Source: an optimization exercise on an open RTL-to-GDS flow (aim: small area, a short achievable clock period and few clock cycles per item). Production flows keep margins and buffers that such runs may drop. RTL that was checked went through simulation tests only; none was proved equivalent to the original. Not every run is shown, and edits may drop behaviour that the tests do not exercise. Only the layout flow was run in run 2; the RTL was not checked for function there.

File: flow/design.v
module softmax_4 (
    input wire clk,
    input wire reset,
    input wire start,
    input wire [15:0] in0, in1, in2, in3,     
    output reg [7:0] out0, out1, out2, out3, 
    output reg done
);
    parameter IDLE = 2'd0, EXP = 2'd1, DIVIDE = 2'd2, DONE = 2'd3;
    reg [1:0] state;
    reg [15:0] exp0, exp1, exp2, exp3;
    wire [17:0] sum_exp;
    reg [7:0] result0, result1, result2, result3;
    always @(posedge clk or posedge reset) begin
        if (reset)
            state <= IDLE;
        else begin
            case (state)
                IDLE:    state <= (start) ? EXP : IDLE;
                EXP:     state <= DIVIDE;
                DIVIDE:  state <= DONE;
                DONE:    state <= IDLE;
                default: state <= IDLE;
            endcase
        end
    end
    wire [31:0] x_sq0, x_sq1, x_sq2, x_sq3;
    assign x_sq0 = in0 * in0;
    assign x_sq1 = in1 * in1;
    assign x_sq2 = in2 * in2;
    assign x_sq3 = in3 * in3;
    assign sum_exp = exp0 + exp1 + exp2 + exp3;
    always @(posedge clk) begin
        if (reset) begin
            exp0 <= 0; exp1 <= 0; exp2 <= 0; exp3 <= 0;
            done <= 0;
        end else begin
            case (state)
                EXP: begin
                    exp0 <= 16'd256 + in0 + (x_sq0 >> 9);
                    exp1 <= 16'd256 + in1 + (x_sq1 >> 9);
                    exp2 <= 16'd256 + in2 + (x_sq2 >> 9);
                    exp3 <= 16'd256 + in3 + (x_sq3 >> 9);
                end
                DIVIDE: begin
                    if (sum_exp != 0) begin
                        result0 <= ({8'd0, exp0} * 24'd255) / sum_exp;
                        result1 <= ({8'd0, exp1} * 24'd255) / sum_exp;
                        result2 <= ({8'd0, exp2} * 24'd255) / sum_exp;
                        result3 <= ({8'd0, exp3} * 24'd255) / sum_exp;
                    end else begin
                        result0 <= 0;
                        result1 <= 0;
                        result2 <= 0;
                        result3 <= 0;
                    end
                end
                DONE: begin
                    out0 <= result0;
                    out1 <= result1;
                    out2 <= result2;
                    out3 <= result3;
                    done <= 1;
                end
                default: begin
                    done <= 0;
                end
            endcase
        end
    end
endmodule
File: flow/run.sh
#!/bin/bash
# synth_recipe.tcl (not shown) runs the flow's synth.tcl, then flattens the netlist and writes it again
# the make line also repeats each setting of config.mk as NAME=value (left out here)
make -C /OpenROAD-flow-scripts/flow DESIGN_CONFIG=/design/flow/config.mk WORK_HOME=/design/flow/orfs CLKGATE_MAP_FILE= SYNTH_SCRIPT=/design/flow/synth_recipe.tcl finish
File: flow/config.mk
export PLATFORM = sky130hd
export DESIGN_NAME = softmax_4
export DESIGN_NICKNAME = softmax_4
export VERILOG_FILES = /design/flow/design.v
export SDC_FILE = /design/flow/constraint.sdc
export NUM_CORES = 4
export LEC_CHECK = 0
export CAP_MARGIN = 20
export CORE_MARGIN = 2
export CORE_UTILIZATION = 40
export SLEW_MARGIN = 20
File: flow/constraint.sdc
create_clock -name core_clock -period 60.0 [get_ports {clk}]
set_input_delay 12.0000 -clock core_clock [delete_from_list [all_inputs] [get_ports {clk}]]
set_output_delay 12.0000 -clock core_clock [all_outputs]
set_load 0.01 [all_outputs]
Run 1, I/O nets highlighted:
Drawn at 1.5 px/µm.
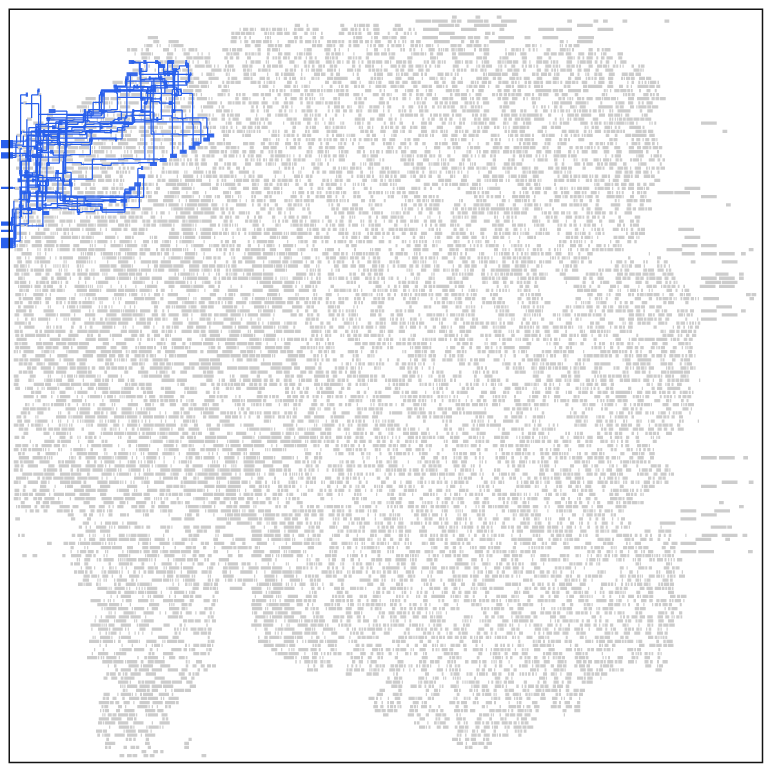
Blue shows in2, direction input, end cells 128, buffers 25, wire 4620 µm.
# IOs: 100
port bufs: 99

Run 1, track usage over the die:
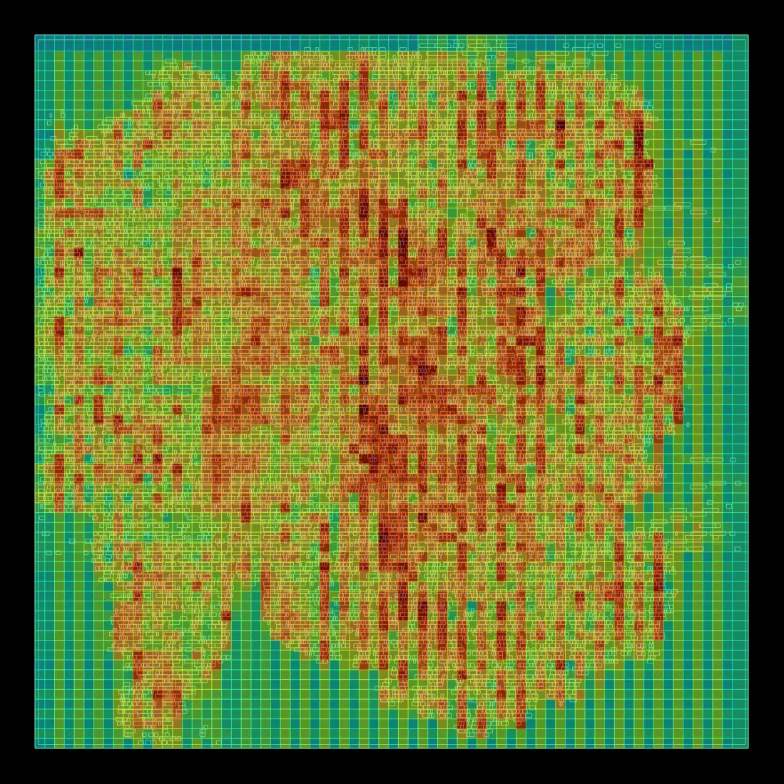
routing usage on met2: 38.8%
Final Util: 44.3%
gr busiest metal: met2
grt met1 use: 33.0%
DR WL/cell: 18.7 µm

Run 1, the clock tree on the layout:
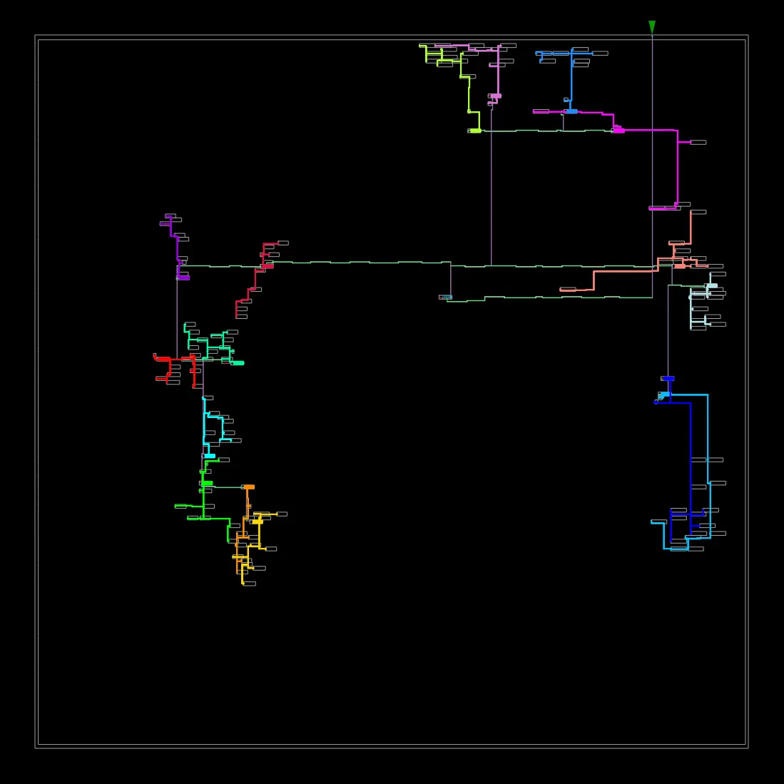
root buffer cell: clkbuf_16
clock sinks: 131
Num CTS Buffers: 17
FFs & Latches: 131
htree depth: 4

## run 1: layout make-up
cell class	instances	area (µm²)	share of cell area (%)
multi-input combinational	10500	90500	83.0
inverter	1503	5660	5.20
timing repair buffer	602	4910	4.50
tap	3220	4030	3.70
sequential	131	3310	3.03
clock buffer	18	429	0.394
clock inverter	14	163	0.149
antenna	4	10.0	0.00919
## run 1: critical path: cells and delay by family, from the launching register on
kind / cells / cell delay, ns
fa+ha+maj: 28 / 8.62
mux: 12 / 4.08
simple gates: 72 / 12.18
flops: 1 / 0.57
xor+xnor: 1 / 0.17
compound gates: 134 / 29.01
buf+inv: 14 / 1.86
## run 1: kinds of logic after synthesis
group	share of synthesized area, %
and+or+nand+nor	17.7
AOI/OAI and AO/OA	19.4
adders and majority gates	40.3
buffers and inverters	6.92
xor gates and xnor gates	6.94
muxes	5.39
DFF	3.31
## run 1: per-layer routing
layer	routed length, µm	global-route usage, %	vias up
li1	-	-	44200
met1	143000	33.0	42100
met2	135000	38.8	2015
met3	13800	1.92	346
met4	7670	5.38	4
met5	27	0	-
## run 1: worst max-delay path by stage
stage | to | slack (ns) | cells after the start
floorplan | result2[0]$_SDFFCE_PN0P_ | 0.006 | 277
global placement | result2[0]$_SDFFCE_PN0P_ | -1.26 | 263
detailed placement | result2[0]$_SDFFCE_PN0P_ | -1.95 | 263
CTS | result2[0]$_SDFFCE_PN0P_ | 0.04 | 261
global route | result2[0]$_SDFFCE_PN0P_ | -0.27 | 266
finish | result2[0]$_SDFFCE_PN0P_ | 3.19 | 261
## run 1: cell usage in the layout, fill, tap and decap left out, drive strengths merged, types with 132 or more instances in the layout
master,synthesis,routed
a21o,298,298
a21oi,711,711
and2,265,265
buf,72,504
fa,916,916
ha,1721,1721
inv,1502,1499
mux2,362,362
nand2,867,868
nand3,217,217
nor2,1124,1124
nor2b,142,142
nor3,452,452
o21a,372,372
o21ai,544,544
o31ai,132,132
xnor2,514,514
xor2,269,269
## run 1: flip-flops by register name, indices dropped and copies added (netlist names)
register	cells
result1	8
out3	8
out2	8
result3	8
exp1	16
out0	8
out1	8
exp3	16
result0	8
exp0	16
state	2
done	1
exp2	16
result2	8
==> flow_metrics.py, run 1 <==
metrics = {
    "final_layout": {
        "areaGrowthSynthToFinish_pct": 10.2,
        "nNetsFinal": 15400,
        "drive_gt1_share_pct": 10.7,
        "fillCellCount": 24900,
        "instances_no_fill": 16000,
    },
    "sta": {
        "setup_viol": 0,
        "skew_ns": 0.0131,
        "holdWs_ns": 0.419,
        "setup_tns_ns": 0,
        "worst_pin_slew_ns": 1.16,
    },
    "critical_path": {
        "reg2reg_setup_slack_ns": 3.19,
        "crit_required_ns": 60.26,
        "r2r_cells": 261,
        "rr_startpoint": "exp2[0]$_SDFFE_PP0N_",
        "worstPathArrival_ns": 57.07,
        "critPathMaxFanout": 14,
        "path_class": "register to register",
        "rr_endpoint": "result2[0]$_SDFFCE_PN0P_",
    },
    "logic_synthesis": {
        "synth_edf_count": 64,
        "syn_area_um2": 98900,
        "ys.flop_type": "dfxtp_1",
        "synth_seq_cells": 131,
        "ys_seq_area_share_pct": 3.31,
        "synth_area_per_cell_um2": 7.98,
        "netlist_instances": 12400,
        "synth_largest_area_cell": "ha_1",
        "netlist_top_cells_area": "ha_1 22%, fa_1 19%, inv_1 5.7%",
        "yosys_warnings": 1,
    },
    "global_route": {
        "grt_pass1_vias": 86300,
        "grt_overflow_total": 0,
        "grt_pass1_wl_um": 475000,
        "antenna_found_initial": 11,
    },
    "placed_design": {
        "dpl_cell_area_um2": 106000,
        "dp_hpwl_um": 240000,
        "placedCellCount": 15800,
    },
    "clocking": {
        "cts_setup_buffers": 3,
        "cts_max_path_buffers": 2,
        "clock_latency_ns": 0.54,
    },
    "status": {
        "status": "no timing/DRC/antenna violations",
    },
    "floorplan": {
        "initial_core_util_pct": 40.2,
        "fp.coreArea_um2": 246000,
    },
    "worst_hold_path": {
        "worstHoldStart": "result3[7]$_SDFFCE_PN0P_",
    },
    "detailed_routing": {
        "dr.pass1.iters": 6,
    },
}
Testbench counts for the RTL of run 1, summed over its fixed seeds: cycles 96,000, items 24,000.
==> run 2: changes to the inputs <==
==> flow/design.v (replaced) <==
module softmax_4 (
    input wire clk,
    input wire reset,
    input wire start,
    input wire [15:0] in0, in1, in2, in3,
    output reg [7:0] out0, out1, out2, out3,
    output reg done
);
    function [15:0] fexp(input [15:0] x);
        reg [31:0] sq;
        begin
            sq = x * x;
            fexp = 16'd256 + x + sq[24:9];
        end
    endfunction
    function [7:0] fdiv(input [15:0] e, input [17:0] s);
        reg [23:0] n;
        reg [18:0] r;
        reg [18:0] d;
        integer b;
        begin
            n = {e, 8'd0} - {8'd0, e};
            r = {2'd0, n[23:7]};
            for (b = 7; b >= 0; b = b - 1) begin
                d = r - {1'b0, s};
                fdiv[b] = ~d[18] && (s != 0);
                if (!d[18]) r = d;
                if (b > 0) r = {r[17:0], n[b-1]};
            end
        end
    endfunction
    wire [15:0] e0 = fexp(in0);
    wire [15:0] e1 = fexp(in1);
    wire [15:0] e2 = fexp(in2);
    wire [15:0] e3 = fexp(in3);
    wire [17:0] s = e0 + e1 + e2 + e3;
    always @(posedge clk) begin
        out0 <= fdiv(e0, s);
        out1 <= fdiv(e1, s);
        out2 <= fdiv(e2, s);
        out3 <= fdiv(e3, s);
    end
    always @(posedge clk or posedge reset) begin
        if (reset)
            done <= 1'b0;
        else
            done <= start;
    end
endmodule
Run 2, track usage over the die:
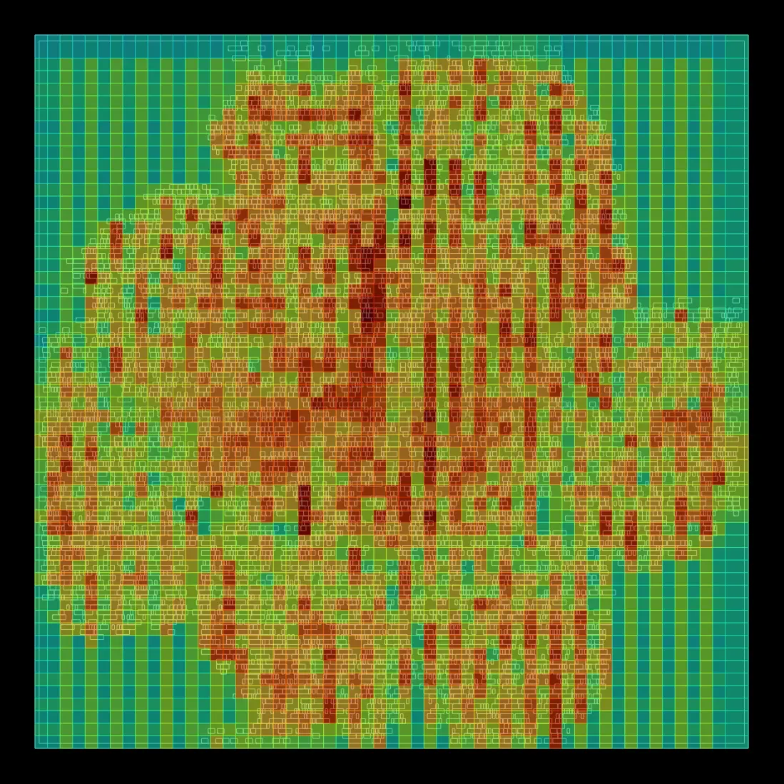
grt met1 use: 29.1%
GRT Overall Usage: 22.1%
GR Util met3: 1.13%

==> run 2 against run 1 <==
Worst setup slack better by 4.8 ns. Utilization shrank 1.5 points. Flip-flop and latch count fell by 98. Routed wire length shrank 44%. Die area decreased by 39%. Count of clock-buffer cells in the layout fell by 12. Fmax rose by 9.2%. Sequential share of layout area decreased by 2.0 points. First-iteration DRC count fell by 50%.
==> flow_metrics.py, run 2 <==
metrics = {
    "logic_synthesis": {
        "synth_seq_cells": 33,
        "synth_area_per_cell_um2": 7.88,
        "synth_largest_area_cell": "fa_1",
        "synth_edf_count": 0,
        "ys_seq_area_share_pct": 1.10,
        "synth_xor_area_share_pct": 9.29,
        "yosys_warnings": 1,
        "ys.flop_type": "dfxtp_1",
        "synth_mux_area_share_pct": 3.09,
        "syn_area_um2": 60300,
        "netlist_top_cells_area": "fa_1 22%, ha_1 21%, inv_1 7.2%",
        "synthAdderAreaFrac_pct": 43.2,
    },
    "clocking": {
        "root_buffer": "clkbuf_16",
        "cts_inserted_buffers": 5,
        "htreeDepth": 2,
        "cts_max_path_buffers": 2,
        "cts_setup_buffers": 0,
    },
    "critical_path": {
        "worstPathArrival_ns": 52.26,
        "crit_end": "out0[0]$_DFF_P_",
        "crit_required_ns": 60.26,
    },
    "global_route": {
        "grt_pass1_vias": 53200,
        "grt_pass1_wl_um": 277000,
    },
    "final_layout": {
        "layout_common_cells": "1146 x inv_1, 1002 x ha_1, 658 x fa_1, 614 x nand2_1, 524 x nor2_1",
        "drive_gt1_share_pct": 4.23,
        "nNetsFinal": 9387,
        "antenna_cells": 0,
        "areaGrowthSynthToFinish_pct": 6.33,
    },
    "floorplan": {
        "io_pins": 100,
        "fp.coreArea_um2": 150000,
        "initial_core_util_pct": 40.3,
    },
    "sta": {
        "setup_ws_ns": 8.00,
        "setup_viol": 0,
    },
    "detailed_routing": {
        "wl_met3_um": 5930,
        "wirelength_met1_um": 76400,
        "wl_per_cell_um": 17.4,
        "highest_layer": "met4",
        "wl_met2_um": 81400,
    },
    "placed_design": {
        "numPortBuffers": 99,
        "dpl_cell_area_um2": 63900,
        "dp_hpwl_um": 138000,
    },
    "status": {
        "status": "no timing/DRC/antenna violations",
    },
}
Run 2, met1 routing:
Drawn at 1.5 px/µm. Supply wires on this layer in grey.
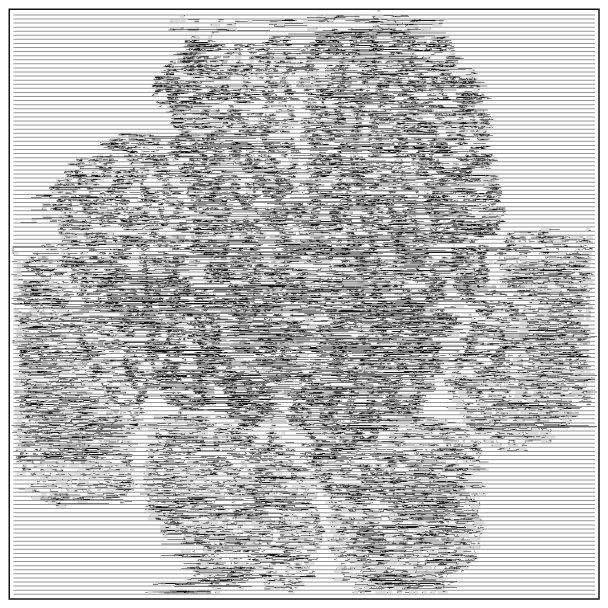
The layer holds 45% of the routed length. 8951 nets have wire on it. The layer carries 76.4 mm of wire. The longest straight run is 126 µm.
Via Count: 52500
final wirelength: 168000 µm

## run 2: cell count changes after synthesis, sizes merged, moves of 158 or more
cell / before / now
a21oi: 711 / 518
fa: 916 / 658
ha: 1721 / 1002
inv: 1502 / 1149
mux2: 362 / 98
nand2: 867 / 615
nor2: 1124 / 525
nor3: 452 / 93
o21a: 372 / 85
o21ai: 544 / 386
## run 2: worst max-delay path: cells and delay by family
family                   cells  cell delay (ns)
multiplexers                 7             2.14
XOR/XNOR                     5             1.01
buffers and inverters       16             3.36
AO/OA/AOI/OAI               89            17.88
adder cells (fa/ha/maj)     22             8.69
AND/OR/NAND/NOR             40             7.06
## run 2: metrics by stage
step | instances | hold WS, ns
finish | 9677 | 11.81
CTS | 9676 | 11.79
floorplan | 7652 | 11.73
detailed placement | 9668 | 12.14
global route | 9677 | 11.81
global placement | 9668 | 12.14
## run 2: area by class of cell
type | count | area, µm²
inverter | 1152 | 4330
sequential | 33 | 666
tap | 2016 | 2520
fill | 15200 | 85700
clock buffer | 6 | 129
clock inverter | 2 | 10.0
multi-input combinational | 6286 | 54800
timing repair buffer | 182 | 1610
## run 2: logic make-up (layout without fill, tap and decap cells)
family,Yosys count,count (layout)
adders and majority gates,1692,1692
buffers and inverters,1333,1342
xor gates and xnor gates,636,636
DFF,33,33
muxes,173,173
AOI/OAI and AO/OA,1749,1749
and+or+nand+nor,2036,2036
## run 2: metal layers
metal  GRT usage [%]  vias up
li1                -    25800
met1            29.1    25400
met2            39.3     1047
met3            1.13      238
met4            5.50        0
met5               0        -
## run 2: how the worst min path moves through the flow
| stage | endpoint | slack [ns] | depth (start not counted) |
|---|---|---|---|
| 6_report | done$_DFF_PP0_ | 11.81 | 2 |
| 4_1_cts | done$_DFF_PP0_ | 11.79 | 2 |
| 5_1_grt | done$_DFF_PP0_ | 11.81 | 2 |
| 3_5_place_dp | done$_DFF_PP0_ | 12.14 | 2 |
| 3_3_place_gp | done$_DFF_PP0_ | 12.14 | 2 |
| 2_1_floorplan | done$_DFF_PP0_ | 11.73 | 1 |
==> run 3: a larger rewrite; changed files in full <==
==> flow/design.v <==
module softmax_4 (
    input wire clk,
    input wire reset,
    input wire start,
    input wire [15:0] in0, in1, in2, in3,
    output reg [7:0] out0, out1, out2, out3,
    output reg done
);
    wire [15:0] e0, e1, e2, e3;
    sm_exp x0 (.x(in0), .e(e0));
    sm_exp x1 (.x(in1), .e(e1));
    sm_exp x2 (.x(in2), .e(e2));
    sm_exp x3 (.x(in3), .e(e3));
    wire [17:0] s = e0 + e1 + e2 + e3;
    wire nz = |s;
    wire b4 = ~|s[17:2];
    wire [17:0] s1 = b4 ? {s[1:0], 16'd0} : s;
    wire b3 = ~|s1[17:10];
    wire [17:0] s2 = b3 ? {s1[9:0], 8'd0} : s1;
    wire b2 = ~|s2[17:14];
    wire [17:0] s3 = b2 ? {s2[13:0], 4'd0} : s2;
    wire b1 = ~|s3[17:16];
    wire [17:0] s4 = b1 ? {s3[15:0], 2'd0} : s3;
    wire b0 = ~s4[17];
    wire [17:0] d = b0 ? {s4[16:0], 1'b0} : s4;
    function [17:0] nrm(input [15:0] e, input c4, input c3, input c2, input c1, input c0);
        reg [17:0] t;
        begin
            t = {2'b00, e};
            if (c4) t = {t[1:0], 16'd0};
            if (c3) t = {t[9:0], 8'd0};
            if (c2) t = {t[13:0], 4'd0};
            if (c1) t = {t[15:0], 2'd0};
            if (c0) t = {t[16:0], 1'b0};
            nrm = t;
        end
    endfunction
    wire [7:0] q0, q1, q2, q3;
    sm_div d0 (.en(nrm(e0, b4, b3, b2, b1, b0)), .d(d), .q(q0));
    sm_div d1 (.en(nrm(e1, b4, b3, b2, b1, b0)), .d(d), .q(q1));
    sm_div d2 (.en(nrm(e2, b4, b3, b2, b1, b0)), .d(d), .q(q2));
    sm_div d3 (.en(nrm(e3, b4, b3, b2, b1, b0)), .d(d), .q(q3));
    always @(posedge clk) begin
        out0 <= nz ? q0 : 8'd0;
        out1 <= nz ? q1 : 8'd0;
        out2 <= nz ? q2 : 8'd0;
        out3 <= nz ? q3 : 8'd0;
    end
    always @(posedge clk or posedge reset) begin
        if (reset)
            done <= 1'b0;
        else
            done <= start;
    end
endmodule
module sm_exp (input wire [15:0] x, output wire [15:0] e);
    wire t1;
    wire t2;
    wire t3;
    wire t4;
    wire t5;
    wire t6;
    wire t7;
    wire t8;
    wire t9;
    wire t10;
    wire t11;
    wire t12;
    wire t13;
    wire t14;
    wire t15;
    wire t16;
    wire t17;
    wire t18;
    wire t19;
    wire t20;
    wire t21;
    wire t22;
    wire t23;
    wire t24;
    wire t25;
    wire t26;
    wire t27;
    wire t28;
    wire t29;
    wire t30;
    wire t31;
    wire t32;
    wire t33;
    wire t34;
    wire t35;
    wire t36;
    wire t37;
    wire t38;
    wire t39;
    wire t40;
    wire t41;
    wire t42;
    wire t43;
    wire t44;
    wire t45;
    wire t46;
    wire t47;
    wire t48;
    wire t49;
    wire t50;
    wire t51;
    wire t52;
    wire t53;
    wire t54;
    wire t55;
    wire t56;
    wire t57;
    wire t58;
    wire t59;
    wire t60;
    wire t61;
    wire t62;
    wire t63;
    wire t64;
    wire t65;
    wire t66;
    wire t67;
    wire t68;
    wire t69;
    wire t70;
    wire t71;
    wire t72;
    wire t73;
    wire t74;
    wire t75;
    wire t76;
    wire t77;
    wire t78;
    wire t79;
    wire t80;
    wire t81;
    wire t82;
    wire t83;
    wire t84;
    wire t85;
    wire t86;
    wire t87;
    wire t88;
    wire t89;
    wire t90;
    wire t91;
    wire t92;
    wire t93;
    wire t94;
    wire t95;
    wire t96;
    wire t97;
    wire t98;
    wire t99;
    wire t100;
    wire t101;
    wire t102;
    wire t103;
    wire t104;
    wire t105;
    wire t106;
    wire t107;
    wire t108;
    wire t109;
    wire t110;
    wire t111;
    wire t112;
    wire t113;
    wire t114;
    wire t115;
    wire t116;
    wire t117;
    wire t118;
    wire t119;
    wire t120;
    wire t121;
    wire t122;
    wire t123;
    wire t124;
    wire t125;
    wire t126;
    wire t127;
    wire t128;
    wire t129;
    wire t130;
    wire t131;
    wire t132;
    wire t133;
    wire t134;
    wire t135;
    wire t136;
    wire t137;
    wire t138;
    wire t139;
    wire t140;
    wire t141;
    wire t142;
    wire t143;
    wire t144;
    wire t145;
    wire t146;
    wire t147;
    wire t148;
    wire t149;
    wire t150;
    wire t151;
    wire t152;
    wire t153;
    wire t154;
    wire t155;
    wire t156;
    wire t157;
    wire t158;
    wire t159;
    wire t160;
    wire t161;
    wire t162;
    wire t163;
    wire t164;
    wire t165;
    wire t166;
    wire t167;
    wire t168;
    wire t169;
    wire t170;
    wire t171;
    wire t172;
    wire t173;
    wire t174;
    wire t175;
    wire t176;
    wire t177;
    wire t178;
    wire t179;
    wire t180;
    wire t181;
    wire t182;
    wire t183;
    wire t184;
    wire t185;
    wire t186;
    wire t187;
    wire t188;
    wire t189;
    wire t190;
    wire t191;
    wire t192;
    wire t193;
    wire t194;
    wire t195;
    wire t196;
    wire t197;
    wire t198;
    wire t199;
    wire t200;
    wire t201;
    wire t202;
    wire t203;
    wire t204;
    wire t205;
    wire t206;
    wire t207;
    wire t208;
    wire t209;
    wire t210;
    wire t211;
    wire t212;
    wire t213;
    wire t214;
    wire t215;
    wire t216;
    assign t1 = (x[0]&x[15]) ^ (x[1]&x[14]);
    assign t2 = (x[0]&x[15]) & (x[1]&x[14]);
    assign t3 = (x[1]&x[15]) ^ (x[2]&x[14]);
    assign t4 = (x[1]&x[15]) & (x[2]&x[14]);
    assign t5 = (x[2]&x[15]) ^ (x[3]&x[14]);
    assign t6 = (x[2]&x[15]) & (x[3]&x[14]);
    assign t7 = (x[0]&x[9]) ^ (x[1]&x[8]);
    assign t8 = (x[0]&x[9]) & (x[1]&x[8]);
    assign t9 = (x[0]&x[10]) ^ (x[1]&x[9]);
    assign t10 = (x[0]&x[10]) & (x[1]&x[9]);
    assign t11 = (x[0]&x[11]) ^ (x[1]&x[10]) ^ (x[2]&x[9]);
    assign t12 = ((x[0]&x[11]) & (x[1]&x[10])) | ((x[0]&x[11]) & (x[2]&x[9])) | ((x[1]&x[10]) & (x[2]&x[9]));
    assign t13 = (x[3]&x[8]) ^ x[3];
    assign t14 = (x[3]&x[8]) & x[3];
    assign t15 = (x[0]&x[12]) ^ (x[1]&x[11]) ^ (x[2]&x[10]);
    assign t16 = ((x[0]&x[12]) & (x[1]&x[11])) | ((x[0]&x[12]) & (x[2]&x[10])) | ((x[1]&x[11]) & (x[2]&x[10]));
    assign t17 = (x[3]&x[9]) ^ (x[4]&x[8]);
    assign t18 = (x[3]&x[9]) & (x[4]&x[8]);
    assign t19 = (x[0]&x[13]) ^ (x[1]&x[12]) ^ (x[2]&x[11]);
    assign t20 = ((x[0]&x[13]) & (x[1]&x[12])) | ((x[0]&x[13]) & (x[2]&x[11])) | ((x[1]&x[12]) & (x[2]&x[11]));
    assign t21 = (x[3]&x[10]) ^ (x[4]&x[9]) ^ (x[5]&x[8]);
    assign t22 = ((x[3]&x[10]) & (x[4]&x[9])) | ((x[3]&x[10]) & (x[5]&x[8])) | ((x[4]&x[9]) & (x[5]&x[8]));
    assign t23 = x[5] ^ (x[6]&x[7]);
    assign t24 = x[5] & (x[6]&x[7]);
    assign t25 = (x[0]&x[14]) ^ (x[1]&x[13]) ^ (x[2]&x[12]);
    assign t26 = ((x[0]&x[14]) & (x[1]&x[13])) | ((x[0]&x[14]) & (x[2]&x[12])) | ((x[1]&x[13]) & (x[2]&x[12]));
    assign t27 = (x[3]&x[11]) ^ (x[4]&x[10]) ^ (x[5]&x[9]);
    assign t28 = ((x[3]&x[11]) & (x[4]&x[10])) | ((x[3]&x[11]) & (x[5]&x[9])) | ((x[4]&x[10]) & (x[5]&x[9]));
    assign t29 = (x[6]&x[8]) ^ x[6];
    assign t30 = (x[6]&x[8]) & x[6];
    assign t31 = t1 ^ (x[2]&x[13]) ^ (x[3]&x[12]);
    assign t32 = (t1 & (x[2]&x[13])) | (t1 & (x[3]&x[12])) | ((x[2]&x[13]) & (x[3]&x[12]));
    assign t33 = (x[4]&x[11]) ^ (x[5]&x[10]) ^ (x[6]&x[9]);
    assign t34 = ((x[4]&x[11]) & (x[5]&x[10])) | ((x[4]&x[11]) & (x[6]&x[9])) | ((x[5]&x[10]) & (x[6]&x[9]));
    assign t35 = (x[7]&x[8]) ^ x[7] ^ x[8];
    assign t36 = ((x[7]&x[8]) & x[7]) | ((x[7]&x[8]) & x[8]) | (x[7] & x[8]);
    assign t37 = t2 ^ t3 ^ (x[3]&x[13]);
    assign t38 = (t2 & t3) | (t2 & (x[3]&x[13])) | (t3 & (x[3]&x[13]));
    assign t39 = (x[4]&x[12]) ^ (x[5]&x[11]) ^ (x[6]&x[10]);
    assign t40 = ((x[4]&x[12]) & (x[5]&x[11])) | ((x[4]&x[12]) & (x[6]&x[10])) | ((x[5]&x[11]) & (x[6]&x[10]));
    assign t41 = (x[7]&x[9]) ^ x[8] ^ 1'b1;
    assign t42 = ((x[7]&x[9]) & x[8]) | ((x[7]&x[9]) & 1'b1) | (x[8] & 1'b1);
    assign t43 = t4 ^ t5 ^ (x[4]&x[13]);
    assign t44 = (t4 & t5) | (t4 & (x[4]&x[13])) | (t5 & (x[4]&x[13]));
    assign t45 = (x[5]&x[12]) ^ (x[6]&x[11]) ^ (x[7]&x[10]);
    assign t46 = ((x[5]&x[12]) & (x[6]&x[11])) | ((x[5]&x[12]) & (x[7]&x[10])) | ((x[6]&x[11]) & (x[7]&x[10]));
    assign t47 = (x[8]&x[9]) ^ x[9] ^ x[9];
    assign t48 = ((x[8]&x[9]) & x[9]) | ((x[8]&x[9]) & x[9]) | (x[9] & x[9]);
    assign t49 = t6 ^ (x[3]&x[15]) ^ (x[4]&x[14]);
    assign t50 = (t6 & (x[3]&x[15])) | (t6 & (x[4]&x[14])) | ((x[3]&x[15]) & (x[4]&x[14]));
    assign t51 = (x[5]&x[13]) ^ (x[6]&x[12]) ^ (x[7]&x[11]);
    assign t52 = ((x[5]&x[13]) & (x[6]&x[12])) | ((x[5]&x[13]) & (x[7]&x[11])) | ((x[6]&x[12]) & (x[7]&x[11]));
    assign t53 = (x[8]&x[10]) ^ x[10];
    assign t54 = (x[8]&x[10]) & x[10];
    assign t55 = (x[4]&x[15]) ^ (x[5]&x[14]) ^ (x[6]&x[13]);
    assign t56 = ((x[4]&x[15]) & (x[5]&x[14])) | ((x[4]&x[15]) & (x[6]&x[13])) | ((x[5]&x[14]) & (x[6]&x[13]));
    assign t57 = (x[7]&x[12]) ^ (x[8]&x[11]) ^ (x[9]&x[10]);
    assign t58 = ((x[7]&x[12]) & (x[8]&x[11])) | ((x[7]&x[12]) & (x[9]&x[10])) | ((x[8]&x[11]) & (x[9]&x[10]));
    assign t59 = x[10] ^ x[11];
    assign t60 = x[10] & x[11];
    assign t61 = (x[5]&x[15]) ^ (x[6]&x[14]) ^ (x[7]&x[13]);
    assign t62 = ((x[5]&x[15]) & (x[6]&x[14])) | ((x[5]&x[15]) & (x[7]&x[13])) | ((x[6]&x[14]) & (x[7]&x[13]));
    assign t63 = (x[8]&x[12]) ^ (x[9]&x[11]);
    assign t64 = (x[8]&x[12]) & (x[9]&x[11]);
    assign t65 = (x[6]&x[15]) ^ (x[7]&x[14]) ^ (x[8]&x[13]);
    assign t66 = ((x[6]&x[15]) & (x[7]&x[14])) | ((x[6]&x[15]) & (x[8]&x[13])) | ((x[7]&x[14]) & (x[8]&x[13]));
    assign t67 = (x[9]&x[12]) ^ (x[10]&x[11]);
    assign t68 = (x[9]&x[12]) & (x[10]&x[11]);
    assign t69 = (x[7]&x[15]) ^ (x[8]&x[14]);
    assign t70 = (x[7]&x[15]) & (x[8]&x[14]);
    assign t71 = (x[8]&x[15]) ^ (x[9]&x[14]);
    assign t72 = (x[8]&x[15]) & (x[9]&x[14]);
    assign t73 = (x[0]&x[7]) ^ (x[1]&x[6]);
    assign t74 = (x[0]&x[7]) & (x[1]&x[6]);
    assign t75 = (x[0]&x[8]) ^ x[0] ^ (x[1]&x[7]);
    assign t76 = ((x[0]&x[8]) & x[0]) | ((x[0]&x[8]) & (x[1]&x[7])) | (x[0] & (x[1]&x[7]));
    assign t77 = t7 ^ x[1] ^ (x[2]&x[7]);
    assign t78 = (t7 & x[1]) | (t7 & (x[2]&x[7])) | (x[1] & (x[2]&x[7]));
    assign t79 = (x[3]&x[6]) ^ (x[4]&x[5]);
    assign t80 = (x[3]&x[6]) & (x[4]&x[5]);
    assign t81 = t8 ^ t9 ^ (x[2]&x[8]);
    assign t82 = (t8 & t9) | (t8 & (x[2]&x[8])) | (t9 & (x[2]&x[8]));
    assign t83 = x[2] ^ (x[3]&x[7]) ^ (x[4]&x[6]);
    assign t84 = (x[2] & (x[3]&x[7])) | (x[2] & (x[4]&x[6])) | ((x[3]&x[7]) & (x[4]&x[6]));
    assign t85 = t10 ^ t11 ^ t13;
    assign t86 = (t10 & t11) | (t10 & t13) | (t11 & t13);
    assign t87 = (x[4]&x[7]) ^ (x[5]&x[6]) ^ x[6];
    assign t88 = ((x[4]&x[7]) & (x[5]&x[6])) | ((x[4]&x[7]) & x[6]) | ((x[5]&x[6]) & x[6]);
    assign t89 = t12 ^ t14 ^ t15;
    assign t90 = (t12 & t14) | (t12 & t15) | (t14 & t15);
    assign t91 = t17 ^ x[4] ^ (x[5]&x[7]);
    assign t92 = (t17 & x[4]) | (t17 & (x[5]&x[7])) | (x[4] & (x[5]&x[7]));
    assign t93 = t16 ^ t18 ^ t19;
    assign t94 = (t16 & t18) | (t16 & t19) | (t18 & t19);
    assign t95 = t21 ^ t23 ^ x[7];
    assign t96 = (t21 & t23) | (t21 & x[7]) | (t23 & x[7]);
    assign t97 = t20 ^ t22 ^ t24;
    assign t98 = (t20 & t22) | (t20 & t24) | (t22 & t24);
    assign t99 = t25 ^ t27 ^ t29;
    assign t100 = (t25 & t27) | (t25 & t29) | (t27 & t29);
    assign t101 = t26 ^ t28 ^ t30;
    assign t102 = (t26 & t28) | (t26 & t30) | (t28 & t30);
    assign t103 = t31 ^ t33 ^ t35;
    assign t104 = (t31 & t33) | (t31 & t35) | (t33 & t35);
    assign t105 = t32 ^ t34 ^ t36;
    assign t106 = (t32 & t34) | (t32 & t36) | (t34 & t36);
    assign t107 = t37 ^ t39 ^ t41;
    assign t108 = (t37 & t39) | (t37 & t41) | (t39 & t41);
    assign t109 = t38 ^ t40 ^ t42;
    assign t110 = (t38 & t40) | (t38 & t42) | (t40 & t42);
    assign t111 = t43 ^ t45 ^ t47;
    assign t112 = (t43 & t45) | (t43 & t47) | (t45 & t47);
    assign t113 = t44 ^ t46 ^ t48;
    assign t114 = (t44 & t46) | (t44 & t48) | (t46 & t48);
    assign t115 = t49 ^ t51 ^ t53;
    assign t116 = (t49 & t51) | (t49 & t53) | (t51 & t53);
    assign t117 = t50 ^ t52 ^ t54;
    assign t118 = (t50 & t52) | (t50 & t54) | (t52 & t54);
    assign t119 = t55 ^ t57 ^ t59;
    assign t120 = (t55 & t57) | (t55 & t59) | (t57 & t59);
    assign t121 = t56 ^ t58 ^ t60;
    assign t122 = (t56 & t58) | (t56 & t60) | (t58 & t60);
    assign t123 = t61 ^ t63 ^ x[12];
    assign t124 = (t61 & t63) | (t61 & x[12]) | (t63 & x[12]);
    assign t125 = t62 ^ t64 ^ t65;
    assign t126 = (t62 & t64) | (t62 & t65) | (t64 & t65);
    assign t127 = t67 ^ x[11] ^ x[13];
    assign t128 = (t67 & x[11]) | (t67 & x[13]) | (x[11] & x[13]);
    assign t129 = t66 ^ t68 ^ t69;
    assign t130 = (t66 & t68) | (t66 & t69) | (t68 & t69);
    assign t131 = (x[9]&x[13]) ^ (x[10]&x[12]) ^ x[14];
    assign t132 = ((x[9]&x[13]) & (x[10]&x[12])) | ((x[9]&x[13]) & x[14]) | ((x[10]&x[12]) & x[14]);
    assign t133 = t70 ^ t71 ^ (x[10]&x[13]);
    assign t134 = (t70 & t71) | (t70 & (x[10]&x[13])) | (t71 & (x[10]&x[13]));
    assign t135 = (x[11]&x[12]) ^ x[12] ^ x[15];
    assign t136 = ((x[11]&x[12]) & x[12]) | ((x[11]&x[12]) & x[15]) | (x[12] & x[15]);
    assign t137 = (x[0]&x[5]) ^ (x[1]&x[4]);
    assign t138 = (x[0]&x[5]) & (x[1]&x[4]);
    assign t139 = (x[0]&x[6]) ^ (x[1]&x[5]);
    assign t140 = (x[0]&x[6]) & (x[1]&x[5]);
    assign t141 = t73 ^ (x[2]&x[5]) ^ (x[3]&x[4]);
    assign t142 = (t73 & (x[2]&x[5])) | (t73 & (x[3]&x[4])) | ((x[2]&x[5]) & (x[3]&x[4]));
    assign t143 = t74 ^ t75 ^ (x[2]&x[6]);
    assign t144 = (t74 & t75) | (t74 & (x[2]&x[6])) | (t75 & (x[2]&x[6]));
    assign t145 = t76 ^ t77 ^ t79;
    assign t146 = (t76 & t77) | (t76 & t79) | (t77 & t79);
    assign t147 = t78 ^ t80 ^ t81;
    assign t148 = (t78 & t80) | (t78 & t81) | (t80 & t81);
    assign t149 = t82 ^ t84 ^ t85;
    assign t150 = (t82 & t84) | (t82 & t85) | (t84 & t85);
    assign t151 = t86 ^ t88 ^ t89;
    assign t152 = (t86 & t88) | (t86 & t89) | (t88 & t89);
    assign t153 = t90 ^ t92 ^ t93;
    assign t154 = (t90 & t92) | (t90 & t93) | (t92 & t93);
    assign t155 = t94 ^ t96 ^ t97;
    assign t156 = (t94 & t96) | (t94 & t97) | (t96 & t97);
    assign t157 = t98 ^ t100 ^ t101;
    assign t158 = (t98 & t100) | (t98 & t101) | (t100 & t101);
    assign t159 = t102 ^ t104 ^ t105;
    assign t160 = (t102 & t104) | (t102 & t105) | (t104 & t105);
    assign t161 = t106 ^ t108 ^ t109;
    assign t162 = (t106 & t108) | (t106 & t109) | (t108 & t109);
    assign t163 = t110 ^ t112 ^ t113;
    assign t164 = (t110 & t112) | (t110 & t113) | (t112 & t113);
    assign t165 = t114 ^ t116 ^ t117;
    assign t166 = (t114 & t116) | (t114 & t117) | (t116 & t117);
    assign t167 = t118 ^ t120 ^ t121;
    assign t168 = (t118 & t120) | (t118 & t121) | (t120 & t121);
    assign t169 = t122 ^ t124 ^ t125;
    assign t170 = (t122 & t124) | (t122 & t125) | (t124 & t125);
    assign t171 = t126 ^ t128 ^ t129;
    assign t172 = (t126 & t128) | (t126 & t129) | (t128 & t129);
    assign t173 = t130 ^ t132 ^ t133;
    assign t174 = (t130 & t132) | (t130 & t133) | (t132 & t133);
    assign t175 = (x[0]&x[3]) ^ (x[1]&x[2]);
    assign t176 = (x[0]&x[3]) & (x[1]&x[2]);
    assign t177 = (x[0]&x[4]) ^ (x[1]&x[3]);
    assign t178 = (x[0]&x[4]) & (x[1]&x[3]);
    assign t179 = t137 ^ (x[2]&x[3]) ^ x[3];
    assign t180 = (t137 & (x[2]&x[3])) | (t137 & x[3]) | ((x[2]&x[3]) & x[3]);
    assign t181 = t138 ^ t139 ^ (x[2]&x[4]);
    assign t182 = (t138 & t139) | (t138 & (x[2]&x[4])) | (t139 & (x[2]&x[4]));
    assign t183 = t140 ^ t141 ^ x[4];
    assign t184 = (t140 & t141) | (t140 & x[4]) | (t141 & x[4]);
    assign t185 = t142 ^ t143 ^ (x[3]&x[5]);
    assign t186 = (t142 & t143) | (t142 & (x[3]&x[5])) | (t143 & (x[3]&x[5]));
    assign t187 = t144 ^ t145 ^ x[5];
    assign t188 = (t144 & t145) | (t144 & x[5]) | (t145 & x[5]);
    assign t189 = t146 ^ t147 ^ t83;
    assign t190 = (t146 & t147) | (t146 & t83) | (t147 & t83);
    assign t191 = t148 ^ t149 ^ t87;
    assign t192 = (t148 & t149) | (t148 & t87) | (t149 & t87);
    assign t193 = t150 ^ t151 ^ t91;
    assign t194 = (t150 & t151) | (t150 & t91) | (t151 & t91);
    assign t195 = t152 ^ t153 ^ t95;
    assign t196 = (t152 & t153) | (t152 & t95) | (t153 & t95);
    assign t197 = t154 ^ t155 ^ t99;
    assign t198 = (t154 & t155) | (t154 & t99) | (t155 & t99);
    assign t199 = t156 ^ t157 ^ t103;
    assign t200 = (t156 & t157) | (t156 & t103) | (t157 & t103);
    assign t201 = t158 ^ t159 ^ t107;
    assign t202 = (t158 & t159) | (t158 & t107) | (t159 & t107);
    assign t203 = t160 ^ t161 ^ t111;
    assign t204 = (t160 & t161) | (t160 & t111) | (t161 & t111);
    assign t205 = t162 ^ t163 ^ t115;
    assign t206 = (t162 & t163) | (t162 & t115) | (t163 & t115);
    assign t207 = t164 ^ t165 ^ t119;
    assign t208 = (t164 & t165) | (t164 & t119) | (t165 & t119);
    assign t209 = t166 ^ t167 ^ t123;
    assign t210 = (t166 & t167) | (t166 & t123) | (t167 & t123);
    assign t211 = t168 ^ t169 ^ t127;
    assign t212 = (t168 & t169) | (t168 & t127) | (t169 & t127);
    assign t213 = t170 ^ t171 ^ t131;
    assign t214 = (t170 & t171) | (t170 & t131) | (t171 & t131);
    assign t215 = t172 ^ t173 ^ t135;
    assign t216 = (t172 & t173) | (t172 & t135) | (t173 & t135);
    wire [24:0] ra = {t214, t212, t210, t208, t206, t204, t202, t200, t198, t196, t194, t192, t190, t188, t186, t184, t182, t180, t178, t176, t175, (x[0]&x[2]), (x[0]&x[1]), 1'b0, x[0]};
    wire [24:0] rb = {t215, t213, t211, t209, t207, t205, t203, t201, t199, t197, t195, t193, t191, t189, t187, t185, t183, t181, t179, t177, x[2], 1'b0, x[1], 1'b0, 1'b0};
    wire [24:0] sum = ra + rb;
    assign e = sum[24:9];
endmodule
module sm_div (input wire [17:0] en, input wire [17:0] d, output wire [7:0] q);
    wire [27:0] sv0 = {2'b00, en, 8'b0};
    wire [27:0] cv0 = {10'h3ff, ~en};
    wire [19:0] dp = {2'b00, d};
    wire [19:0] dn = {2'b11, ~d};
    wire p1 = 1'b1; wire n1 = 1'b0;
    wire [27:0] a1 = {sv0[26:0], 1'b0};
    wire [27:0] b1 = {cv0[26:0], 1'b0};
    wire [19:0] t1 = ({20{p1}} & dn) | ({20{n1}} & dp);
    wire [19:0] ai1 = {a1[27:9], p1};
    wire [19:0] fs1 = ai1 ^ b1[27:8] ^ t1;
    wire [19:0] fc1 = (ai1 & b1[27:8]) | (ai1 & t1) | (b1[27:8] & t1);
    wire [27:0] sv1 = {fs1, a1[7:0]};
    wire [27:0] cv1 = {fc1[18:0], 1'b0, b1[7:0]};
    wire [3:0] z2 = sv1[27:24] + cv1[27:24];
    wire p2 = ~z2[3];
    wire n2 = z2[3] & ~&z2[2:0];
    wire [27:0] a2 = {sv1[26:0], 1'b0};
    wire [27:0] b2 = {cv1[26:0], 1'b0};
    wire [19:0] t2 = ({20{p2}} & dn) | ({20{n2}} & dp);
    wire [19:0] ai2 = {a2[27:9], p2};
    wire [19:0] fs2 = ai2 ^ b2[27:8] ^ t2;
    wire [19:0] fc2 = (ai2 & b2[27:8]) | (ai2 & t2) | (b2[27:8] & t2);
    wire [27:0] sv2 = {fs2, a2[7:0]};
    wire [27:0] cv2 = {fc2[18:0], 1'b0, b2[7:0]};
    wire [3:0] z3 = sv2[27:24] + cv2[27:24];
    wire p3 = ~z3[3];
    wire n3 = z3[3] & ~&z3[2:0];
    wire [27:0] a3 = {sv2[26:0], 1'b0};
    wire [27:0] b3 = {cv2[26:0], 1'b0};
    wire [19:0] t3 = ({20{p3}} & dn) | ({20{n3}} & dp);
    wire [19:0] ai3 = {a3[27:9], p3};
    wire [19:0] fs3 = ai3 ^ b3[27:8] ^ t3;
    wire [19:0] fc3 = (ai3 & b3[27:8]) | (ai3 & t3) | (b3[27:8] & t3);
    wire [27:0] sv3 = {fs3, a3[7:0]};
    wire [27:0] cv3 = {fc3[18:0], 1'b0, b3[7:0]};
    wire [3:0] z4 = sv3[27:24] + cv3[27:24];
    wire p4 = ~z4[3];
    wire n4 = z4[3] & ~&z4[2:0];
    wire [27:0] a4 = {sv3[26:0], 1'b0};
    wire [27:0] b4 = {cv3[26:0], 1'b0};
    wire [19:0] t4 = ({20{p4}} & dn) | ({20{n4}} & dp);
    wire [19:0] ai4 = {a4[27:9], p4};
    wire [19:0] fs4 = ai4 ^ b4[27:8] ^ t4;
    wire [19:0] fc4 = (ai4 & b4[27:8]) | (ai4 & t4) | (b4[27:8] & t4);
    wire [27:0] sv4 = {fs4, a4[7:0]};
    wire [27:0] cv4 = {fc4[18:0], 1'b0, b4[7:0]};
    wire [3:0] z5 = sv4[27:24] + cv4[27:24];
    wire p5 = ~z5[3];
    wire n5 = z5[3] & ~&z5[2:0];
    wire [27:0] a5 = {sv4[26:0], 1'b0};
    wire [27:0] b5 = {cv4[26:0], 1'b0};
    wire [19:0] t5 = ({20{p5}} & dn) | ({20{n5}} & dp);
    wire [19:0] ai5 = {a5[27:9], p5};
    wire [19:0] fs5 = ai5 ^ b5[27:8] ^ t5;
    wire [19:0] fc5 = (ai5 & b5[27:8]) | (ai5 & t5) | (b5[27:8] & t5);
    wire [27:0] sv5 = {fs5, a5[7:0]};
    wire [27:0] cv5 = {fc5[18:0], 1'b0, b5[7:0]};
    wire [3:0] z6 = sv5[27:24] + cv5[27:24];
    wire p6 = ~z6[3];
    wire n6 = z6[3] & ~&z6[2:0];
    wire [27:0] a6 = {sv5[26:0], 1'b0};
    wire [27:0] b6 = {cv5[26:0], 1'b0};
    wire [19:0] t6 = ({20{p6}} & dn) | ({20{n6}} & dp);
    wire [19:0] ai6 = {a6[27:9], p6};
    wire [19:0] fs6 = ai6 ^ b6[27:8] ^ t6;
    wire [19:0] fc6 = (ai6 & b6[27:8]) | (ai6 & t6) | (b6[27:8] & t6);
    wire [27:0] sv6 = {fs6, a6[7:0]};
    wire [27:0] cv6 = {fc6[18:0], 1'b0, b6[7:0]};
    wire [3:0] z7 = sv6[27:24] + cv6[27:24];
    wire p7 = ~z7[3];
    wire n7 = z7[3] & ~&z7[2:0];
    wire [27:0] a7 = {sv6[26:0], 1'b0};
    wire [27:0] b7 = {cv6[26:0], 1'b0};
    wire [19:0] t7 = ({20{p7}} & dn) | ({20{n7}} & dp);
    wire [19:0] ai7 = {a7[27:9], p7};
    wire [19:0] fs7 = ai7 ^ b7[27:8] ^ t7;
    wire [19:0] fc7 = (ai7 & b7[27:8]) | (ai7 & t7) | (b7[27:8] & t7);
    wire [27:0] sv7 = {fs7, a7[7:0]};
    wire [27:0] cv7 = {fc7[18:0], 1'b0, b7[7:0]};
    wire [3:0] z8 = sv7[27:24] + cv7[27:24];
    wire p8 = ~z8[3];
    wire n8 = z8[3] & ~&z8[2:0];
    wire [27:0] a8 = {sv7[26:0], 1'b0};
    wire [27:0] b8 = {cv7[26:0], 1'b0};
    wire [19:0] t8 = ({20{p8}} & dn) | ({20{n8}} & dp);
    wire [19:0] ai8 = {a8[27:9], p8};
    wire [19:0] fs8 = ai8 ^ b8[27:8] ^ t8;
    wire [19:0] fc8 = (ai8 & b8[27:8]) | (ai8 & t8) | (b8[27:8] & t8);
    wire [27:0] sv8 = {fs8, a8[7:0]};
    wire [27:0] cv8 = {fc8[18:0], 1'b0, b8[7:0]};
    wire [18:0] r = sv8[26:8] + cv8[26:8] + 19'd1;
    wire neg = r[18];
    wire [7:0] P = {p1,p2,p3,p4,p5,p6,p7,p8};
    wire [7:0] N = {n1,n2,n3,n4,n5,n6,n7,n8};
    assign q = P + ~N + {7'd0, ~neg};
endmodule
Run 3, I/O nets highlighted:
Drawn at 2 px/µm.
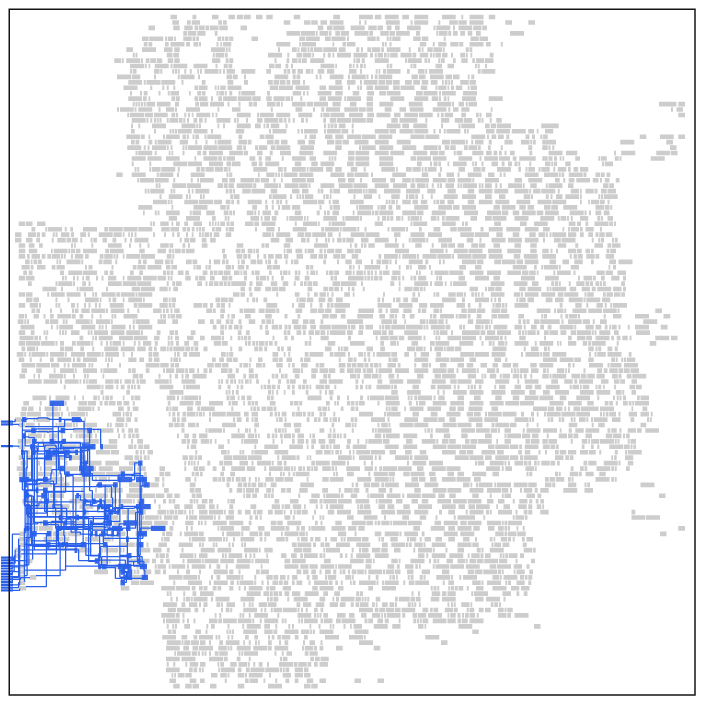
Blue shows in2, direction input, end cells 122, buffers 16, wire 3260 µm.

==> run 3 against run 2 <==
Still clean on timing, DRC and antenna. Utilization fell by 0.56 points. Die area fell by 24%. Non-clock buffer count fell by 11. Critical endpoint is now out3[5]$_SDFF_PN0_.
==> flow_metrics.py, run 3 <==
metrics = {
    "logic_synthesis": {
        "ys.flop_type": "dfxtp_1",
        "netlist_top_cells_area": "fa_1 39%, ha_1 11%, mux2i_1 8.4%",
        "synth_edf_count": 0,
        "syn_area_um2": 45700,
        "yosys_warnings": 1,
        "netlist_instances": 5189,
    },
    "clocking": {
        "root_buffer": "clkbuf_16",
        "cts.sinks": 33,
        "cts_setup_buffers": 0,
        "htreeDepth": 2,
        "cts_max_path_buffers": 2,
        "cts_inserted_buffers": 5,
    },
    "global_route": {
        "track_usage_pct": 22.5,
        "grt_pass1_vias": 36900,
        "grt_pass1_wl_um": 210000,
    },
    "detailed_routing": {
        "vias": 35500,
        "dr.pass1.iters": 8,
        "wirelength_um": 130000,
    },
    "final_layout": {
        "final-seq-area_um2": 666,
        "multi_input_area_um2": 40500,
        "layout_commonest_cell": "fa_1",
        "nNetsFinal": 6437,
        "fillCellCount": 11400,
        "instances_no_fill": 6587,
    },
    "critical_path": {
        "critPathMaxFanout": 73,
        "crit_required_ns": 60.24,
        "worstPathArrival_ns": 47.65,
        "path_class": "input port to register",
    },
    "sta": {
        "worst_pin_slew_ns": 1.06,
        "setup_tns_ns": 0,
        "setup_viol": 0,
    },
    "floorplan": {
        "initial_core_util_pct": 40.2,
        "io_pins": 100,
        "fp.coreArea_um2": 114000,
    },
    "placed_design": {
        "dp_hpwl_um": 105000,
        "placedCellCount": 6578,
        "numPortBuffers": 99,
    },
    "status": {
        "status": "no timing/DRC/antenna violations",
    },
}
Testbench counts for the RTL of run 3, summed over its fixed seeds: cycles 24,000, items 24,000.
Run 3, wiring by layer:
Drawn at 1.5 px/µm.
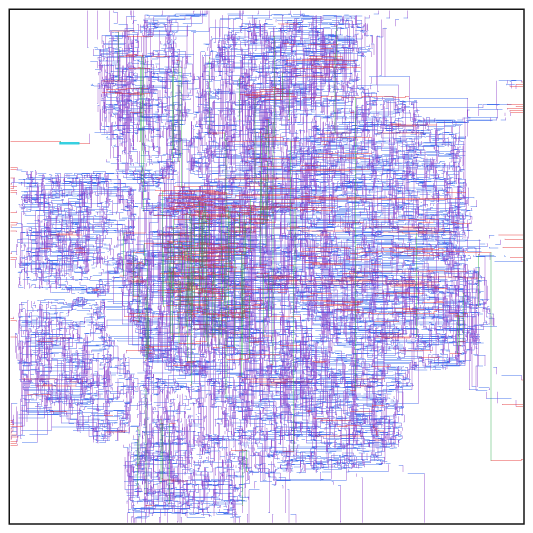
Green shows metal 4, wire length 4760 µm. Red shows metal 3, wire length 6830 µm. Blue shows metal 1, wire length 58.3 mm. Purple shows metal 2, wire length 60.4 mm. Cyan shows metal 5, wire length 12.0 µm.

## run 3: cell types whose count changed after synthesis, moves of 108 or more
cell and delta:
a21o_1 -216, a21oi_1 -274, fa_1 +225, ha_1 -589, inv_1 -271, mux2i_1 +309, nand2_1 -200, nand2b_1 -108
nor2_1 -248, o21ai_0 -179, xnor2_1 -275, xor2_1 -110
## run 3: path summary, 6_finish.rpt
check / startpoint / endpoint / cells after the start
worst max-delay path: in3[2] / out3[5]$_SDFF_PN0_ / 120
worst min-delay path: reset / done$_DFF_PP0_ / 2
max in group asynchronous: reset / done$_DFF_PP0_ / 2
min in group core_clock: start / done$_DFF_PP0_ / 1
## run 3: area by class of cell
type / instances / area share (%)
clock buffers: 8 / 0.284
inverters: 890 / 6.95
multi-input cells: 3973 / 84.3
flip-flops and latches: 33 / 1.38
well taps: 1512 / 3.93
repair buffers: 171 / 3.19
## run 3: logic make-up (layout without fill, tap and decap cells)
| kind of cell | count (synthesis) | after routing | share of synthesized area, % |
|---|---|---|---|
| compound gates | 786 | 786 | 10.9 |
| mux | 432 | 432 | 9.64 |
| flops | 33 | 33 | 1.46 |
| xor+xnor | 263 | 263 | 5.39 |
| buf+inv | 1183 | 1069 | 10.3 |
| simple gates | 1195 | 1195 | 12.4 |
| fa+ha+maj | 1297 | 1297 | 50.0 |
## run 3: worst max-delay path, delay by kind of cell
kind / cells / cell delay (ns)
AO/OA/AOI/OAI: 45 / 10.53
multiplexers: 2 / 0.47
XOR/XNOR: 14 / 4.03
buffers and inverters: 16 / 4.40
adder cells (fa/ha/maj): 24 / 10.03
AND/OR/NAND/NOR: 19 / 6.06
## run 3: metal layers
| metal | share of wire, % | vias up | GRT usage, % |
|---|---|---|---|
| met5 | 0.0084 | - | 0 |
| met4 | 3.7 | 2 | 7.59 |
| met3 | 5.2 | 222 | 1.85 |
| met2 | 46 | 1137 | 36.8 |
| met1 | 45 | 17700 | 31.5 |
| li1 | - | 16400 | - |
## run 3: per-stage QoR
stage	area, µm²	worst slack (ns)	utilization (%)
after global placement	47900	13.12	42.1
after global routing	48100	9.68	42.2
after detailed placement	47900	12.19	42.1
after CTS	48100	12.52	42.2
final	48100	12.60	42.2
after floorplan	45700	18.72	-
==> run 4: changes to the inputs <==
--- a/flow/design.v
+++ b/flow/design.v
@@ -13,16 +13,15 @@
     sm_exp x3 (.x(in3), .e(e3));
     wire [17:0] s = e0 + e1 + e2 + e3;
     wire nz = |s;
-    wire b4 = ~|s[17:2];
-    wire [17:0] s1 = b4 ? {s[1:0], 16'd0} : s;
-    wire b3 = ~|s1[17:10];
-    wire [17:0] s2 = b3 ? {s1[9:0], 8'd0} : s1;
-    wire b2 = ~|s2[17:14];
-    wire [17:0] s3 = b2 ? {s2[13:0], 4'd0} : s2;
-    wire b1 = ~|s3[17:16];
-    wire [17:0] s4 = b1 ? {s3[15:0], 2'd0} : s3;
-    wire b0 = ~s4[17];
-    wire [17:0] d = b0 ? {s4[16:0], 1'b0} : s4;
+    reg [4:0] k;
+    integer i;
+    always @(*) begin
+        k = 5'd0;
+        for (i = 0; i < 18; i = i + 1)
+            if (s[i]) k = 5'd17 - i[4:0];
+    end
+    wire b4 = k[4], b3 = k[3], b2 = k[2], b1 = k[1], b0 = k[0];
+    wire [17:0] d = s << k;
     function [17:0] nrm(input [15:0] e, input c4, input c3, input c2, input c1, input c0);
         reg [17:0] t;
         begin
@@ -36,10 +35,11 @@
         end
     endfunction
     wire [7:0] q0, q1, q2, q3;
-    sm_div d0 (.en(nrm(e0, b4, b3, b2, b1, b0)), .d(d), .q(q0));
-    sm_div d1 (.en(nrm(e1, b4, b3, b2, b1, b0)), .d(d), .q(q1));
-    sm_div d2 (.en(nrm(e2, b4, b3, b2, b1, b0)), .d(d), .q(q2));
-    sm_div d3 (.en(nrm(e3, b4, b3, b2, b1, b0)), .d(d), .q(q3));
+    wire [19:0] d3 = {2'b00, d} + {1'b0, d, 1'b0};
+    sm_div dv0 (.en(nrm(e0, b4, b3, b2, b1, b0)), .d(d), .d3(d3), .q(q0));
+    sm_div dv1 (.en(nrm(e1, b4, b3, b2, b1, b0)), .d(d), .d3(d3), .q(q1));
+    sm_div dv2 (.en(nrm(e2, b4, b3, b2, b1, b0)), .d(d), .d3(d3), .q(q2));
+    sm_div dv3 (.en(nrm(e3, b4, b3, b2, b1, b0)), .d(d), .d3(d3), .q(q3));
     always @(posedge clk) begin
         out0 <= nz ? q0 : 8'd0;
         out1 <= nz ? q1 : 8'd0;
@@ -491,100 +491,92 @@
     wire [24:0] sum = ra + rb;
     assign e = sum[24:9];
 endmodule
-module sm_div (input wire [17:0] en, input wire [17:0] d, output wire [7:0] q);
+module sm_qsl (input wire [5:0] z, input wire [1:0] di, output wire p, output wire n,
+               output wire m1, output wire m2, output wire m3);
+    wire s = z[5];
+    wire [4:0] v = z[4:0] ^ {5{s}};
+    assign p = ~s;
+    assign n = s & (|v);
+    wire v3 = v >= 5'd3, v4 = v >= 5'd4, v5 = v >= 5'd5, v6 = v >= 5'd6;
+    wire v7 = v >= 5'd7, v8 = v >= 5'd8, v9 = v >= 5'd9;
+    wire ge2 = s ? (di[1] ? v5 : v4) : (di[1] ? v4 : v3);
+    reg ge3;
+    always @(*) begin
+        case ({s, di})
+            3'b000: ge3 = v5;
+            3'b001: ge3 = v6;
+            3'b010: ge3 = v7;
+            3'b011: ge3 = v8;
+            3'b100: ge3 = v6;
+            3'b101: ge3 = v7;
+            3'b110: ge3 = v8;
+            default: ge3 = v9;
+        endcase
+    end
+    assign m3 = ge3;
+    assign m2 = ge2 & ~ge3;
+    assign m1 = ~ge2 & (p | n);
+endmodule
+module sm_div (input wire [17:0] en, input wire [17:0] d, input wire [19:0] d3, output wire [7:0] q);
     wire [27:0] sv0 = {2'b00, en, 8'b0};
     wire [27:0] cv0 = {10'h3ff, ~en};
-    wire [19:0] dp = {2'b00, d};
-    wire [19:0] dn = {2'b11, ~d};
-    wire p1 = 1'b1; wire n1 = 1'b0;
-    wire [27:0] a1 = {sv0[26:0], 1'b0};
-    wire [27:0] b1 = {cv0[26:0], 1'b0};
-    wire [19:0] t1 = ({20{p1}} & dn) | ({20{n1}} & dp);
+    wire [19:0] d1 = {2'b00, d};
+    wire [19:0] d2 = {1'b0, d, 1'b0};
+    wire [5:0] z1 = {2'b00, en[17:14]} - 6'd1;
+    wire p1, n1, ma1, mb1, mc1;
+    sm_qsl qs1 (.z(z1), .di(d[16:15]), .p(p1), .n(n1), .m1(ma1), .m2(mb1), .m3(mc1));
+    wire [27:0] a1 = {sv0[25:0], 2'b0};
+    wire [27:0] b1 = {cv0[25:0], 2'b0};
+    wire [19:0] g1 = ({20{ma1}} & d1) | ({20{mb1}} & d2) | ({20{mc1}} & d3);
+    wire [19:0] t1 = g1 ^ {20{p1}};
     wire [19:0] ai1 = {a1[27:9], p1};
     wire [19:0] fs1 = ai1 ^ b1[27:8] ^ t1;
     wire [19:0] fc1 = (ai1 & b1[27:8]) | (ai1 & t1) | (b1[27:8] & t1);
     wire [27:0] sv1 = {fs1, a1[7:0]};
     wire [27:0] cv1 = {fc1[18:0], 1'b0, b1[7:0]};
-    wire [3:0] z2 = sv1[27:24] + cv1[27:24];
-    wire p2 = ~z2[3];
-    wire n2 = z2[3] & ~&z2[2:0];
-    wire [27:0] a2 = {sv1[26:0], 1'b0};
-    wire [27:0] b2 = {cv1[26:0], 1'b0};
-    wire [19:0] t2 = ({20{p2}} & dn) | ({20{n2}} & dp);
+    wire [5:0] z2 = sv1[27:22] + cv1[27:22];
+    wire p2, n2, ma2, mb2, mc2;
+    sm_qsl qs2 (.z(z2), .di(d[16:15]), .p(p2), .n(n2), .m1(ma2), .m2(mb2), .m3(mc2));
+    wire [27:0] a2 = {sv1[25:0], 2'b0};
+    wire [27:0] b2 = {cv1[25:0], 2'b0};
+    wire [19:0] g2 = ({20{ma2}} & d1) | ({20{mb2}} & d2) | ({20{mc2}} & d3);
+    wire [19:0] t2 = g2 ^ {20{p2}};
     wire [19:0] ai2 = {a2[27:9], p2};
     wire [19:0] fs2 = ai2 ^ b2[27:8] ^ t2;
     wire [19:0] fc2 = (ai2 & b2[27:8]) | (ai2 & t2) | (b2[27:8] & t2);
     wire [27:0] sv2 = {fs2, a2[7:0]};
     wire [27:0] cv2 = {fc2[18:0], 1'b0, b2[7:0]};
-    wire [3:0] z3 = sv2[27:24] + cv2[27:24];
-    wire p3 = ~z3[3];
-    wire n3 = z3[3] & ~&z3[2:0];
-    wire [27:0] a3 = {sv2[26:0], 1'b0};
-    wire [27:0] b3 = {cv2[26:0], 1'b0};
-    wire [19:0] t3 = ({20{p3}} & dn) | ({20{n3}} & dp);
+    wire [5:0] z3 = sv2[27:22] + cv2[27:22];
+    wire p3, n3, ma3, mb3, mc3;
+    sm_qsl qs3 (.z(z3), .di(d[16:15]), .p(p3), .n(n3), .m1(ma3), .m2(mb3), .m3(mc3));
+    wire [27:0] a3 = {sv2[25:0], 2'b0};
+    wire [27:0] b3 = {cv2[25:0], 2'b0};
+    wire [19:0] g3 = ({20{ma3}} & d1) | ({20{mb3}} & d2) | ({20{mc3}} & d3);
+    wire [19:0] t3 = g3 ^ {20{p3}};
     wire [19:0] ai3 = {a3[27:9], p3};
     wire [19:0] fs3 = ai3 ^ b3[27:8] ^ t3;
     wire [19:0] fc3 = (ai3 & b3[27:8]) | (ai3 & t3) | (b3[27:8] & t3);
     wire [27:0] sv3 = {fs3, a3[7:0]};
     wire [27:0] cv3 = {fc3[18:0], 1'b0, b3[7:0]};
-    wire [3:0] z4 = sv3[27:24] + cv3[27:24];
-    wire p4 = ~z4[3];
-    wire n4 = z4[3] & ~&z4[2:0];
-    wire [27:0] a4 = {sv3[26:0], 1'b0};
-    wire [27:0] b4 = {cv3[26:0], 1'b0};
-    wire [19:0] t4 = ({20{p4}} & dn) | ({20{n4}} & dp);
+    wire [5:0] z4 = sv3[27:22] + cv3[27:22];
+    wire p4, n4, ma4, mb4, mc4;
+    sm_qsl qs4 (.z(z4), .di(d[16:15]), .p(p4), .n(n4), .m1(ma4), .m2(mb4), .m3(mc4));
+    wire [27:0] a4 = {sv3[25:0], 2'b0};
+    wire [27:0] b4 = {cv3[25:0], 2'b0};
+    wire [19:0] g4 = ({20{ma4}} & d1) | ({20{mb4}} & d2) | ({20{mc4}} & d3);
+    wire [19:0] t4 = g4 ^ {20{p4}};
     wire [19:0] ai4 = {a4[27:9], p4};
     wire [19:0] fs4 = ai4 ^ b4[27:8] ^ t4;
     wire [19:0] fc4 = (ai4 & b4[27:8]) | (ai4 & t4) | (b4[27:8] & t4);
     wire [27:0] sv4 = {fs4, a4[7:0]};
     wire [27:0] cv4 = {fc4[18:0], 1'b0, b4[7:0]};
-    wire [3:0] z5 = sv4[27:24] + cv4[27:24];
-    wire p5 = ~z5[3];
-    wire n5 = z5[3] & ~&z5[2:0];
-    wire [27:0] a5 = {sv4[26:0], 1'b0};
-    wire [27:0] b5 = {cv4[26:0], 1'b0};
-    wire [19:0] t5 = ({20{p5}} & dn) | ({20{n5}} & dp);
-    wire [19:0] ai5 = {a5[27:9], p5};
-    wire [19:0] fs5 = ai5 ^ b5[27:8] ^ t5;
-    wire [19:0] fc5 = (ai5 & b5[27:8]) | (ai5 & t5) | (b5[27:8] & t5);
-    wire [27:0] sv5 = {fs5, a5[7:0]};
-    wire [27:0] cv5 = {fc5[18:0], 1'b0, b5[7:0]};
-    wire [3:0] z6 = sv5[27:24] + cv5[27:24];
-    wire p6 = ~z6[3];
-    wire n6 = z6[3] & ~&z6[2:0];
-    wire [27:0] a6 = {sv5[26:0], 1'b0};
-    wire [27:0] b6 = {cv5[26:0], 1'b0};
-    wire [19:0] t6 = ({20{p6}} & dn) | ({20{n6}} & dp);
-    wire [19:0] ai6 = {a6[27:9], p6};
-    wire [19:0] fs6 = ai6 ^ b6[27:8] ^ t6;
-    wire [19:0] fc6 = (ai6 & b6[27:8]) | (ai6 & t6) | (b6[27:8] & t6);
-    wire [27:0] sv6 = {fs6, a6[7:0]};
-    wire [27:0] cv6 = {fc6[18:0], 1'b0, b6[7:0]};
-    wire [3:0] z7 = sv6[27:24] + cv6[27:24];
-    wire p7 = ~z7[3];
-    wire n7 = z7[3] & ~&z7[2:0];
-    wire [27:0] a7 = {sv6[26:0], 1'b0};
-    wire [27:0] b7 = {cv6[26:0], 1'b0};
-    wire [19:0] t7 = ({20{p7}} & dn) | ({20{n7}} & dp);
-    wire [19:0] ai7 = {a7[27:9], p7};
-    wire [19:0] fs7 = ai7 ^ b7[27:8] ^ t7;
-    wire [19:0] fc7 = (ai7 & b7[27:8]) | (ai7 & t7) | (b7[27:8] & t7);
-    wire [27:0] sv7 = {fs7, a7[7:0]};
-    wire [27:0] cv7 = {fc7[18:0], 1'b0, b7[7:0]};
-    wire [3:0] z8 = sv7[27:24] + cv7[27:24];
-    wire p8 = ~z8[3];
-    wire n8 = z8[3] & ~&z8[2:0];
-    wire [27:0] a8 = {sv7[26:0], 1'b0};
-    wire [27:0] b8 = {cv7[26:0], 1'b0};
-    wire [19:0] t8 = ({20{p8}} & dn) | ({20{n8}} & dp);
-    wire [19:0] ai8 = {a8[27:9], p8};
-    wire [19:0] fs8 = ai8 ^ b8[27:8] ^ t8;
-    wire [19:0] fc8 = (ai8 & b8[27:8]) | (ai8 & t8) | (b8[27:8] & t8);
-    wire [27:0] sv8 = {fs8, a8[7:0]};
-    wire [27:0] cv8 = {fc8[18:0], 1'b0, b8[7:0]};
-    wire [18:0] r = sv8[26:8] + cv8[26:8] + 19'd1;
+    wire [18:0] r = sv4[26:8] + cv4[26:8] + 19'd1;
     wire neg = r[18];
-    wire [7:0] P = {p1,p2,p3,p4,p5,p6,p7,p8};
-    wire [7:0] N = {n1,n2,n3,n4,n5,n6,n7,n8};
-    assign q = P + ~N + {7'd0, ~neg};
+    wire [7:0] P = {p1 ? {mb1|mc1, ma1|mc1} : 2'b00, p2 ? {mb2|mc2, ma2|mc2} : 2'b00,
+                    p3 ? {mb3|mc3, ma3|mc3} : 2'b00, p4 ? {mb4|mc4, ma4|mc4} : 2'b00};
+    wire [7:0] N = {n1 ? {mb1|mc1, ma1|mc1} : 2'b00, n2 ? {mb2|mc2, ma2|mc2} : 2'b00,
+                    n3 ? {mb3|mc3, ma3|mc3} : 2'b00, n4 ? {mb4|mc4, ma4|mc4} : 2'b00};
+    wire [7:0] qa = P + ~N;
+    wire [7:0] qb = P + ~N + 8'd1;
+    assign q = neg ? qa : qb;
 endmodule
--- a/flow/config.mk
+++ b/flow/config.mk
@@ -5,7 +5,8 @@
 export SDC_FILE = /design/flow/constraint.sdc
 export NUM_CORES = 4
 export LEC_CHECK = 0
+export ABC_AREA = 1
 export CAP_MARGIN = 20
 export CORE_MARGIN = 2
-export CORE_UTILIZATION = 40
+export CORE_UTILIZATION = 70
 export SLEW_MARGIN = 20
Run 4, track usage over the die:
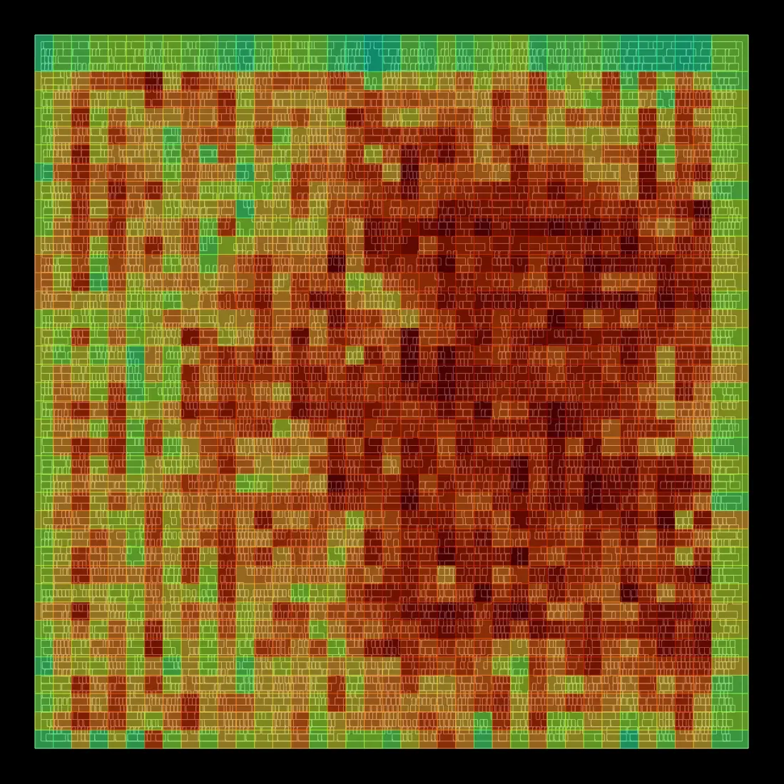
Final Util: 72.4%
GRT Overall Usage: 45.7%
DR WL/cell: 19.7 µm

==> run 4 against run 3 <==
Critical path depth up 25. Via count up 43%. Count of clock-buffer cells in the layout unchanged. Worst hold slack better by 0.035 ns. Global-route usage up 23 points. Final cell count up 28%. Critical path type unchanged. Largest cell class unchanged.
==> flow_metrics.py, run 4 <==
metrics = {
    "status": {
        "status": "no timing/DRC/antenna violations",
    },
    "logic_synthesis": {
        "synth_area_per_cell_um2": 6.47,
        "synthSimpleGateAreaFrac_pct": 26.6,
        "synth_top_family_by_area": "adder cells",
        "synth_largest_area_cell": "fa_1",
        "netlist_instances": 7608,
        "netlist_top_cells_area": "fa_1 24%, nand2_1 15%, inv_1 13%",
        "synth_xor_area_share_pct": 8.90,
        "synth_seq_cells": 33,
        "synth_edf_count": 0,
        "synthAdderAreaFrac_pct": 33.9,
        "ys.flop_type": "dfxtp_1",
        "synth_mux_area_share_pct": 0.0610,
        "synth_compound_area_share_pct": 12.8,
        "syn_area_um2": 49200,
    },
    "global_route": {
        "grt_pass1_wl_um": 260000,
        "grt_overflow_total": 0,
        "antenna_found_initial": 6,
    },
    "clocking": {
        "cts_setup_buffers": 0,
        "cts_max_path_buffers": 2,
        "cts.sinks": 33,
        "htreeDepth": 2,
        "cts_inserted_buffers": 5,
    },
    "detailed_routing": {
        "vias": 50800,
        "wirelength_um": 166000,
    },
    "sta": {
        "setup_viol": 0,
        "setup_tns_ns": 0,
        "worst_pin_slew_ns": 1.32,
    },
    "critical_path": {
        "worstPathArrival_ns": 44.26,
        "crit_required_ns": 60.17,
        "path_class": "input port to register",
    },
    "placed_design": {
        "numPortBuffers": 99,
        "dpl_cell_area_um2": 50400,
        "dp_worst_setup_slack_ns": 17.17,
    },
    "final_layout": {
        "areaGrowthSynthToFinish_pct": 2.69,
        "layout_commonest_cell": "nand2_1",
        "finalInstanceArea_um2": 50500,
        "fillCellCount": 6156,
        "instances_no_fill": 8400,
    },
    "floorplan": {
        "initial_core_util_pct": 70.5,
        "io_pins": 100,
    },
}
Testbench counts for the RTL of run 4, summed over its fixed seeds: cycles 24,000, items 24,000.
Run 4, cell classes on the final placement:
Drawn at 2 px/µm.
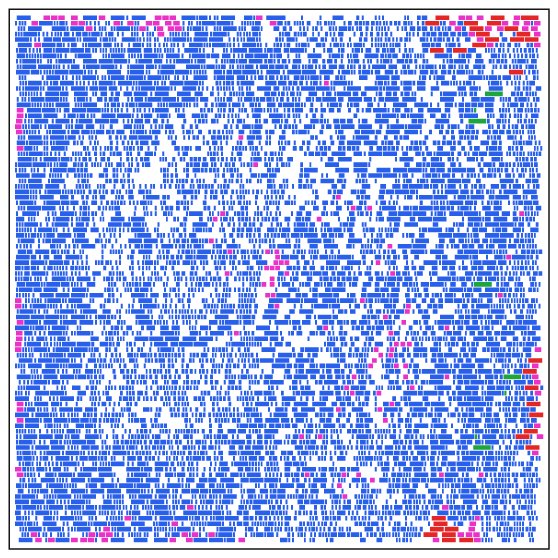
Blue shows combinational and other logic, cells 7237, share of their area 95%. Red shows sequential cells, cells 33, share of their area 1.3%. Green shows clock drivers and dummy loads, cells 8, share of their area 0.28%. Magenta shows remaining buffers and delay cells, cells 175, share of their area 3.2%.
sequential share of cell area: 1.32%
area of the core: 69800 µm²
Site Rows: 97

==> run 4: cell types whose count changed after synthesis, moves of 88 or more <==
cell,before,now
inv_1,878,1652
xor2_1,75,409
fa_1,883,579
mux2i_1,384,3
o221ai_1,4,121
nand2_1,414,1948
and2_1,234,7
xnor2_1,173,75
o22ai_1,13,138
a21oi_1,241,329
nand3_1,56,411
==> run 4: path summary, 6_finish.rpt <==
| check | from | endpoint | slack, ns | cells past startpoint |
|---|---|---|---|---|
| setup / recovery | in0[0] | out1[7]$_SDFF_PN0_ | 15.91 | 145 |
| hold / removal | reset | done$_DFF_PP0_ | 11.84 | 2 |
| max in group asynchronous | reset | done$_DFF_PP0_ | 48.07 | 2 |
| min in group core_clock | start | done$_DFF_PP0_ | 12.14 | 1 |
==> run 4: worst max-delay path, delay by kind of cell <==
kind                     cells  cell delay, ns
AND/OR/NAND/NOR             53            9.52
adder cells (fa/ha/maj)     18            7.34
AO/OA/AOI/OAI               33            6.73
buffers and inverters       29            5.07
XOR/XNOR                    12            3.48
==> run 4: metal layers <==
metal	part of all wire, %	track usage (%)	wire [µm]	vias up
met5	0.049	0.541	82	-
met4	8.1	29.3	13500	10
met3	13	13.5	21500	941
met2	43	70.4	70700	3168
met1	36	56.0	60000	23400
li1	-	-	-	23200
==> run 4: stage by stage <==
step / util (%) / hold slack, ns
6_report: 72.4 / 11.84
4_1_cts: 72.3 / 11.83
2_1_floorplan: - / 11.73
5_1_grt: 72.4 / 11.86
3_3_place_gp: 72.1 / 12.14
3_5_place_dp: 72.2 / 12.14
==> run 4: area by class of cell <==
| class | count | area, µm² | share of cell area [%] |
|---|---|---|---|
| clock buffer | 8 | 136 | 0.270 |
| timing repair buffer | 175 | 1560 | 3.09 |
| sequential | 33 | 666 | 1.32 |
| tap | 940 | 1180 | 2.33 |
| antenna | 7 | 17.5 | 0.0347 |
| multi-input combinational | 5539 | 40600 | 80.3 |
| inverter | 1698 | 6380 | 12.6 |
==> run 5: changes to the inputs <==
==> flow/flow/run.sh (new file) <==
#!/bin/bash
# Standard ORFS layout (standard.sh) in two parts. Up to clock-tree synthesis,
# repair_timing is asked to over-fix setup by a margin; after it (global route onwards)
# it only fixes violations. Clock period and I/O constraints are unchanged.
set -euo pipefail
cd "$(dirname "${BASH_SOURCE[0]}")/.."
SETUP_SLACK_MARGIN=30 bash standard.sh cts > standard_cts.log 2>&1
SETUP_SLACK_MARGIN=0 bash standard.sh > standard_finish.log 2>&1
==> flow/standard.sh (new file) <==
#!/bin/bash
# synth_recipe.tcl (not shown) runs the flow's synth.tcl, then flattens the netlist and writes it again
# the make line also repeats each setting of config.mk as NAME=value (left out here)
make -C /OpenROAD-flow-scripts/flow DESIGN_CONFIG=/design/flow/config.mk WORK_HOME=/design/flow/orfs CLKGATE_MAP_FILE= SYNTH_SCRIPT=/design/flow/synth_recipe.tcl "${@:-finish}"
--- a/flow/config.mk
+++ b/flow/config.mk
@@ -5,7 +5,7 @@
 export SDC_FILE = /design/flow/constraint.sdc
 export NUM_CORES = 4
 export LEC_CHECK = 0
-export ABC_AREA = 1
+export ABC_AREA = 0
 export CAP_MARGIN = 20
 export CORE_MARGIN = 2
 export CORE_UTILIZATION = 70
removed: flow/run.sh
==> run 5 against run 4 <==
The run now fails in 5_1_grt. Synthesized cell count decreased by 20%. Area after synthesis down 5.4%.
==> flow_metrics.py, run 5 <==
metrics = {
    "clocking": {
        "root_buffer": "clkbuf_16",
        "htreeDepth": 2,
        "cts_inserted_buffers": 5,
        "cts_max_path_buffers": 2,
        "cts.sinks": 33,
    },
    "logic_synthesis": {
        "synth_area_per_cell_um2": 7.64,
        "synth_edf_count": 0,
        "synth_xor_area_share_pct": 10.8,
        "synthAdderAreaFrac_pct": 35.9,
        "synth_seq_cells": 33,
        "synth.distinct_cells": 125,
        "yosysTopAreaCellShare_pct": 24.9,
        "synth.most_common_cell": "inv_1",
        "async_reset_ff_share_pct": 3.03,
        "syn_area_um2": 46500,
        "synth_compound_area_share_pct": 22.8,
        "synth_fp_nets": 7141,
        "synth_largest_area_cell": "fa_1",
        "yosys_warnings": 2,
        "netlist_instances": 6089,
        "synth_common_cells": "871 x inv_1, 579 x fa_1, 459 x nand2_1",
        "synth_mux_area_share_pct": 1.74,
        "ys_seq_area_share_pct": 1.43,
        "ys.flop_type": "dfxtp_1",
        "netlist_top_cells_area": "fa_1 25%, ha_1 11%, xnor2_1 8.1%",
        "synth_top_family_by_area": "adder cells",
        "synthSimpleGateAreaFrac_pct": 17.3,
    },
    "floorplan": {
        "io_pins": 100,
        "die_height_um": 262,
        "rows": 94,
        "die_x_um": 262,
        "initial_core_util_pct": 70.7,
    },
    "placed_design": {
        "numPortBuffers": 99,
        "dpl_cell_area_um2": 49500,
        "gp_congestion": 1.13,
        "dp_hpwl_um": 124000,
    },
    "global_route": {
        "track_usage_pct": 79.2,
        "grt_max_degree": 49,
        "grt_overflow_total": 288,
        "grt_pass1_vias": 62100,
        "grt_pass1_wl_um": 410000,
    },
    "status": {
        "status": "stopped before the end",
        "lastStage": "5_1_grt",
        "error": "[ERROR GRT-0116] Global routing finished with congestion. Check the congestion regions in the DRC Viewer.",
    },
}
==> run 5: cell types whose count changed after synthesis, sizes merged, moves of 62 or more <==
cell	change
a222oi	+85
mux2i	+62
xnor2	+368
a21oi	+75
nand3	-317
inv	-809
a21o	+74
nor2	+69
xor2	-302
and2	+270
nand2	-1585
==> run 5: kinds of logic after synthesis <==
family          count (synthesis)
compound gates               1555
xor+xnor                      559
fa+ha+maj                     987
buf+inv                      1230
flops                          33
mux                            78
other cells                     1
simple gates                 1646
==> run 5: repair_timing <==
item | 4_1_cts
gates cloned | 42
gates resized for setup | 1025
hold buffers | 0
endpoints found under the setup margin | 32
pin swaps | 308
setup buffers | 585
==> run 5: metrics by stage <==
stage	setup slack, ns	util, %	cells
2_1_floorplan	24.23	-	6089
3_3_place_gp	17.38	75.3	6833
4_1_cts	24.18	88.8	7468
3_5_place_dp	17.20	75.3	6833
==> run 5: metal layers <==
layer / overflow / GRT usage, %
met2: 124 / 93.5
met1: 34 / 80.4
met4: 88 / 68.4
met3: 37 / 68.7
met5: 5 / 55.3
==> run 5: how the worst max path moves through the flow <==
stage | end | start | slack (ns) | cells past startpoint
CTS | out1[7]$_SDFF_PN0_ | in2[11] | 24.18 | 122
detailed placement | out1[7]$_SDFF_PN0_ | in0[1] | 17.20 | 119
floorplan | out3[6]$_SDFF_PN0_ | in1[0] | 24.23 | 129
global placement | out1[7]$_SDFF_PN0_ | in1[2] | 17.38 | 122
## Run 6: large edit since run 5, in outline
flow/design.v: 582 -> 821 lines; modules unchanged: 2
  softmax_4: edited, 55 -> 56 lines
  sm_qsl: edited, 26 -> 264 lines
==> module softmax_4 as of run 6 <==
module softmax_4 (
    input wire clk,
    input wire reset,
    input wire start,
    input wire [15:0] in0, in1, in2, in3,
    output reg [7:0] out0, out1, out2, out3,
    output reg done
);
    wire [15:0] e0, e1, e2, e3;
    sm_exp x0 (.x(in0), .e(e0));
    sm_exp x1 (.x(in1), .e(e1));
    sm_exp x2 (.x(in2), .e(e2));
    sm_exp x3 (.x(in3), .e(e3));
    wire [17:0] s = e0 + e1 + e2 + e3;
    wire nz = |s;
    wire b4 = ~|s[17:2];
    wire [17:0] s1 = b4 ? {s[1:0], 16'd0} : s;
    wire b3 = ~|s1[17:10];
    wire [17:0] s2 = b3 ? {s1[9:0], 8'd0} : s1;
    wire b2 = ~|s2[17:14];
    wire [17:0] s3 = b2 ? {s2[13:0], 4'd0} : s2;
    wire b1 = ~|s3[17:16];
    wire [17:0] s4 = b1 ? {s3[15:0], 2'd0} : s3;
    wire b0 = ~s4[17];
    wire [17:0] d = b0 ? {s4[16:0], 1'b0} : s4;
    function [17:0] nrm(input [15:0] e, input c4, input c3, input c2, input c1, input c0);
        reg [17:0] t;
        begin
            t = {2'b00, e};
            if (c4) t = {t[1:0], 16'd0};
            if (c3) t = {t[9:0], 8'd0};
            if (c2) t = {t[13:0], 4'd0};
            if (c1) t = {t[15:0], 2'd0};
            if (c0) t = {t[16:0], 1'b0};
            nrm = t;
        end
    endfunction
    wire [7:0] q0, q1, q2, q3;
    wire [19:0] d3 = {2'b00, d} + {1'b0, d, 1'b0};
    sm_div dv0 (.en(nrm(e0, b4, b3, b2, b1, b0)), .d(d), .d3(d3), .q(q0));
    sm_div dv1 (.en(nrm(e1, b4, b3, b2, b1, b0)), .d(d), .d3(d3), .q(q1));
    sm_div dv2 (.en(nrm(e2, b4, b3, b2, b1, b0)), .d(d), .d3(d3), .q(q2));
    sm_div dv3 (.en(nrm(e3, b4, b3, b2, b1, b0)), .d(d), .d3(d3), .q(q3));
    always @(posedge clk) begin
        out0 <= nz ? q0 : 8'd0;
        out1 <= nz ? q1 : 8'd0;
        out2 <= nz ? q2 : 8'd0;
        out3 <= nz ? q3 : 8'd0;
    end
    always @(posedge clk or posedge reset) begin
        if (reset)
            done <= 1'b0;
        else
            done <= start;
    end
endmodule
==> flow/run.sh (new file) <==
#!/bin/bash
# synth_recipe.tcl (not shown) runs the flow's synth.tcl, then flattens the netlist and writes it again
# the make line also repeats each setting of config.mk as NAME=value (left out here)
make -C /OpenROAD-flow-scripts/flow DESIGN_CONFIG=/design/flow/config.mk WORK_HOME=/design/flow/orfs CLKGATE_MAP_FILE= SYNTH_SCRIPT=/design/flow/synth_recipe.tcl finish
--- a/flow/config.mk
+++ b/flow/config.mk
@@ -6,7 +6,7 @@
 export NUM_CORES = 4
 export LEC_CHECK = 0
-export ABC_AREA = 0
+export ABC_AREA = 1
 export CAP_MARGIN = 20
 export CORE_MARGIN = 2
-export CORE_UTILIZATION = 70
+export CORE_UTILIZATION = 55
 export SLEW_MARGIN = 20
removed: flow/flow/run.sh
removed: flow/standard.sh
Run 6, met1 routing:
Drawn at 2 px/µm. Supply wires on this layer in grey.
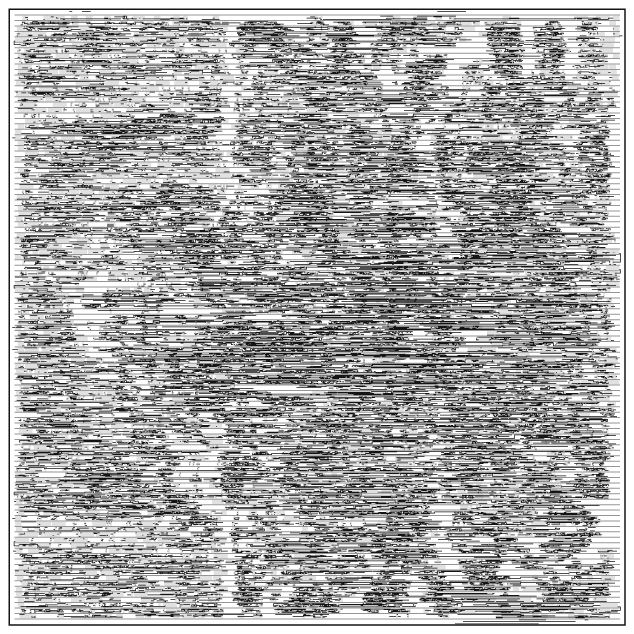
The layer carries 70.6 mm of wire. The wires run mostly horizontal. The layer holds 42% of the routed length.

==> run 6 against run 5 <==
Now clean on timing, DRC and antenna. Synthesized cell count up 29%. Area after synthesis increased by 8.7%.
==> flow_metrics.py, run 6 <==
metrics = {
    "status": {
        "status": "no timing/DRC/antenna violations",
    },
    "placed_design": {
        "dp_hpwl_um": 134000,
        "placedCellCount": 8915,
        "numPortBuffers": 99,
        "gp_congestion": 1.02,
    },
    "logic_synthesis": {
        "synth_common_cells": "2028 x nand2_1, 1626 x inv_1, 577 x fa_1",
        "yosysTopAreaCellShare_pct": 22.9,
        "synth.most_common_cell": "nand2_1",
        "ys_seq_area_share_pct": 1.32,
        "synth_area_per_cell_um2": 6.42,
        "synth_edf_count": 0,
        "synth_seq_cells": 33,
        "netlist_instances": 7880,
        "async_reset_ff_share_pct": 3.03,
        "syn_area_um2": 50600,
        "netlist_top_cells_area": "fa_1 23%, nand2_1 15%, inv_1 12%",
        "synth.distinct_cells": 71,
        "yosys_warnings": 2,
        "synth_fp_nets": 8988,
    },
    "detailed_routing": {
        "wl_per_cell_um": 19.0,
        "wirelength_um": 170000,
        "vias": 50400,
        "dr.pass1.iters": 7,
    },
    "clocking": {
        "cts_max_path_buffers": 2,
        "hold_buffers": 0,
        "cts_setup_buffers": 0,
        "cts_resized": 0,
        "root_buffer": "clkbuf_16",
    },
    "final_layout": {
        "nNetsFinal": 8844,
        "layout_common_cells": "2028 x nand2_1, 1626 x inv_1, 577 x fa_1, 464 x ha_1, 424 x xor2_1",
    },
    "sta": {
        "setup_viol": 0,
        "setup_tns_ns": 0,
    },
    "critical_path": {
        "crit_required_ns": 60.24,
        "path_class": "input port to register",
        "worstPathArrival_ns": 42.47,
        "critPathMaxFanout": 94,
    },
    "global_route": {
        "grt_pass1_wl_um": 269000,
        "antenna_found_initial": 4,
        "grt_overflow_total": 0,
        "grt_max_degree": 97,
        "grt_pass1_vias": 48300,
    },
    "worst_hold_path": {
        "hp-class": "input port to async pin",
    },
    "floorplan": {
        "io_pins": 100,
        "die_height_um": 307,
        "rows": 111,
        "fp.coreArea_um2": 91400,
        "initial_core_util_pct": 55.3,
        "die_x_um": 307,
    },
}
Testbench counts for the RTL of run 6, summed over its fixed seeds: cycles 24,000, items 24,000.
Run 6, the clock tree on the layout:
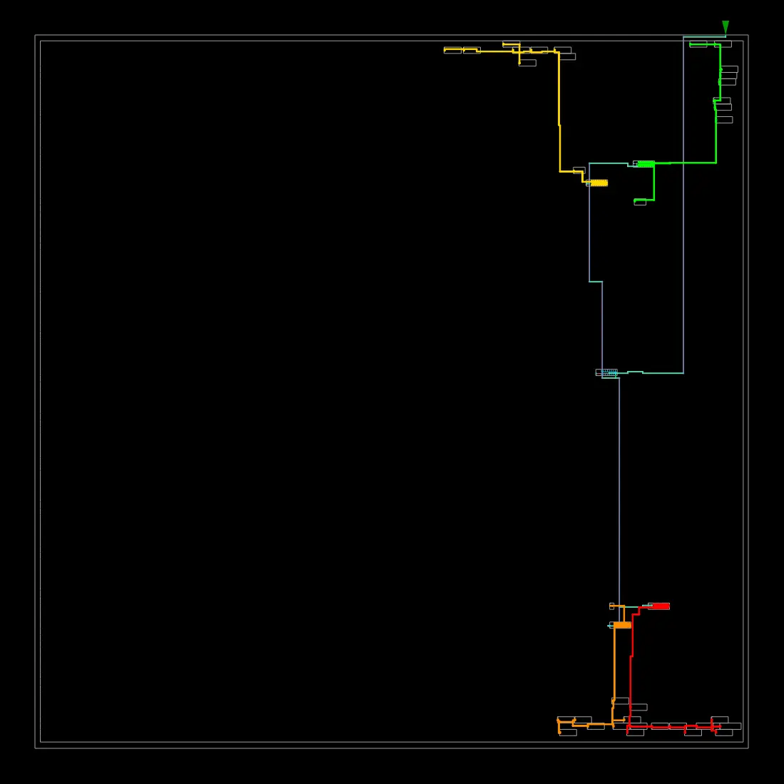
FFs & Latches: 33
clock sinks: 33
Num CTS Buffers: 5
htree depth: 2

run 6: cell types whose count changed after synthesis, moves of 77 or more:
cell,before,now
nand2_1,459,2028
xnor2_1,431,76
o22ai_1,117,35
a21oi_1,415,338
o21ai_0,252,377
nand3_1,128,415
a222oi_1,85,0
inv_1,871,1626
and2_1,278,10
xor2_1,113,427
run 6: cell type report:
cell class              instances  area [µm²]
fillers                      9195       38900
diodes                          2        5.00
clock inverters                 1        5.00
repair buffers                177        1580
multi-input cells            5828       42300
inverters                    1691        6350
flip-flops and latches         33         666
clock buffers                   7         153
well taps                    1186        1480
run 6: metal layers:
metal	vias to the layer above	GRT usage (%)	wire length, µm
li1	24100	-	-
met1	23600	47.9	70600
met2	2142	58.3	76100
met3	486	4.78	14400
met4	2	15.3	8790
met5	-	0	13
run 6: worst max path at each step:
stage	startpoint	cells past startpoint	to
floorplan	in1[10]	143	out2[1]$_SDFF_PN0_
global placement	in1[2]	142	out1[1]$_SDFF_PN0_
detailed placement	in1[2]	141	out1[7]$_SDFF_PN0_
CTS	in1[2]	141	out1[7]$_SDFF_PN0_
global route	in1[1]	143	out1[7]$_SDFF_PN0_
finish	in1[2]	141	out1[7]$_SDFF_PN0_
run 6: worst max-delay path: cells and delay by family:
family,cells,cell delay (ns)
compound gates,28,4.98
xor+xnor,9,2.46
fa+ha+maj,16,6.99
buf+inv,25,5.78
simple gates,63,10.09
run 6: per-stage QoR:
stage / hold slack [ns] / setup slack (ns) / utilization [%] / area [µm²]
2_1_floorplan: 11.73 / 24.72 / - / 50600
3_3_place_gp: 12.14 / 18.48 / 57.3 / 52400
3_5_place_dp: 12.15 / 18.05 / 57.3 / 52400
4_1_cts: 11.81 / 18.34 / 57.5 / 52500
5_1_grt: 11.82 / 15.55 / 57.5 / 52500
6_report: 11.81 / 17.77 / 57.5 / 52500
run 6: cells by family after synthesis:
group           after synthesis  share of synthesized area, %
xor+xnor                    506                          8.81
compound gates             1100                          12.9
mux                           4                        0.0792
fa+ha+maj                  1041                          34.3
flops                        33                          1.32
buf+inv                    2019                          15.3
simple gates               3177                          27.3
==> run 7: changes to the inputs <==
--- a/flow/config.mk
+++ b/flow/config.mk
@@ -8,5 +8,5 @@
 export ABC_AREA = 1
 export CAP_MARGIN = 20
 export CORE_MARGIN = 2
-export CORE_UTILIZATION = 55
+export CORE_UTILIZATION = 70
 export SLEW_MARGIN = 20
Run 7, met1 routing:
Drawn at 2 px/µm. Supply wires on this layer in grey.
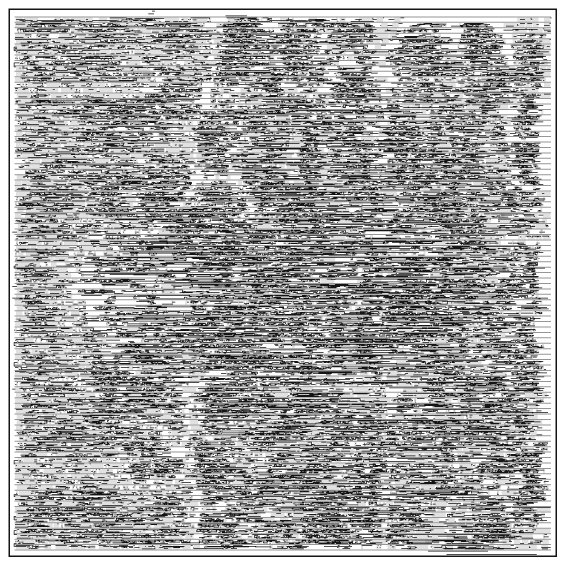
grt met1 use: 55.6%
final wirelength: 166000 µm
Via Count: 52600

==> run 7 against run 6 <==
Fmax up 0.47%. Worst hold slack better by 0.012 ns. Non-clock buffer count down 10.
==> flow_metrics.py, run 7 <==
metrics = {
    "status": {
        "status": "no timing/DRC/antenna violations",
    },
    "floorplan": {
        "die_x_um": 273,
        "io_pins": 100,
        "fp.coreArea_um2": 71500,
        "die_height_um": 273,
        "rows": 98,
        "initial_core_util_pct": 70.7,
    },
    "sta": {
        "setup_viol": 0,
        "worst_pin_slew_ns": 1.24,
        "setup_tns_ns": 0,
    },
    "global_route": {
        "antenna_found_initial": 5,
        "grt_max_degree": 98,
        "grt_pass1_vias": 50400,
        "track_usage_pct": 44.0,
        "grt_overflow_total": 0,
        "grt_pass1_wl_um": 264000,
    },
    "logic_synthesis": {
        "synth_area_per_cell_um2": 6.42,
        "synth_seq_cells": 33,
        "netlist_instances": 7880,
        "ys_seq_area_share_pct": 1.32,
        "synth_common_cells": "2028 x nand2_1, 1626 x inv_1, 577 x fa_1",
        "synth_edf_count": 0,
        "async_reset_ff_share_pct": 3.03,
        "synth_largest_area_cell": "fa_1",
        "synth_fp_nets": 8988,
        "ys.flop_type": "dfxtp_1",
        "yosysTopAreaCellShare_pct": 22.9,
        "syn_area_um2": 50600,
        "netlist_top_cells_area": "fa_1 23%, nand2_1 15%, inv_1 12%",
        "yosys_warnings": 2,
        "synth.most_common_cell": "nand2_1",
    },
    "clocking": {
        "htreeDepth": 2,
        "hold_buffers": 0,
        "cts_setup_buffers": 0,
        "cts_resized": 0,
        "cts.sinks": 33,
        "root_buffer": "clkbuf_16",
    },
    "placed_design": {
        "placedCellCount": 8669,
        "dp_hpwl_um": 129000,
        "numPortBuffers": 99,
        "gp_congestion": 1.06,
    },
    "final_layout": {
        "nNetsFinal": 8834,
        "instances_no_fill": 8682,
        "layout_commonest_cell": "nand2_1",
        "layout_common_cells": "2028 x nand2_1, 1626 x inv_1, 577 x fa_1, 464 x ha_1, 425 x xor2_1",
        "drive_gt1_share_pct": 4.44,
        "areaGrowthSynthToFinish_pct": 3.10,
    },
    "critical_path": {
        "crit_required_ns": 60.21,
    },
    "detailed_routing": {
        "wl_per_cell_um": 19.2,
        "dr.pass1.iters": 19,
        "drc_errors": 0,
    },
}
Run 7, the clock tree on the layout:
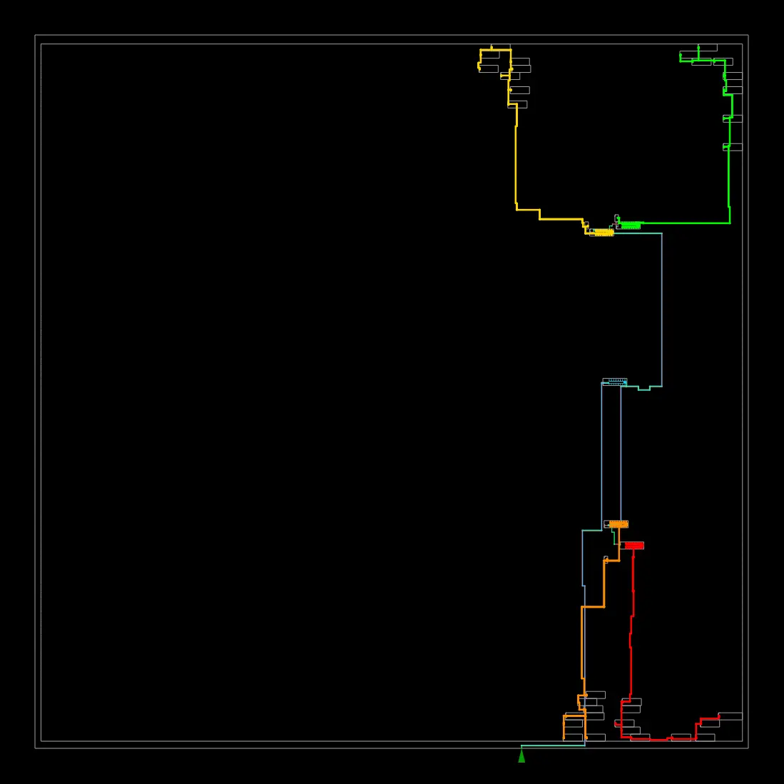

==> run 7: kinds of logic after synthesis <==
| group | after synthesis | synth area share [%] |
|---|---|---|
| buf+inv | 2019 | 15.3 |
| mux | 4 | 0.0792 |
| fa+ha+maj | 1041 | 34.3 |
| simple gates | 3177 | 27.3 |
| compound gates | 1100 | 12.9 |
| flops | 33 | 1.32 |
| xor+xnor | 506 | 8.81 |
==> run 7: area by class of cell <==
| cell class | count | area [µm²] |
|---|---|---|
| antenna | 5 | 12.5 |
| inverter | 1691 | 6350 |
| multi-input combinational | 5828 | 42300 |
| tap | 950 | 1190 |
| clock buffer | 8 | 136 |
| timing repair buffer | 167 | 1500 |
| sequential | 33 | 666 |
| fill | 6107 | 19400 |
==> run 7: worst max path at each step <==
stage	cells past startpoint	end	start
detailed placement	134	out2[0]$_SDFF_PN0_	in2[3]
CTS	134	out2[0]$_SDFF_PN0_	in2[3]
floorplan	143	out2[1]$_SDFF_PN0_	in1[10]
global placement	133	out2[1]$_SDFF_PN0_	in2[3]
global route	140	out2[0]$_SDFF_PN0_	in0[1]
finish	134	out2[0]$_SDFF_PN0_	in2[3]
==> run 7: through the flow <==
stage	area (µm²)	util, %	setup WS, ns	hold slack [ns]
CTS	52100	72.9	18.99	11.83
global placement	52000	72.7	19.10	12.14
finish	52100	72.9	17.96	11.83
global route	52100	72.9	16.19	11.85
floorplan	50600	-	24.72	11.73
detailed placement	52000	72.7	18.74	12.15
==> run 7: routing by layer <==
metal	vias up	track usage, %	routed length [µm]
li1	24100	-	-
met1	24100	55.6	61200
met2	3450	69.9	73000
met3	886	8.51	19800
met4	2	26.5	12300
met5	-	0	16
==> run 7: worst max-delay path: cells and delay by family <==
family | cells | cell delay, ns
AOI/OAI and AO/OA | 21 | 3.89
adders and majority gates | 19 | 7.61
xor gates and xnor gates | 11 | 4.06
buffers and inverters | 23 | 4.54
and+or+nand+nor | 60 | 10.03
==> run 8: changes to the inputs <==
==> flow/flow/run.sh (new file) <==
#!/bin/bash
# Standard ORFS layout (standard.sh) in two parts. Up to clock-tree synthesis,
# repair_timing is asked to over-fix setup by a margin; after it (global route onwards)
# it only fixes violations. Clock period and I/O constraints are unchanged.
set -euo pipefail
cd "$(dirname "${BASH_SOURCE[0]}")/.."
SETUP_SLACK_MARGIN=30 bash standard.sh cts > standard_cts.log 2>&1
SETUP_SLACK_MARGIN=0 bash standard.sh > standard_finish.log 2>&1
==> flow/standard.sh (new file) <==
#!/bin/bash
# synth_recipe.tcl (not shown) runs the flow's synth.tcl, then flattens the netlist and writes it again
# the make line also repeats each setting of config.mk as NAME=value (left out here)
make -C /OpenROAD-flow-scripts/flow DESIGN_CONFIG=/design/flow/config.mk WORK_HOME=/design/flow/orfs CLKGATE_MAP_FILE= SYNTH_SCRIPT=/design/flow/synth_recipe.tcl "${@:-finish}"
removed: flow/run.sh
Run 8, met1 routing:
Drawn at 2 px/µm. Supply wires on this layer in grey.
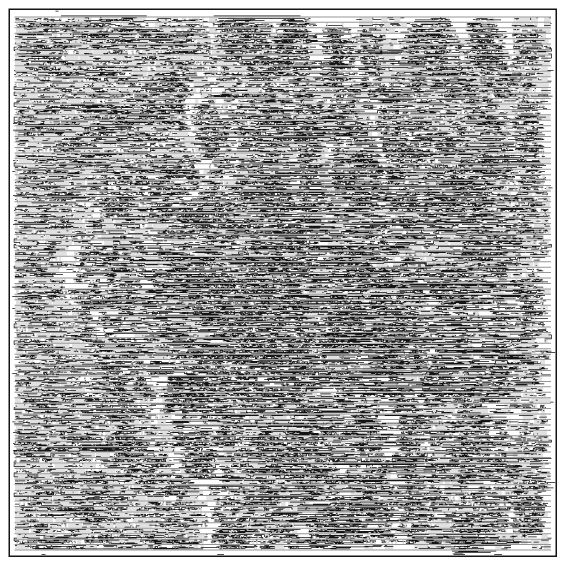
The wires run mostly horizontal. The longest straight run is 72.7 µm. The layer carries 64.2 mm of wire.

==> run 8 against run 7 <==
Count of clock-buffer cells in the layout unchanged. Critical path depth rose by 7. Critical endpoint is now out3[2]$_SDFF_PN0_. Via count is 5.1% higher. Fmax rose by 18%. Critical path type unchanged. Global-route usage up 4.8 points. Routed wire length increased by 11%. Still clean on timing, DRC and antenna. Area after synthesis unchanged. First-iteration DRC count grew 23%.
==> flow_metrics.py, run 8 <==
metrics = {
    "final_layout": {
        "fillCellCount": 5205,
        "final-seq-area_um2": 666,
        "layout_common_cells": "1956 x nand2_1, 1567 x inv_1, 566 x fa_1, 417 x ha_1, 399 x nand3_1",
        "multi_input_area_um2": 44800,
        "layout_commonest_cell": "nand2_1",
        "nNetsFinal": 9045,
    },
    "clocking": {
        "root_buffer": "clkbuf_16",
        "htreeDepth": 2,
        "cts.sinks": 33,
    },
    "sta": {
        "holdWs_ns": 11.83,
        "setup_viol": 0,
        "worst_pin_slew_ns": 1.26,
        "setup_tns_ns": 0,
    },
    "detailed_routing": {
        "drt_iter0_drc": 7543,
        "wirelength_um": 184000,
        "dr.pass1.iters": 14,
        "drc_errors": 0,
    },
    "logic_synthesis": {
        "synth.distinct_cells": 71,
        "netlist_instances": 7880,
        "synth_common_cells": "2028 x nand2_1, 1626 x inv_1, 577 x fa_1",
        "yosysTopAreaCellShare_pct": 22.9,
        "synth_fp_nets": 8988,
        "synth_area_per_cell_um2": 6.42,
        "ys.flop_type": "dfxtp_1",
        "ys_seq_area_share_pct": 1.32,
        "async_reset_ff_share_pct": 3.03,
        "synth_edf_count": 0,
        "synth_seq_cells": 33,
        "yosys_warnings": 2,
    },
    "critical_path": {
        "crit_required_ns": 60.22,
        "path_class": "input port to register",
        "worstPathArrival_ns": 35.80,
    },
    "floorplan": {
        "die_height_um": 273,
        "fp.coreArea_um2": 71500,
        "io_pins": 100,
        "die_x_um": 273,
        "rows": 98,
    },
    "global_route": {
        "grt_pass1_vias": 54400,
        "grt_overflow_total": 0,
        "track_usage_pct": 48.8,
        "antenna_found_initial": 11,
        "grt_max_degree": 49,
    },
    "placed_design": {
        "dp_hpwl_um": 132000,
        "gp_congestion": 1.09,
        "numPortBuffers": 99,
    },
    "job": {
        "drv_cap": 0,
    },
    "status": {
        "status": "no timing/DRC/antenna violations",
    },
}
Run 8, I/O nets highlighted:
Drawn at 3 px/µm.
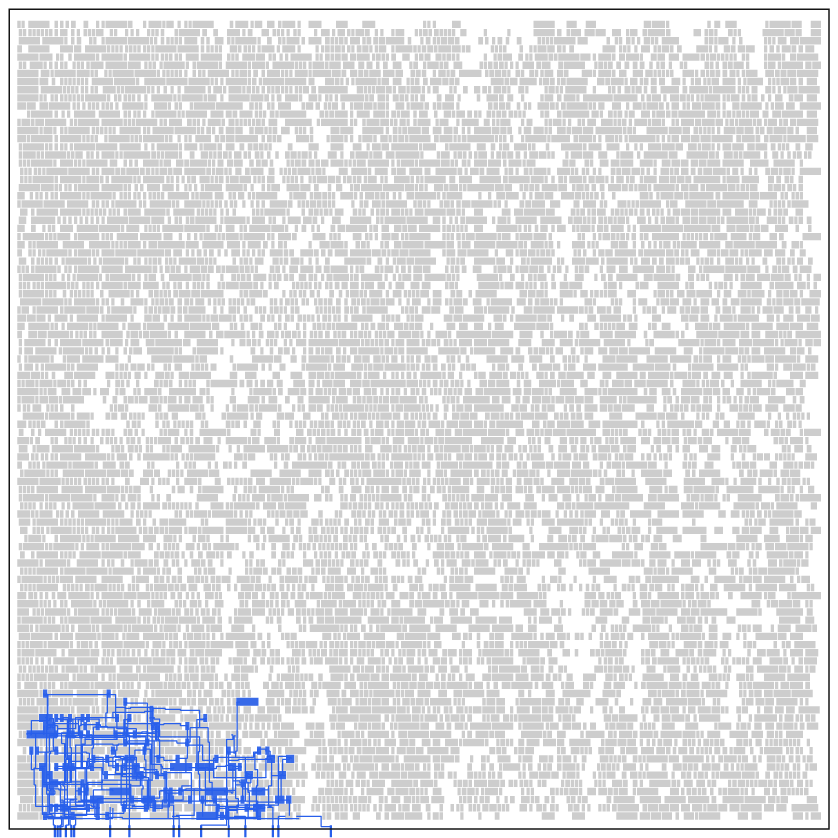
Blue shows in2, direction input, end cells 132, buffers 16, wire 2740 µm.

## run 8: cells by family after synthesis
family                   after synthesis  synth area share, %
multiplexers                           4               0.0792
buffers and inverters               2019                 15.3
AND/OR/NAND/NOR                     3177                 27.3
AO/OA/AOI/OAI                       1100                 12.9
adder cells (fa/ha/maj)             1041                 34.3
XOR/XNOR                             506                 8.81
flip-flops                            33                 1.32
## run 8: area by class of cell
| type | instances | share of cell area [%] |
|---|---|---|
| flip-flops and latches | 33 | 1.18 |
| well taps | 950 | 2.10 |
| inverters | 1691 | 11.6 |
| repair buffers | 356 | 5.61 |
| repair inverters | 5 | 0.0663 |
| clock buffers | 8 | 0.241 |
| diodes | 12 | 0.0530 |
| multi-input cells | 5845 | 79.2 |
## run 8: per-layer routing
| metal | vias up | GRT usage (%) | routed length, µm |
|---|---|---|---|
| met5 | - | 0 | 64 |
| met4 | 6 | 32.7 | 15600 |
| met3 | 1237 | 13.5 | 24700 |
| met2 | 4108 | 76.3 | 79200 |
| met1 | 25400 | 58.9 | 64200 |
| li1 | 24600 | - | - |
## run 8: worst max-delay path: cells and delay by family
family / cells / cell delay [ns]
AOI/OAI and AO/OA: 23 / 3.84
buffers and inverters: 26 / 3.24
xor gates and xnor gates: 10 / 2.05
adders and majority gates: 17 / 7.01
and+or+nand+nor: 65 / 7.48
## run 8: final timing paths
path | depth (start not counted) | to | startpoint
max | 141 | out3[2]$_SDFF_PN0_ | in1[0]
min | 2 | done$_DFF_PP0_ | reset
max in group asynchronous | 2 | done$_DFF_PP0_ | reset
min in group core_clock | 1 | done$_DFF_PP0_ | start
## run 8: metrics by stage
stage / cells / instance area, µm² / setup WS (ns) / util (%)
final: 8900 / 56600 / 24.43 / 79.2
after global routing: 8889 / 56600 / 23.10 / 79.2
after CTS: 8888 / 56600 / 25.42 / 79.2
after detailed placement: 8660 / 53000 / 19.83 / 74.1
after global placement: 8660 / 53000 / 20.16 / 74.1
after floorplan: 7880 / 51900 / 26.58 / -
## run 8: what timing repair did
| item | in CTS | in global routing |
|---|---|---|
| setup endpoints to repair | 32 | 0 |
| gates resized for setup | 695 | 0 |
| setup buffers | 190 | 0 |
==> run 9: changes to the inputs <==
--- a/flow/config.mk
+++ b/flow/config.mk
@@ -8,5 +8,5 @@
 export ABC_AREA = 1
 export CAP_MARGIN = 20
 export CORE_MARGIN = 2
-export CORE_UTILIZATION = 70
+export CORE_UTILIZATION = 55
 export SLEW_MARGIN = 20
Run 9, I/O nets highlighted:
Drawn at 2 px/µm.
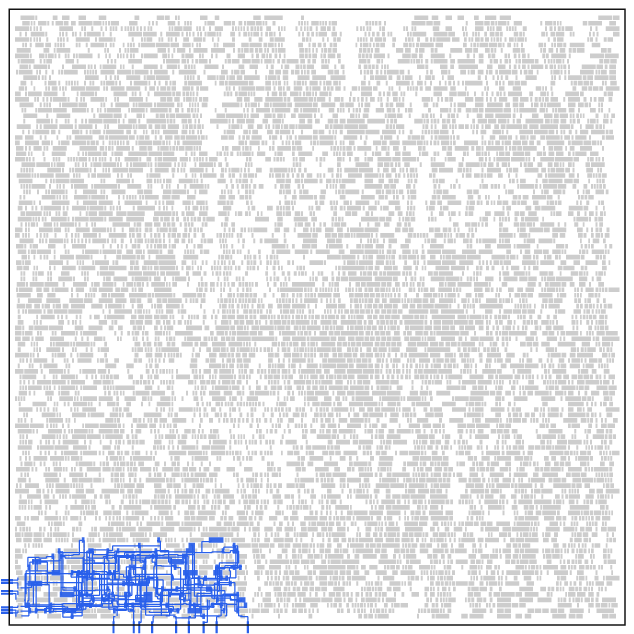

==> run 9 against run 8 <==
Still clean. First-iteration DRC count shrank 22%. Flip-flop and latch count is the same. Final area grew 7.9%. Worst setup slack gained 0.58 ns. Critical path type unchanged. Largest cell class unchanged.
==> flow_metrics.py, run 9 <==
metrics = {
    "global_route": {
        "antenna_found_initial": 2,
        "grt_max_degree": 67,
        "gr-usage-met2_pct": 64.7,
        "grt_overflow_total": 0,
        "track_usage_pct": 39.5,
        "use_met3_pct": 7.20,
    },
    "logic_synthesis": {
        "netlist_instances": 7880,
        "synth_fp_nets": 8988,
        "yosysTopAreaCellShare_pct": 22.9,
        "async_reset_ff_share_pct": 3.03,
        "synth_largest_area_cell": "fa_1",
        "syn_area_um2": 50600,
        "yosys_warnings": 2,
        "synth.distinct_cells": 71,
        "synth_edf_count": 0,
        "synth_seq_cells": 33,
        "ys.flop_type": "dfxtp_1",
        "synth.most_common_cell": "nand2_1",
    },
    "clocking": {
        "cts.sinks": 33,
        "root_buffer": "clkbuf_16",
        "cts_max_path_buffers": 2,
        "cts_inserted_buffers": 5,
        "hold_buffers": 0,
    },
    "detailed_routing": {
        "wl_per_cell_um": 20.0,
        "dr.pass1.iters": 7,
        "drc_errors": 0,
    },
    "placed_design": {
        "dp_hpwl_um": 134000,
        "dpl_cell_area_um2": 53300,
        "dp_worst_setup_slack_ns": 19.68,
        "numPortBuffers": 99,
    },
    "final_layout": {
        "layout_common_cells": "1886 x nand2_1, 1538 x inv_1, 555 x fa_1, 442 x buf_4, 379 x nand3_1",
        "areaGrowthSynthToFinish_pct": 20.8,
        "final_util_pct": 66.8,
    },
    "sta": {
        "setup_tns_ns": 0,
        "setup_ws_ns": 25.01,
        "worst_pin_slew_ns": 0.975,
    },
    "critical_path": {
        "crit_required_ns": 60.23,
        "critPathMaxFanout": 17,
        "worstPathArrival_ns": 35.22,
        "path_class": "input port to register",
    },
    "floorplan": {
        "die_height_um": 307,
        "die_x_um": 307,
        "initial_core_util_pct": 55.3,
        "fp.coreArea_um2": 91400,
        "rows": 111,
        "io_pins": 100,
    },
    "status": {
        "status": "no timing/DRC/antenna violations",
    },
    "worst_hold_path": {
        "hp-class": "input port to async pin",
    },
    "job": {
        "drv_cap": 0,
    },
}
Run 9, met1 routing:
Drawn at 2 px/µm. Supply wires on this layer in grey.
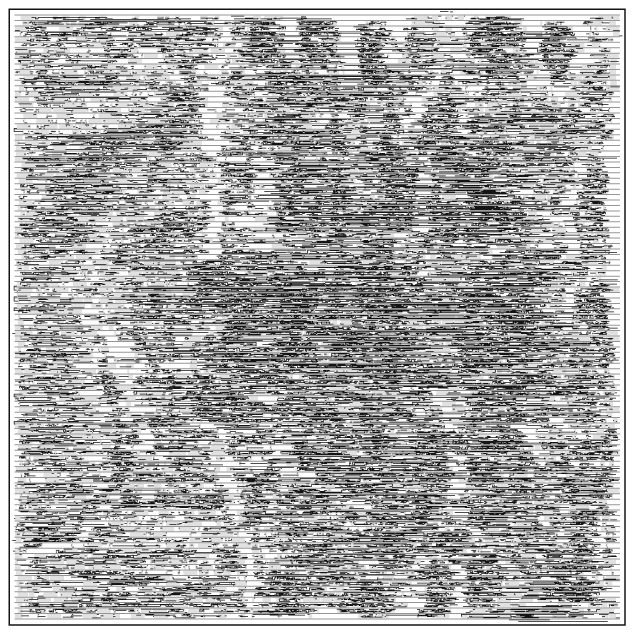
8749 nets have wire on it. The longest straight run is 80.5 µm.
grt met1 use: 49.3%
final wirelength: 187000 µm
Via Count: 53900

-- run 9: changes by cell type in the layout (fill, tap and decap cells not counted), sizes merged, moves of 2 or more --
cell           change
nand2              +4
clkdlybuf4s18      +2
buf              +242
diode              -9
clkdlybuf4s15      -4
bufbuf             +3
dlygate4sd2        +3
-- run 9: per-layer routing --
layer	part of all wire, %	up-vias	routed length [µm]
li1	-	25000	-
met1	38	25400	72100
met2	45	2815	84800
met3	9.5	688	17800
met4	6.8	2	12700
met5	0.0096	-	18
-- run 9: layout make-up --
type	count	area, µm²
inverters	1691	6550
fillers	8132	30300
repair inverters	4	31.3
well taps	1186	1480
clock inverters	1	5.00
repair buffers	603	5660
clock buffers	7	153
flip-flops and latches	33	666
multi-input cells	5847	46500
diodes	3	7.51
-- run 9: timing repair --
item,4_1_cts,5_1_grt
endpoints found under the setup margin,32,0
buffers inserted,427,0
gates resized for setup,1156,0
-- run 9: cells by family (layout without fill, tap and decap cells) --
family	count (synthesis)	in the layout	share of synthesized area [%]
AOI/OAI and AO/OA	1100	1100	12.9
xor gates and xnor gates	506	506	8.81
adders and majority gates	1041	1041	34.3
buffers and inverters	2019	2306	15.3
DFF	33	33	1.32
muxes	4	4	0.0792
other	0	3	0
and+or+nand+nor	3177	3196	27.3
-- run 9: path summary, 6_finish.rpt --
path	slack, ns	to	from	cells past startpoint
setup / recovery	25.01	out0[2]$_SDFF_PN0_	in1[5]	147
hold / removal	11.82	done$_DFF_PP0_	reset	2
max in group asynchronous	48.10	done$_DFF_PP0_	reset	2
min in group core_clock	12.13	done$_DFF_PP0_	start	1
-- run 9: per-stage QoR --
step	instances	hold slack, ns
after global routing	9372	11.82
after detailed placement	8903	12.14
after CTS	9372	11.81
after floorplan	7880	11.73
final	9375	11.82
after global placement	8903	12.14

[afterwards: timing with drivers on the ports]
Ports are ideal in the flow. The routed layouts listed here were re-timed in OpenROAD.
Step 1 sets driving cells, clkbuf_16 on the clock port and buf_2 on the other inputs (assumed; they add their load-dependent delay and slew).
Step 2 times the ports against the registers' clock, not the clock port: input delays grow and output delays shrink by t, the midpoint of the rising clock arrivals with the driver on.
Slacks: no drivers / after step 1 / after step 2; pairs: no drivers / after step 1.
run | shift t [ns] | setup slack, ns | worst hold slack (ns) | worst setup path after step 2 | worst data-port slew with drivers (ns)
run 1 | 0.615 | 3.194 / 3.194 / 3.194 | 0.419 / 0.419 / 0.419 | register to register | 0.04
run 2 | 0.376 | 8.002 / 7.982 / 7.606 | 11.806 / 11.778 / 12.154 | input to register | 0.09
run 3 | 0.399 | 12.595 / 12.627 / 12.227 | 11.803 / 11.765 / 12.164 | input to register | 0.05
run 4 | 0.355 | 15.910 / 15.944 / 15.588 | 11.838 / 11.807 / 12.162 | input to register | 0.06
run 6 | 0.377 | 17.767 / 17.800 / 17.424 | 11.814 / 11.777 / 12.154 | input to register | 0.07
run 7 | 0.359 | 17.964 / 17.995 / 17.636 | 11.826 / 11.796 / 12.155 | input to register | 0.09
run 8 | 0.356 | 24.428 / 24.462 / 24.106 | 11.827 / 11.792 / 12.148 | input to register | 0.09
run 9 | 0.372 | 25.013 / 24.976 / 24.604 | 11.817 / 11.780 / 12.152 | input to register | 0.13
After both steps setup and hold are still met in every run listed. The setup slack of run 9, which loses most, moves by -0.037 ns with the drivers and by -0.409 ns with both steps.
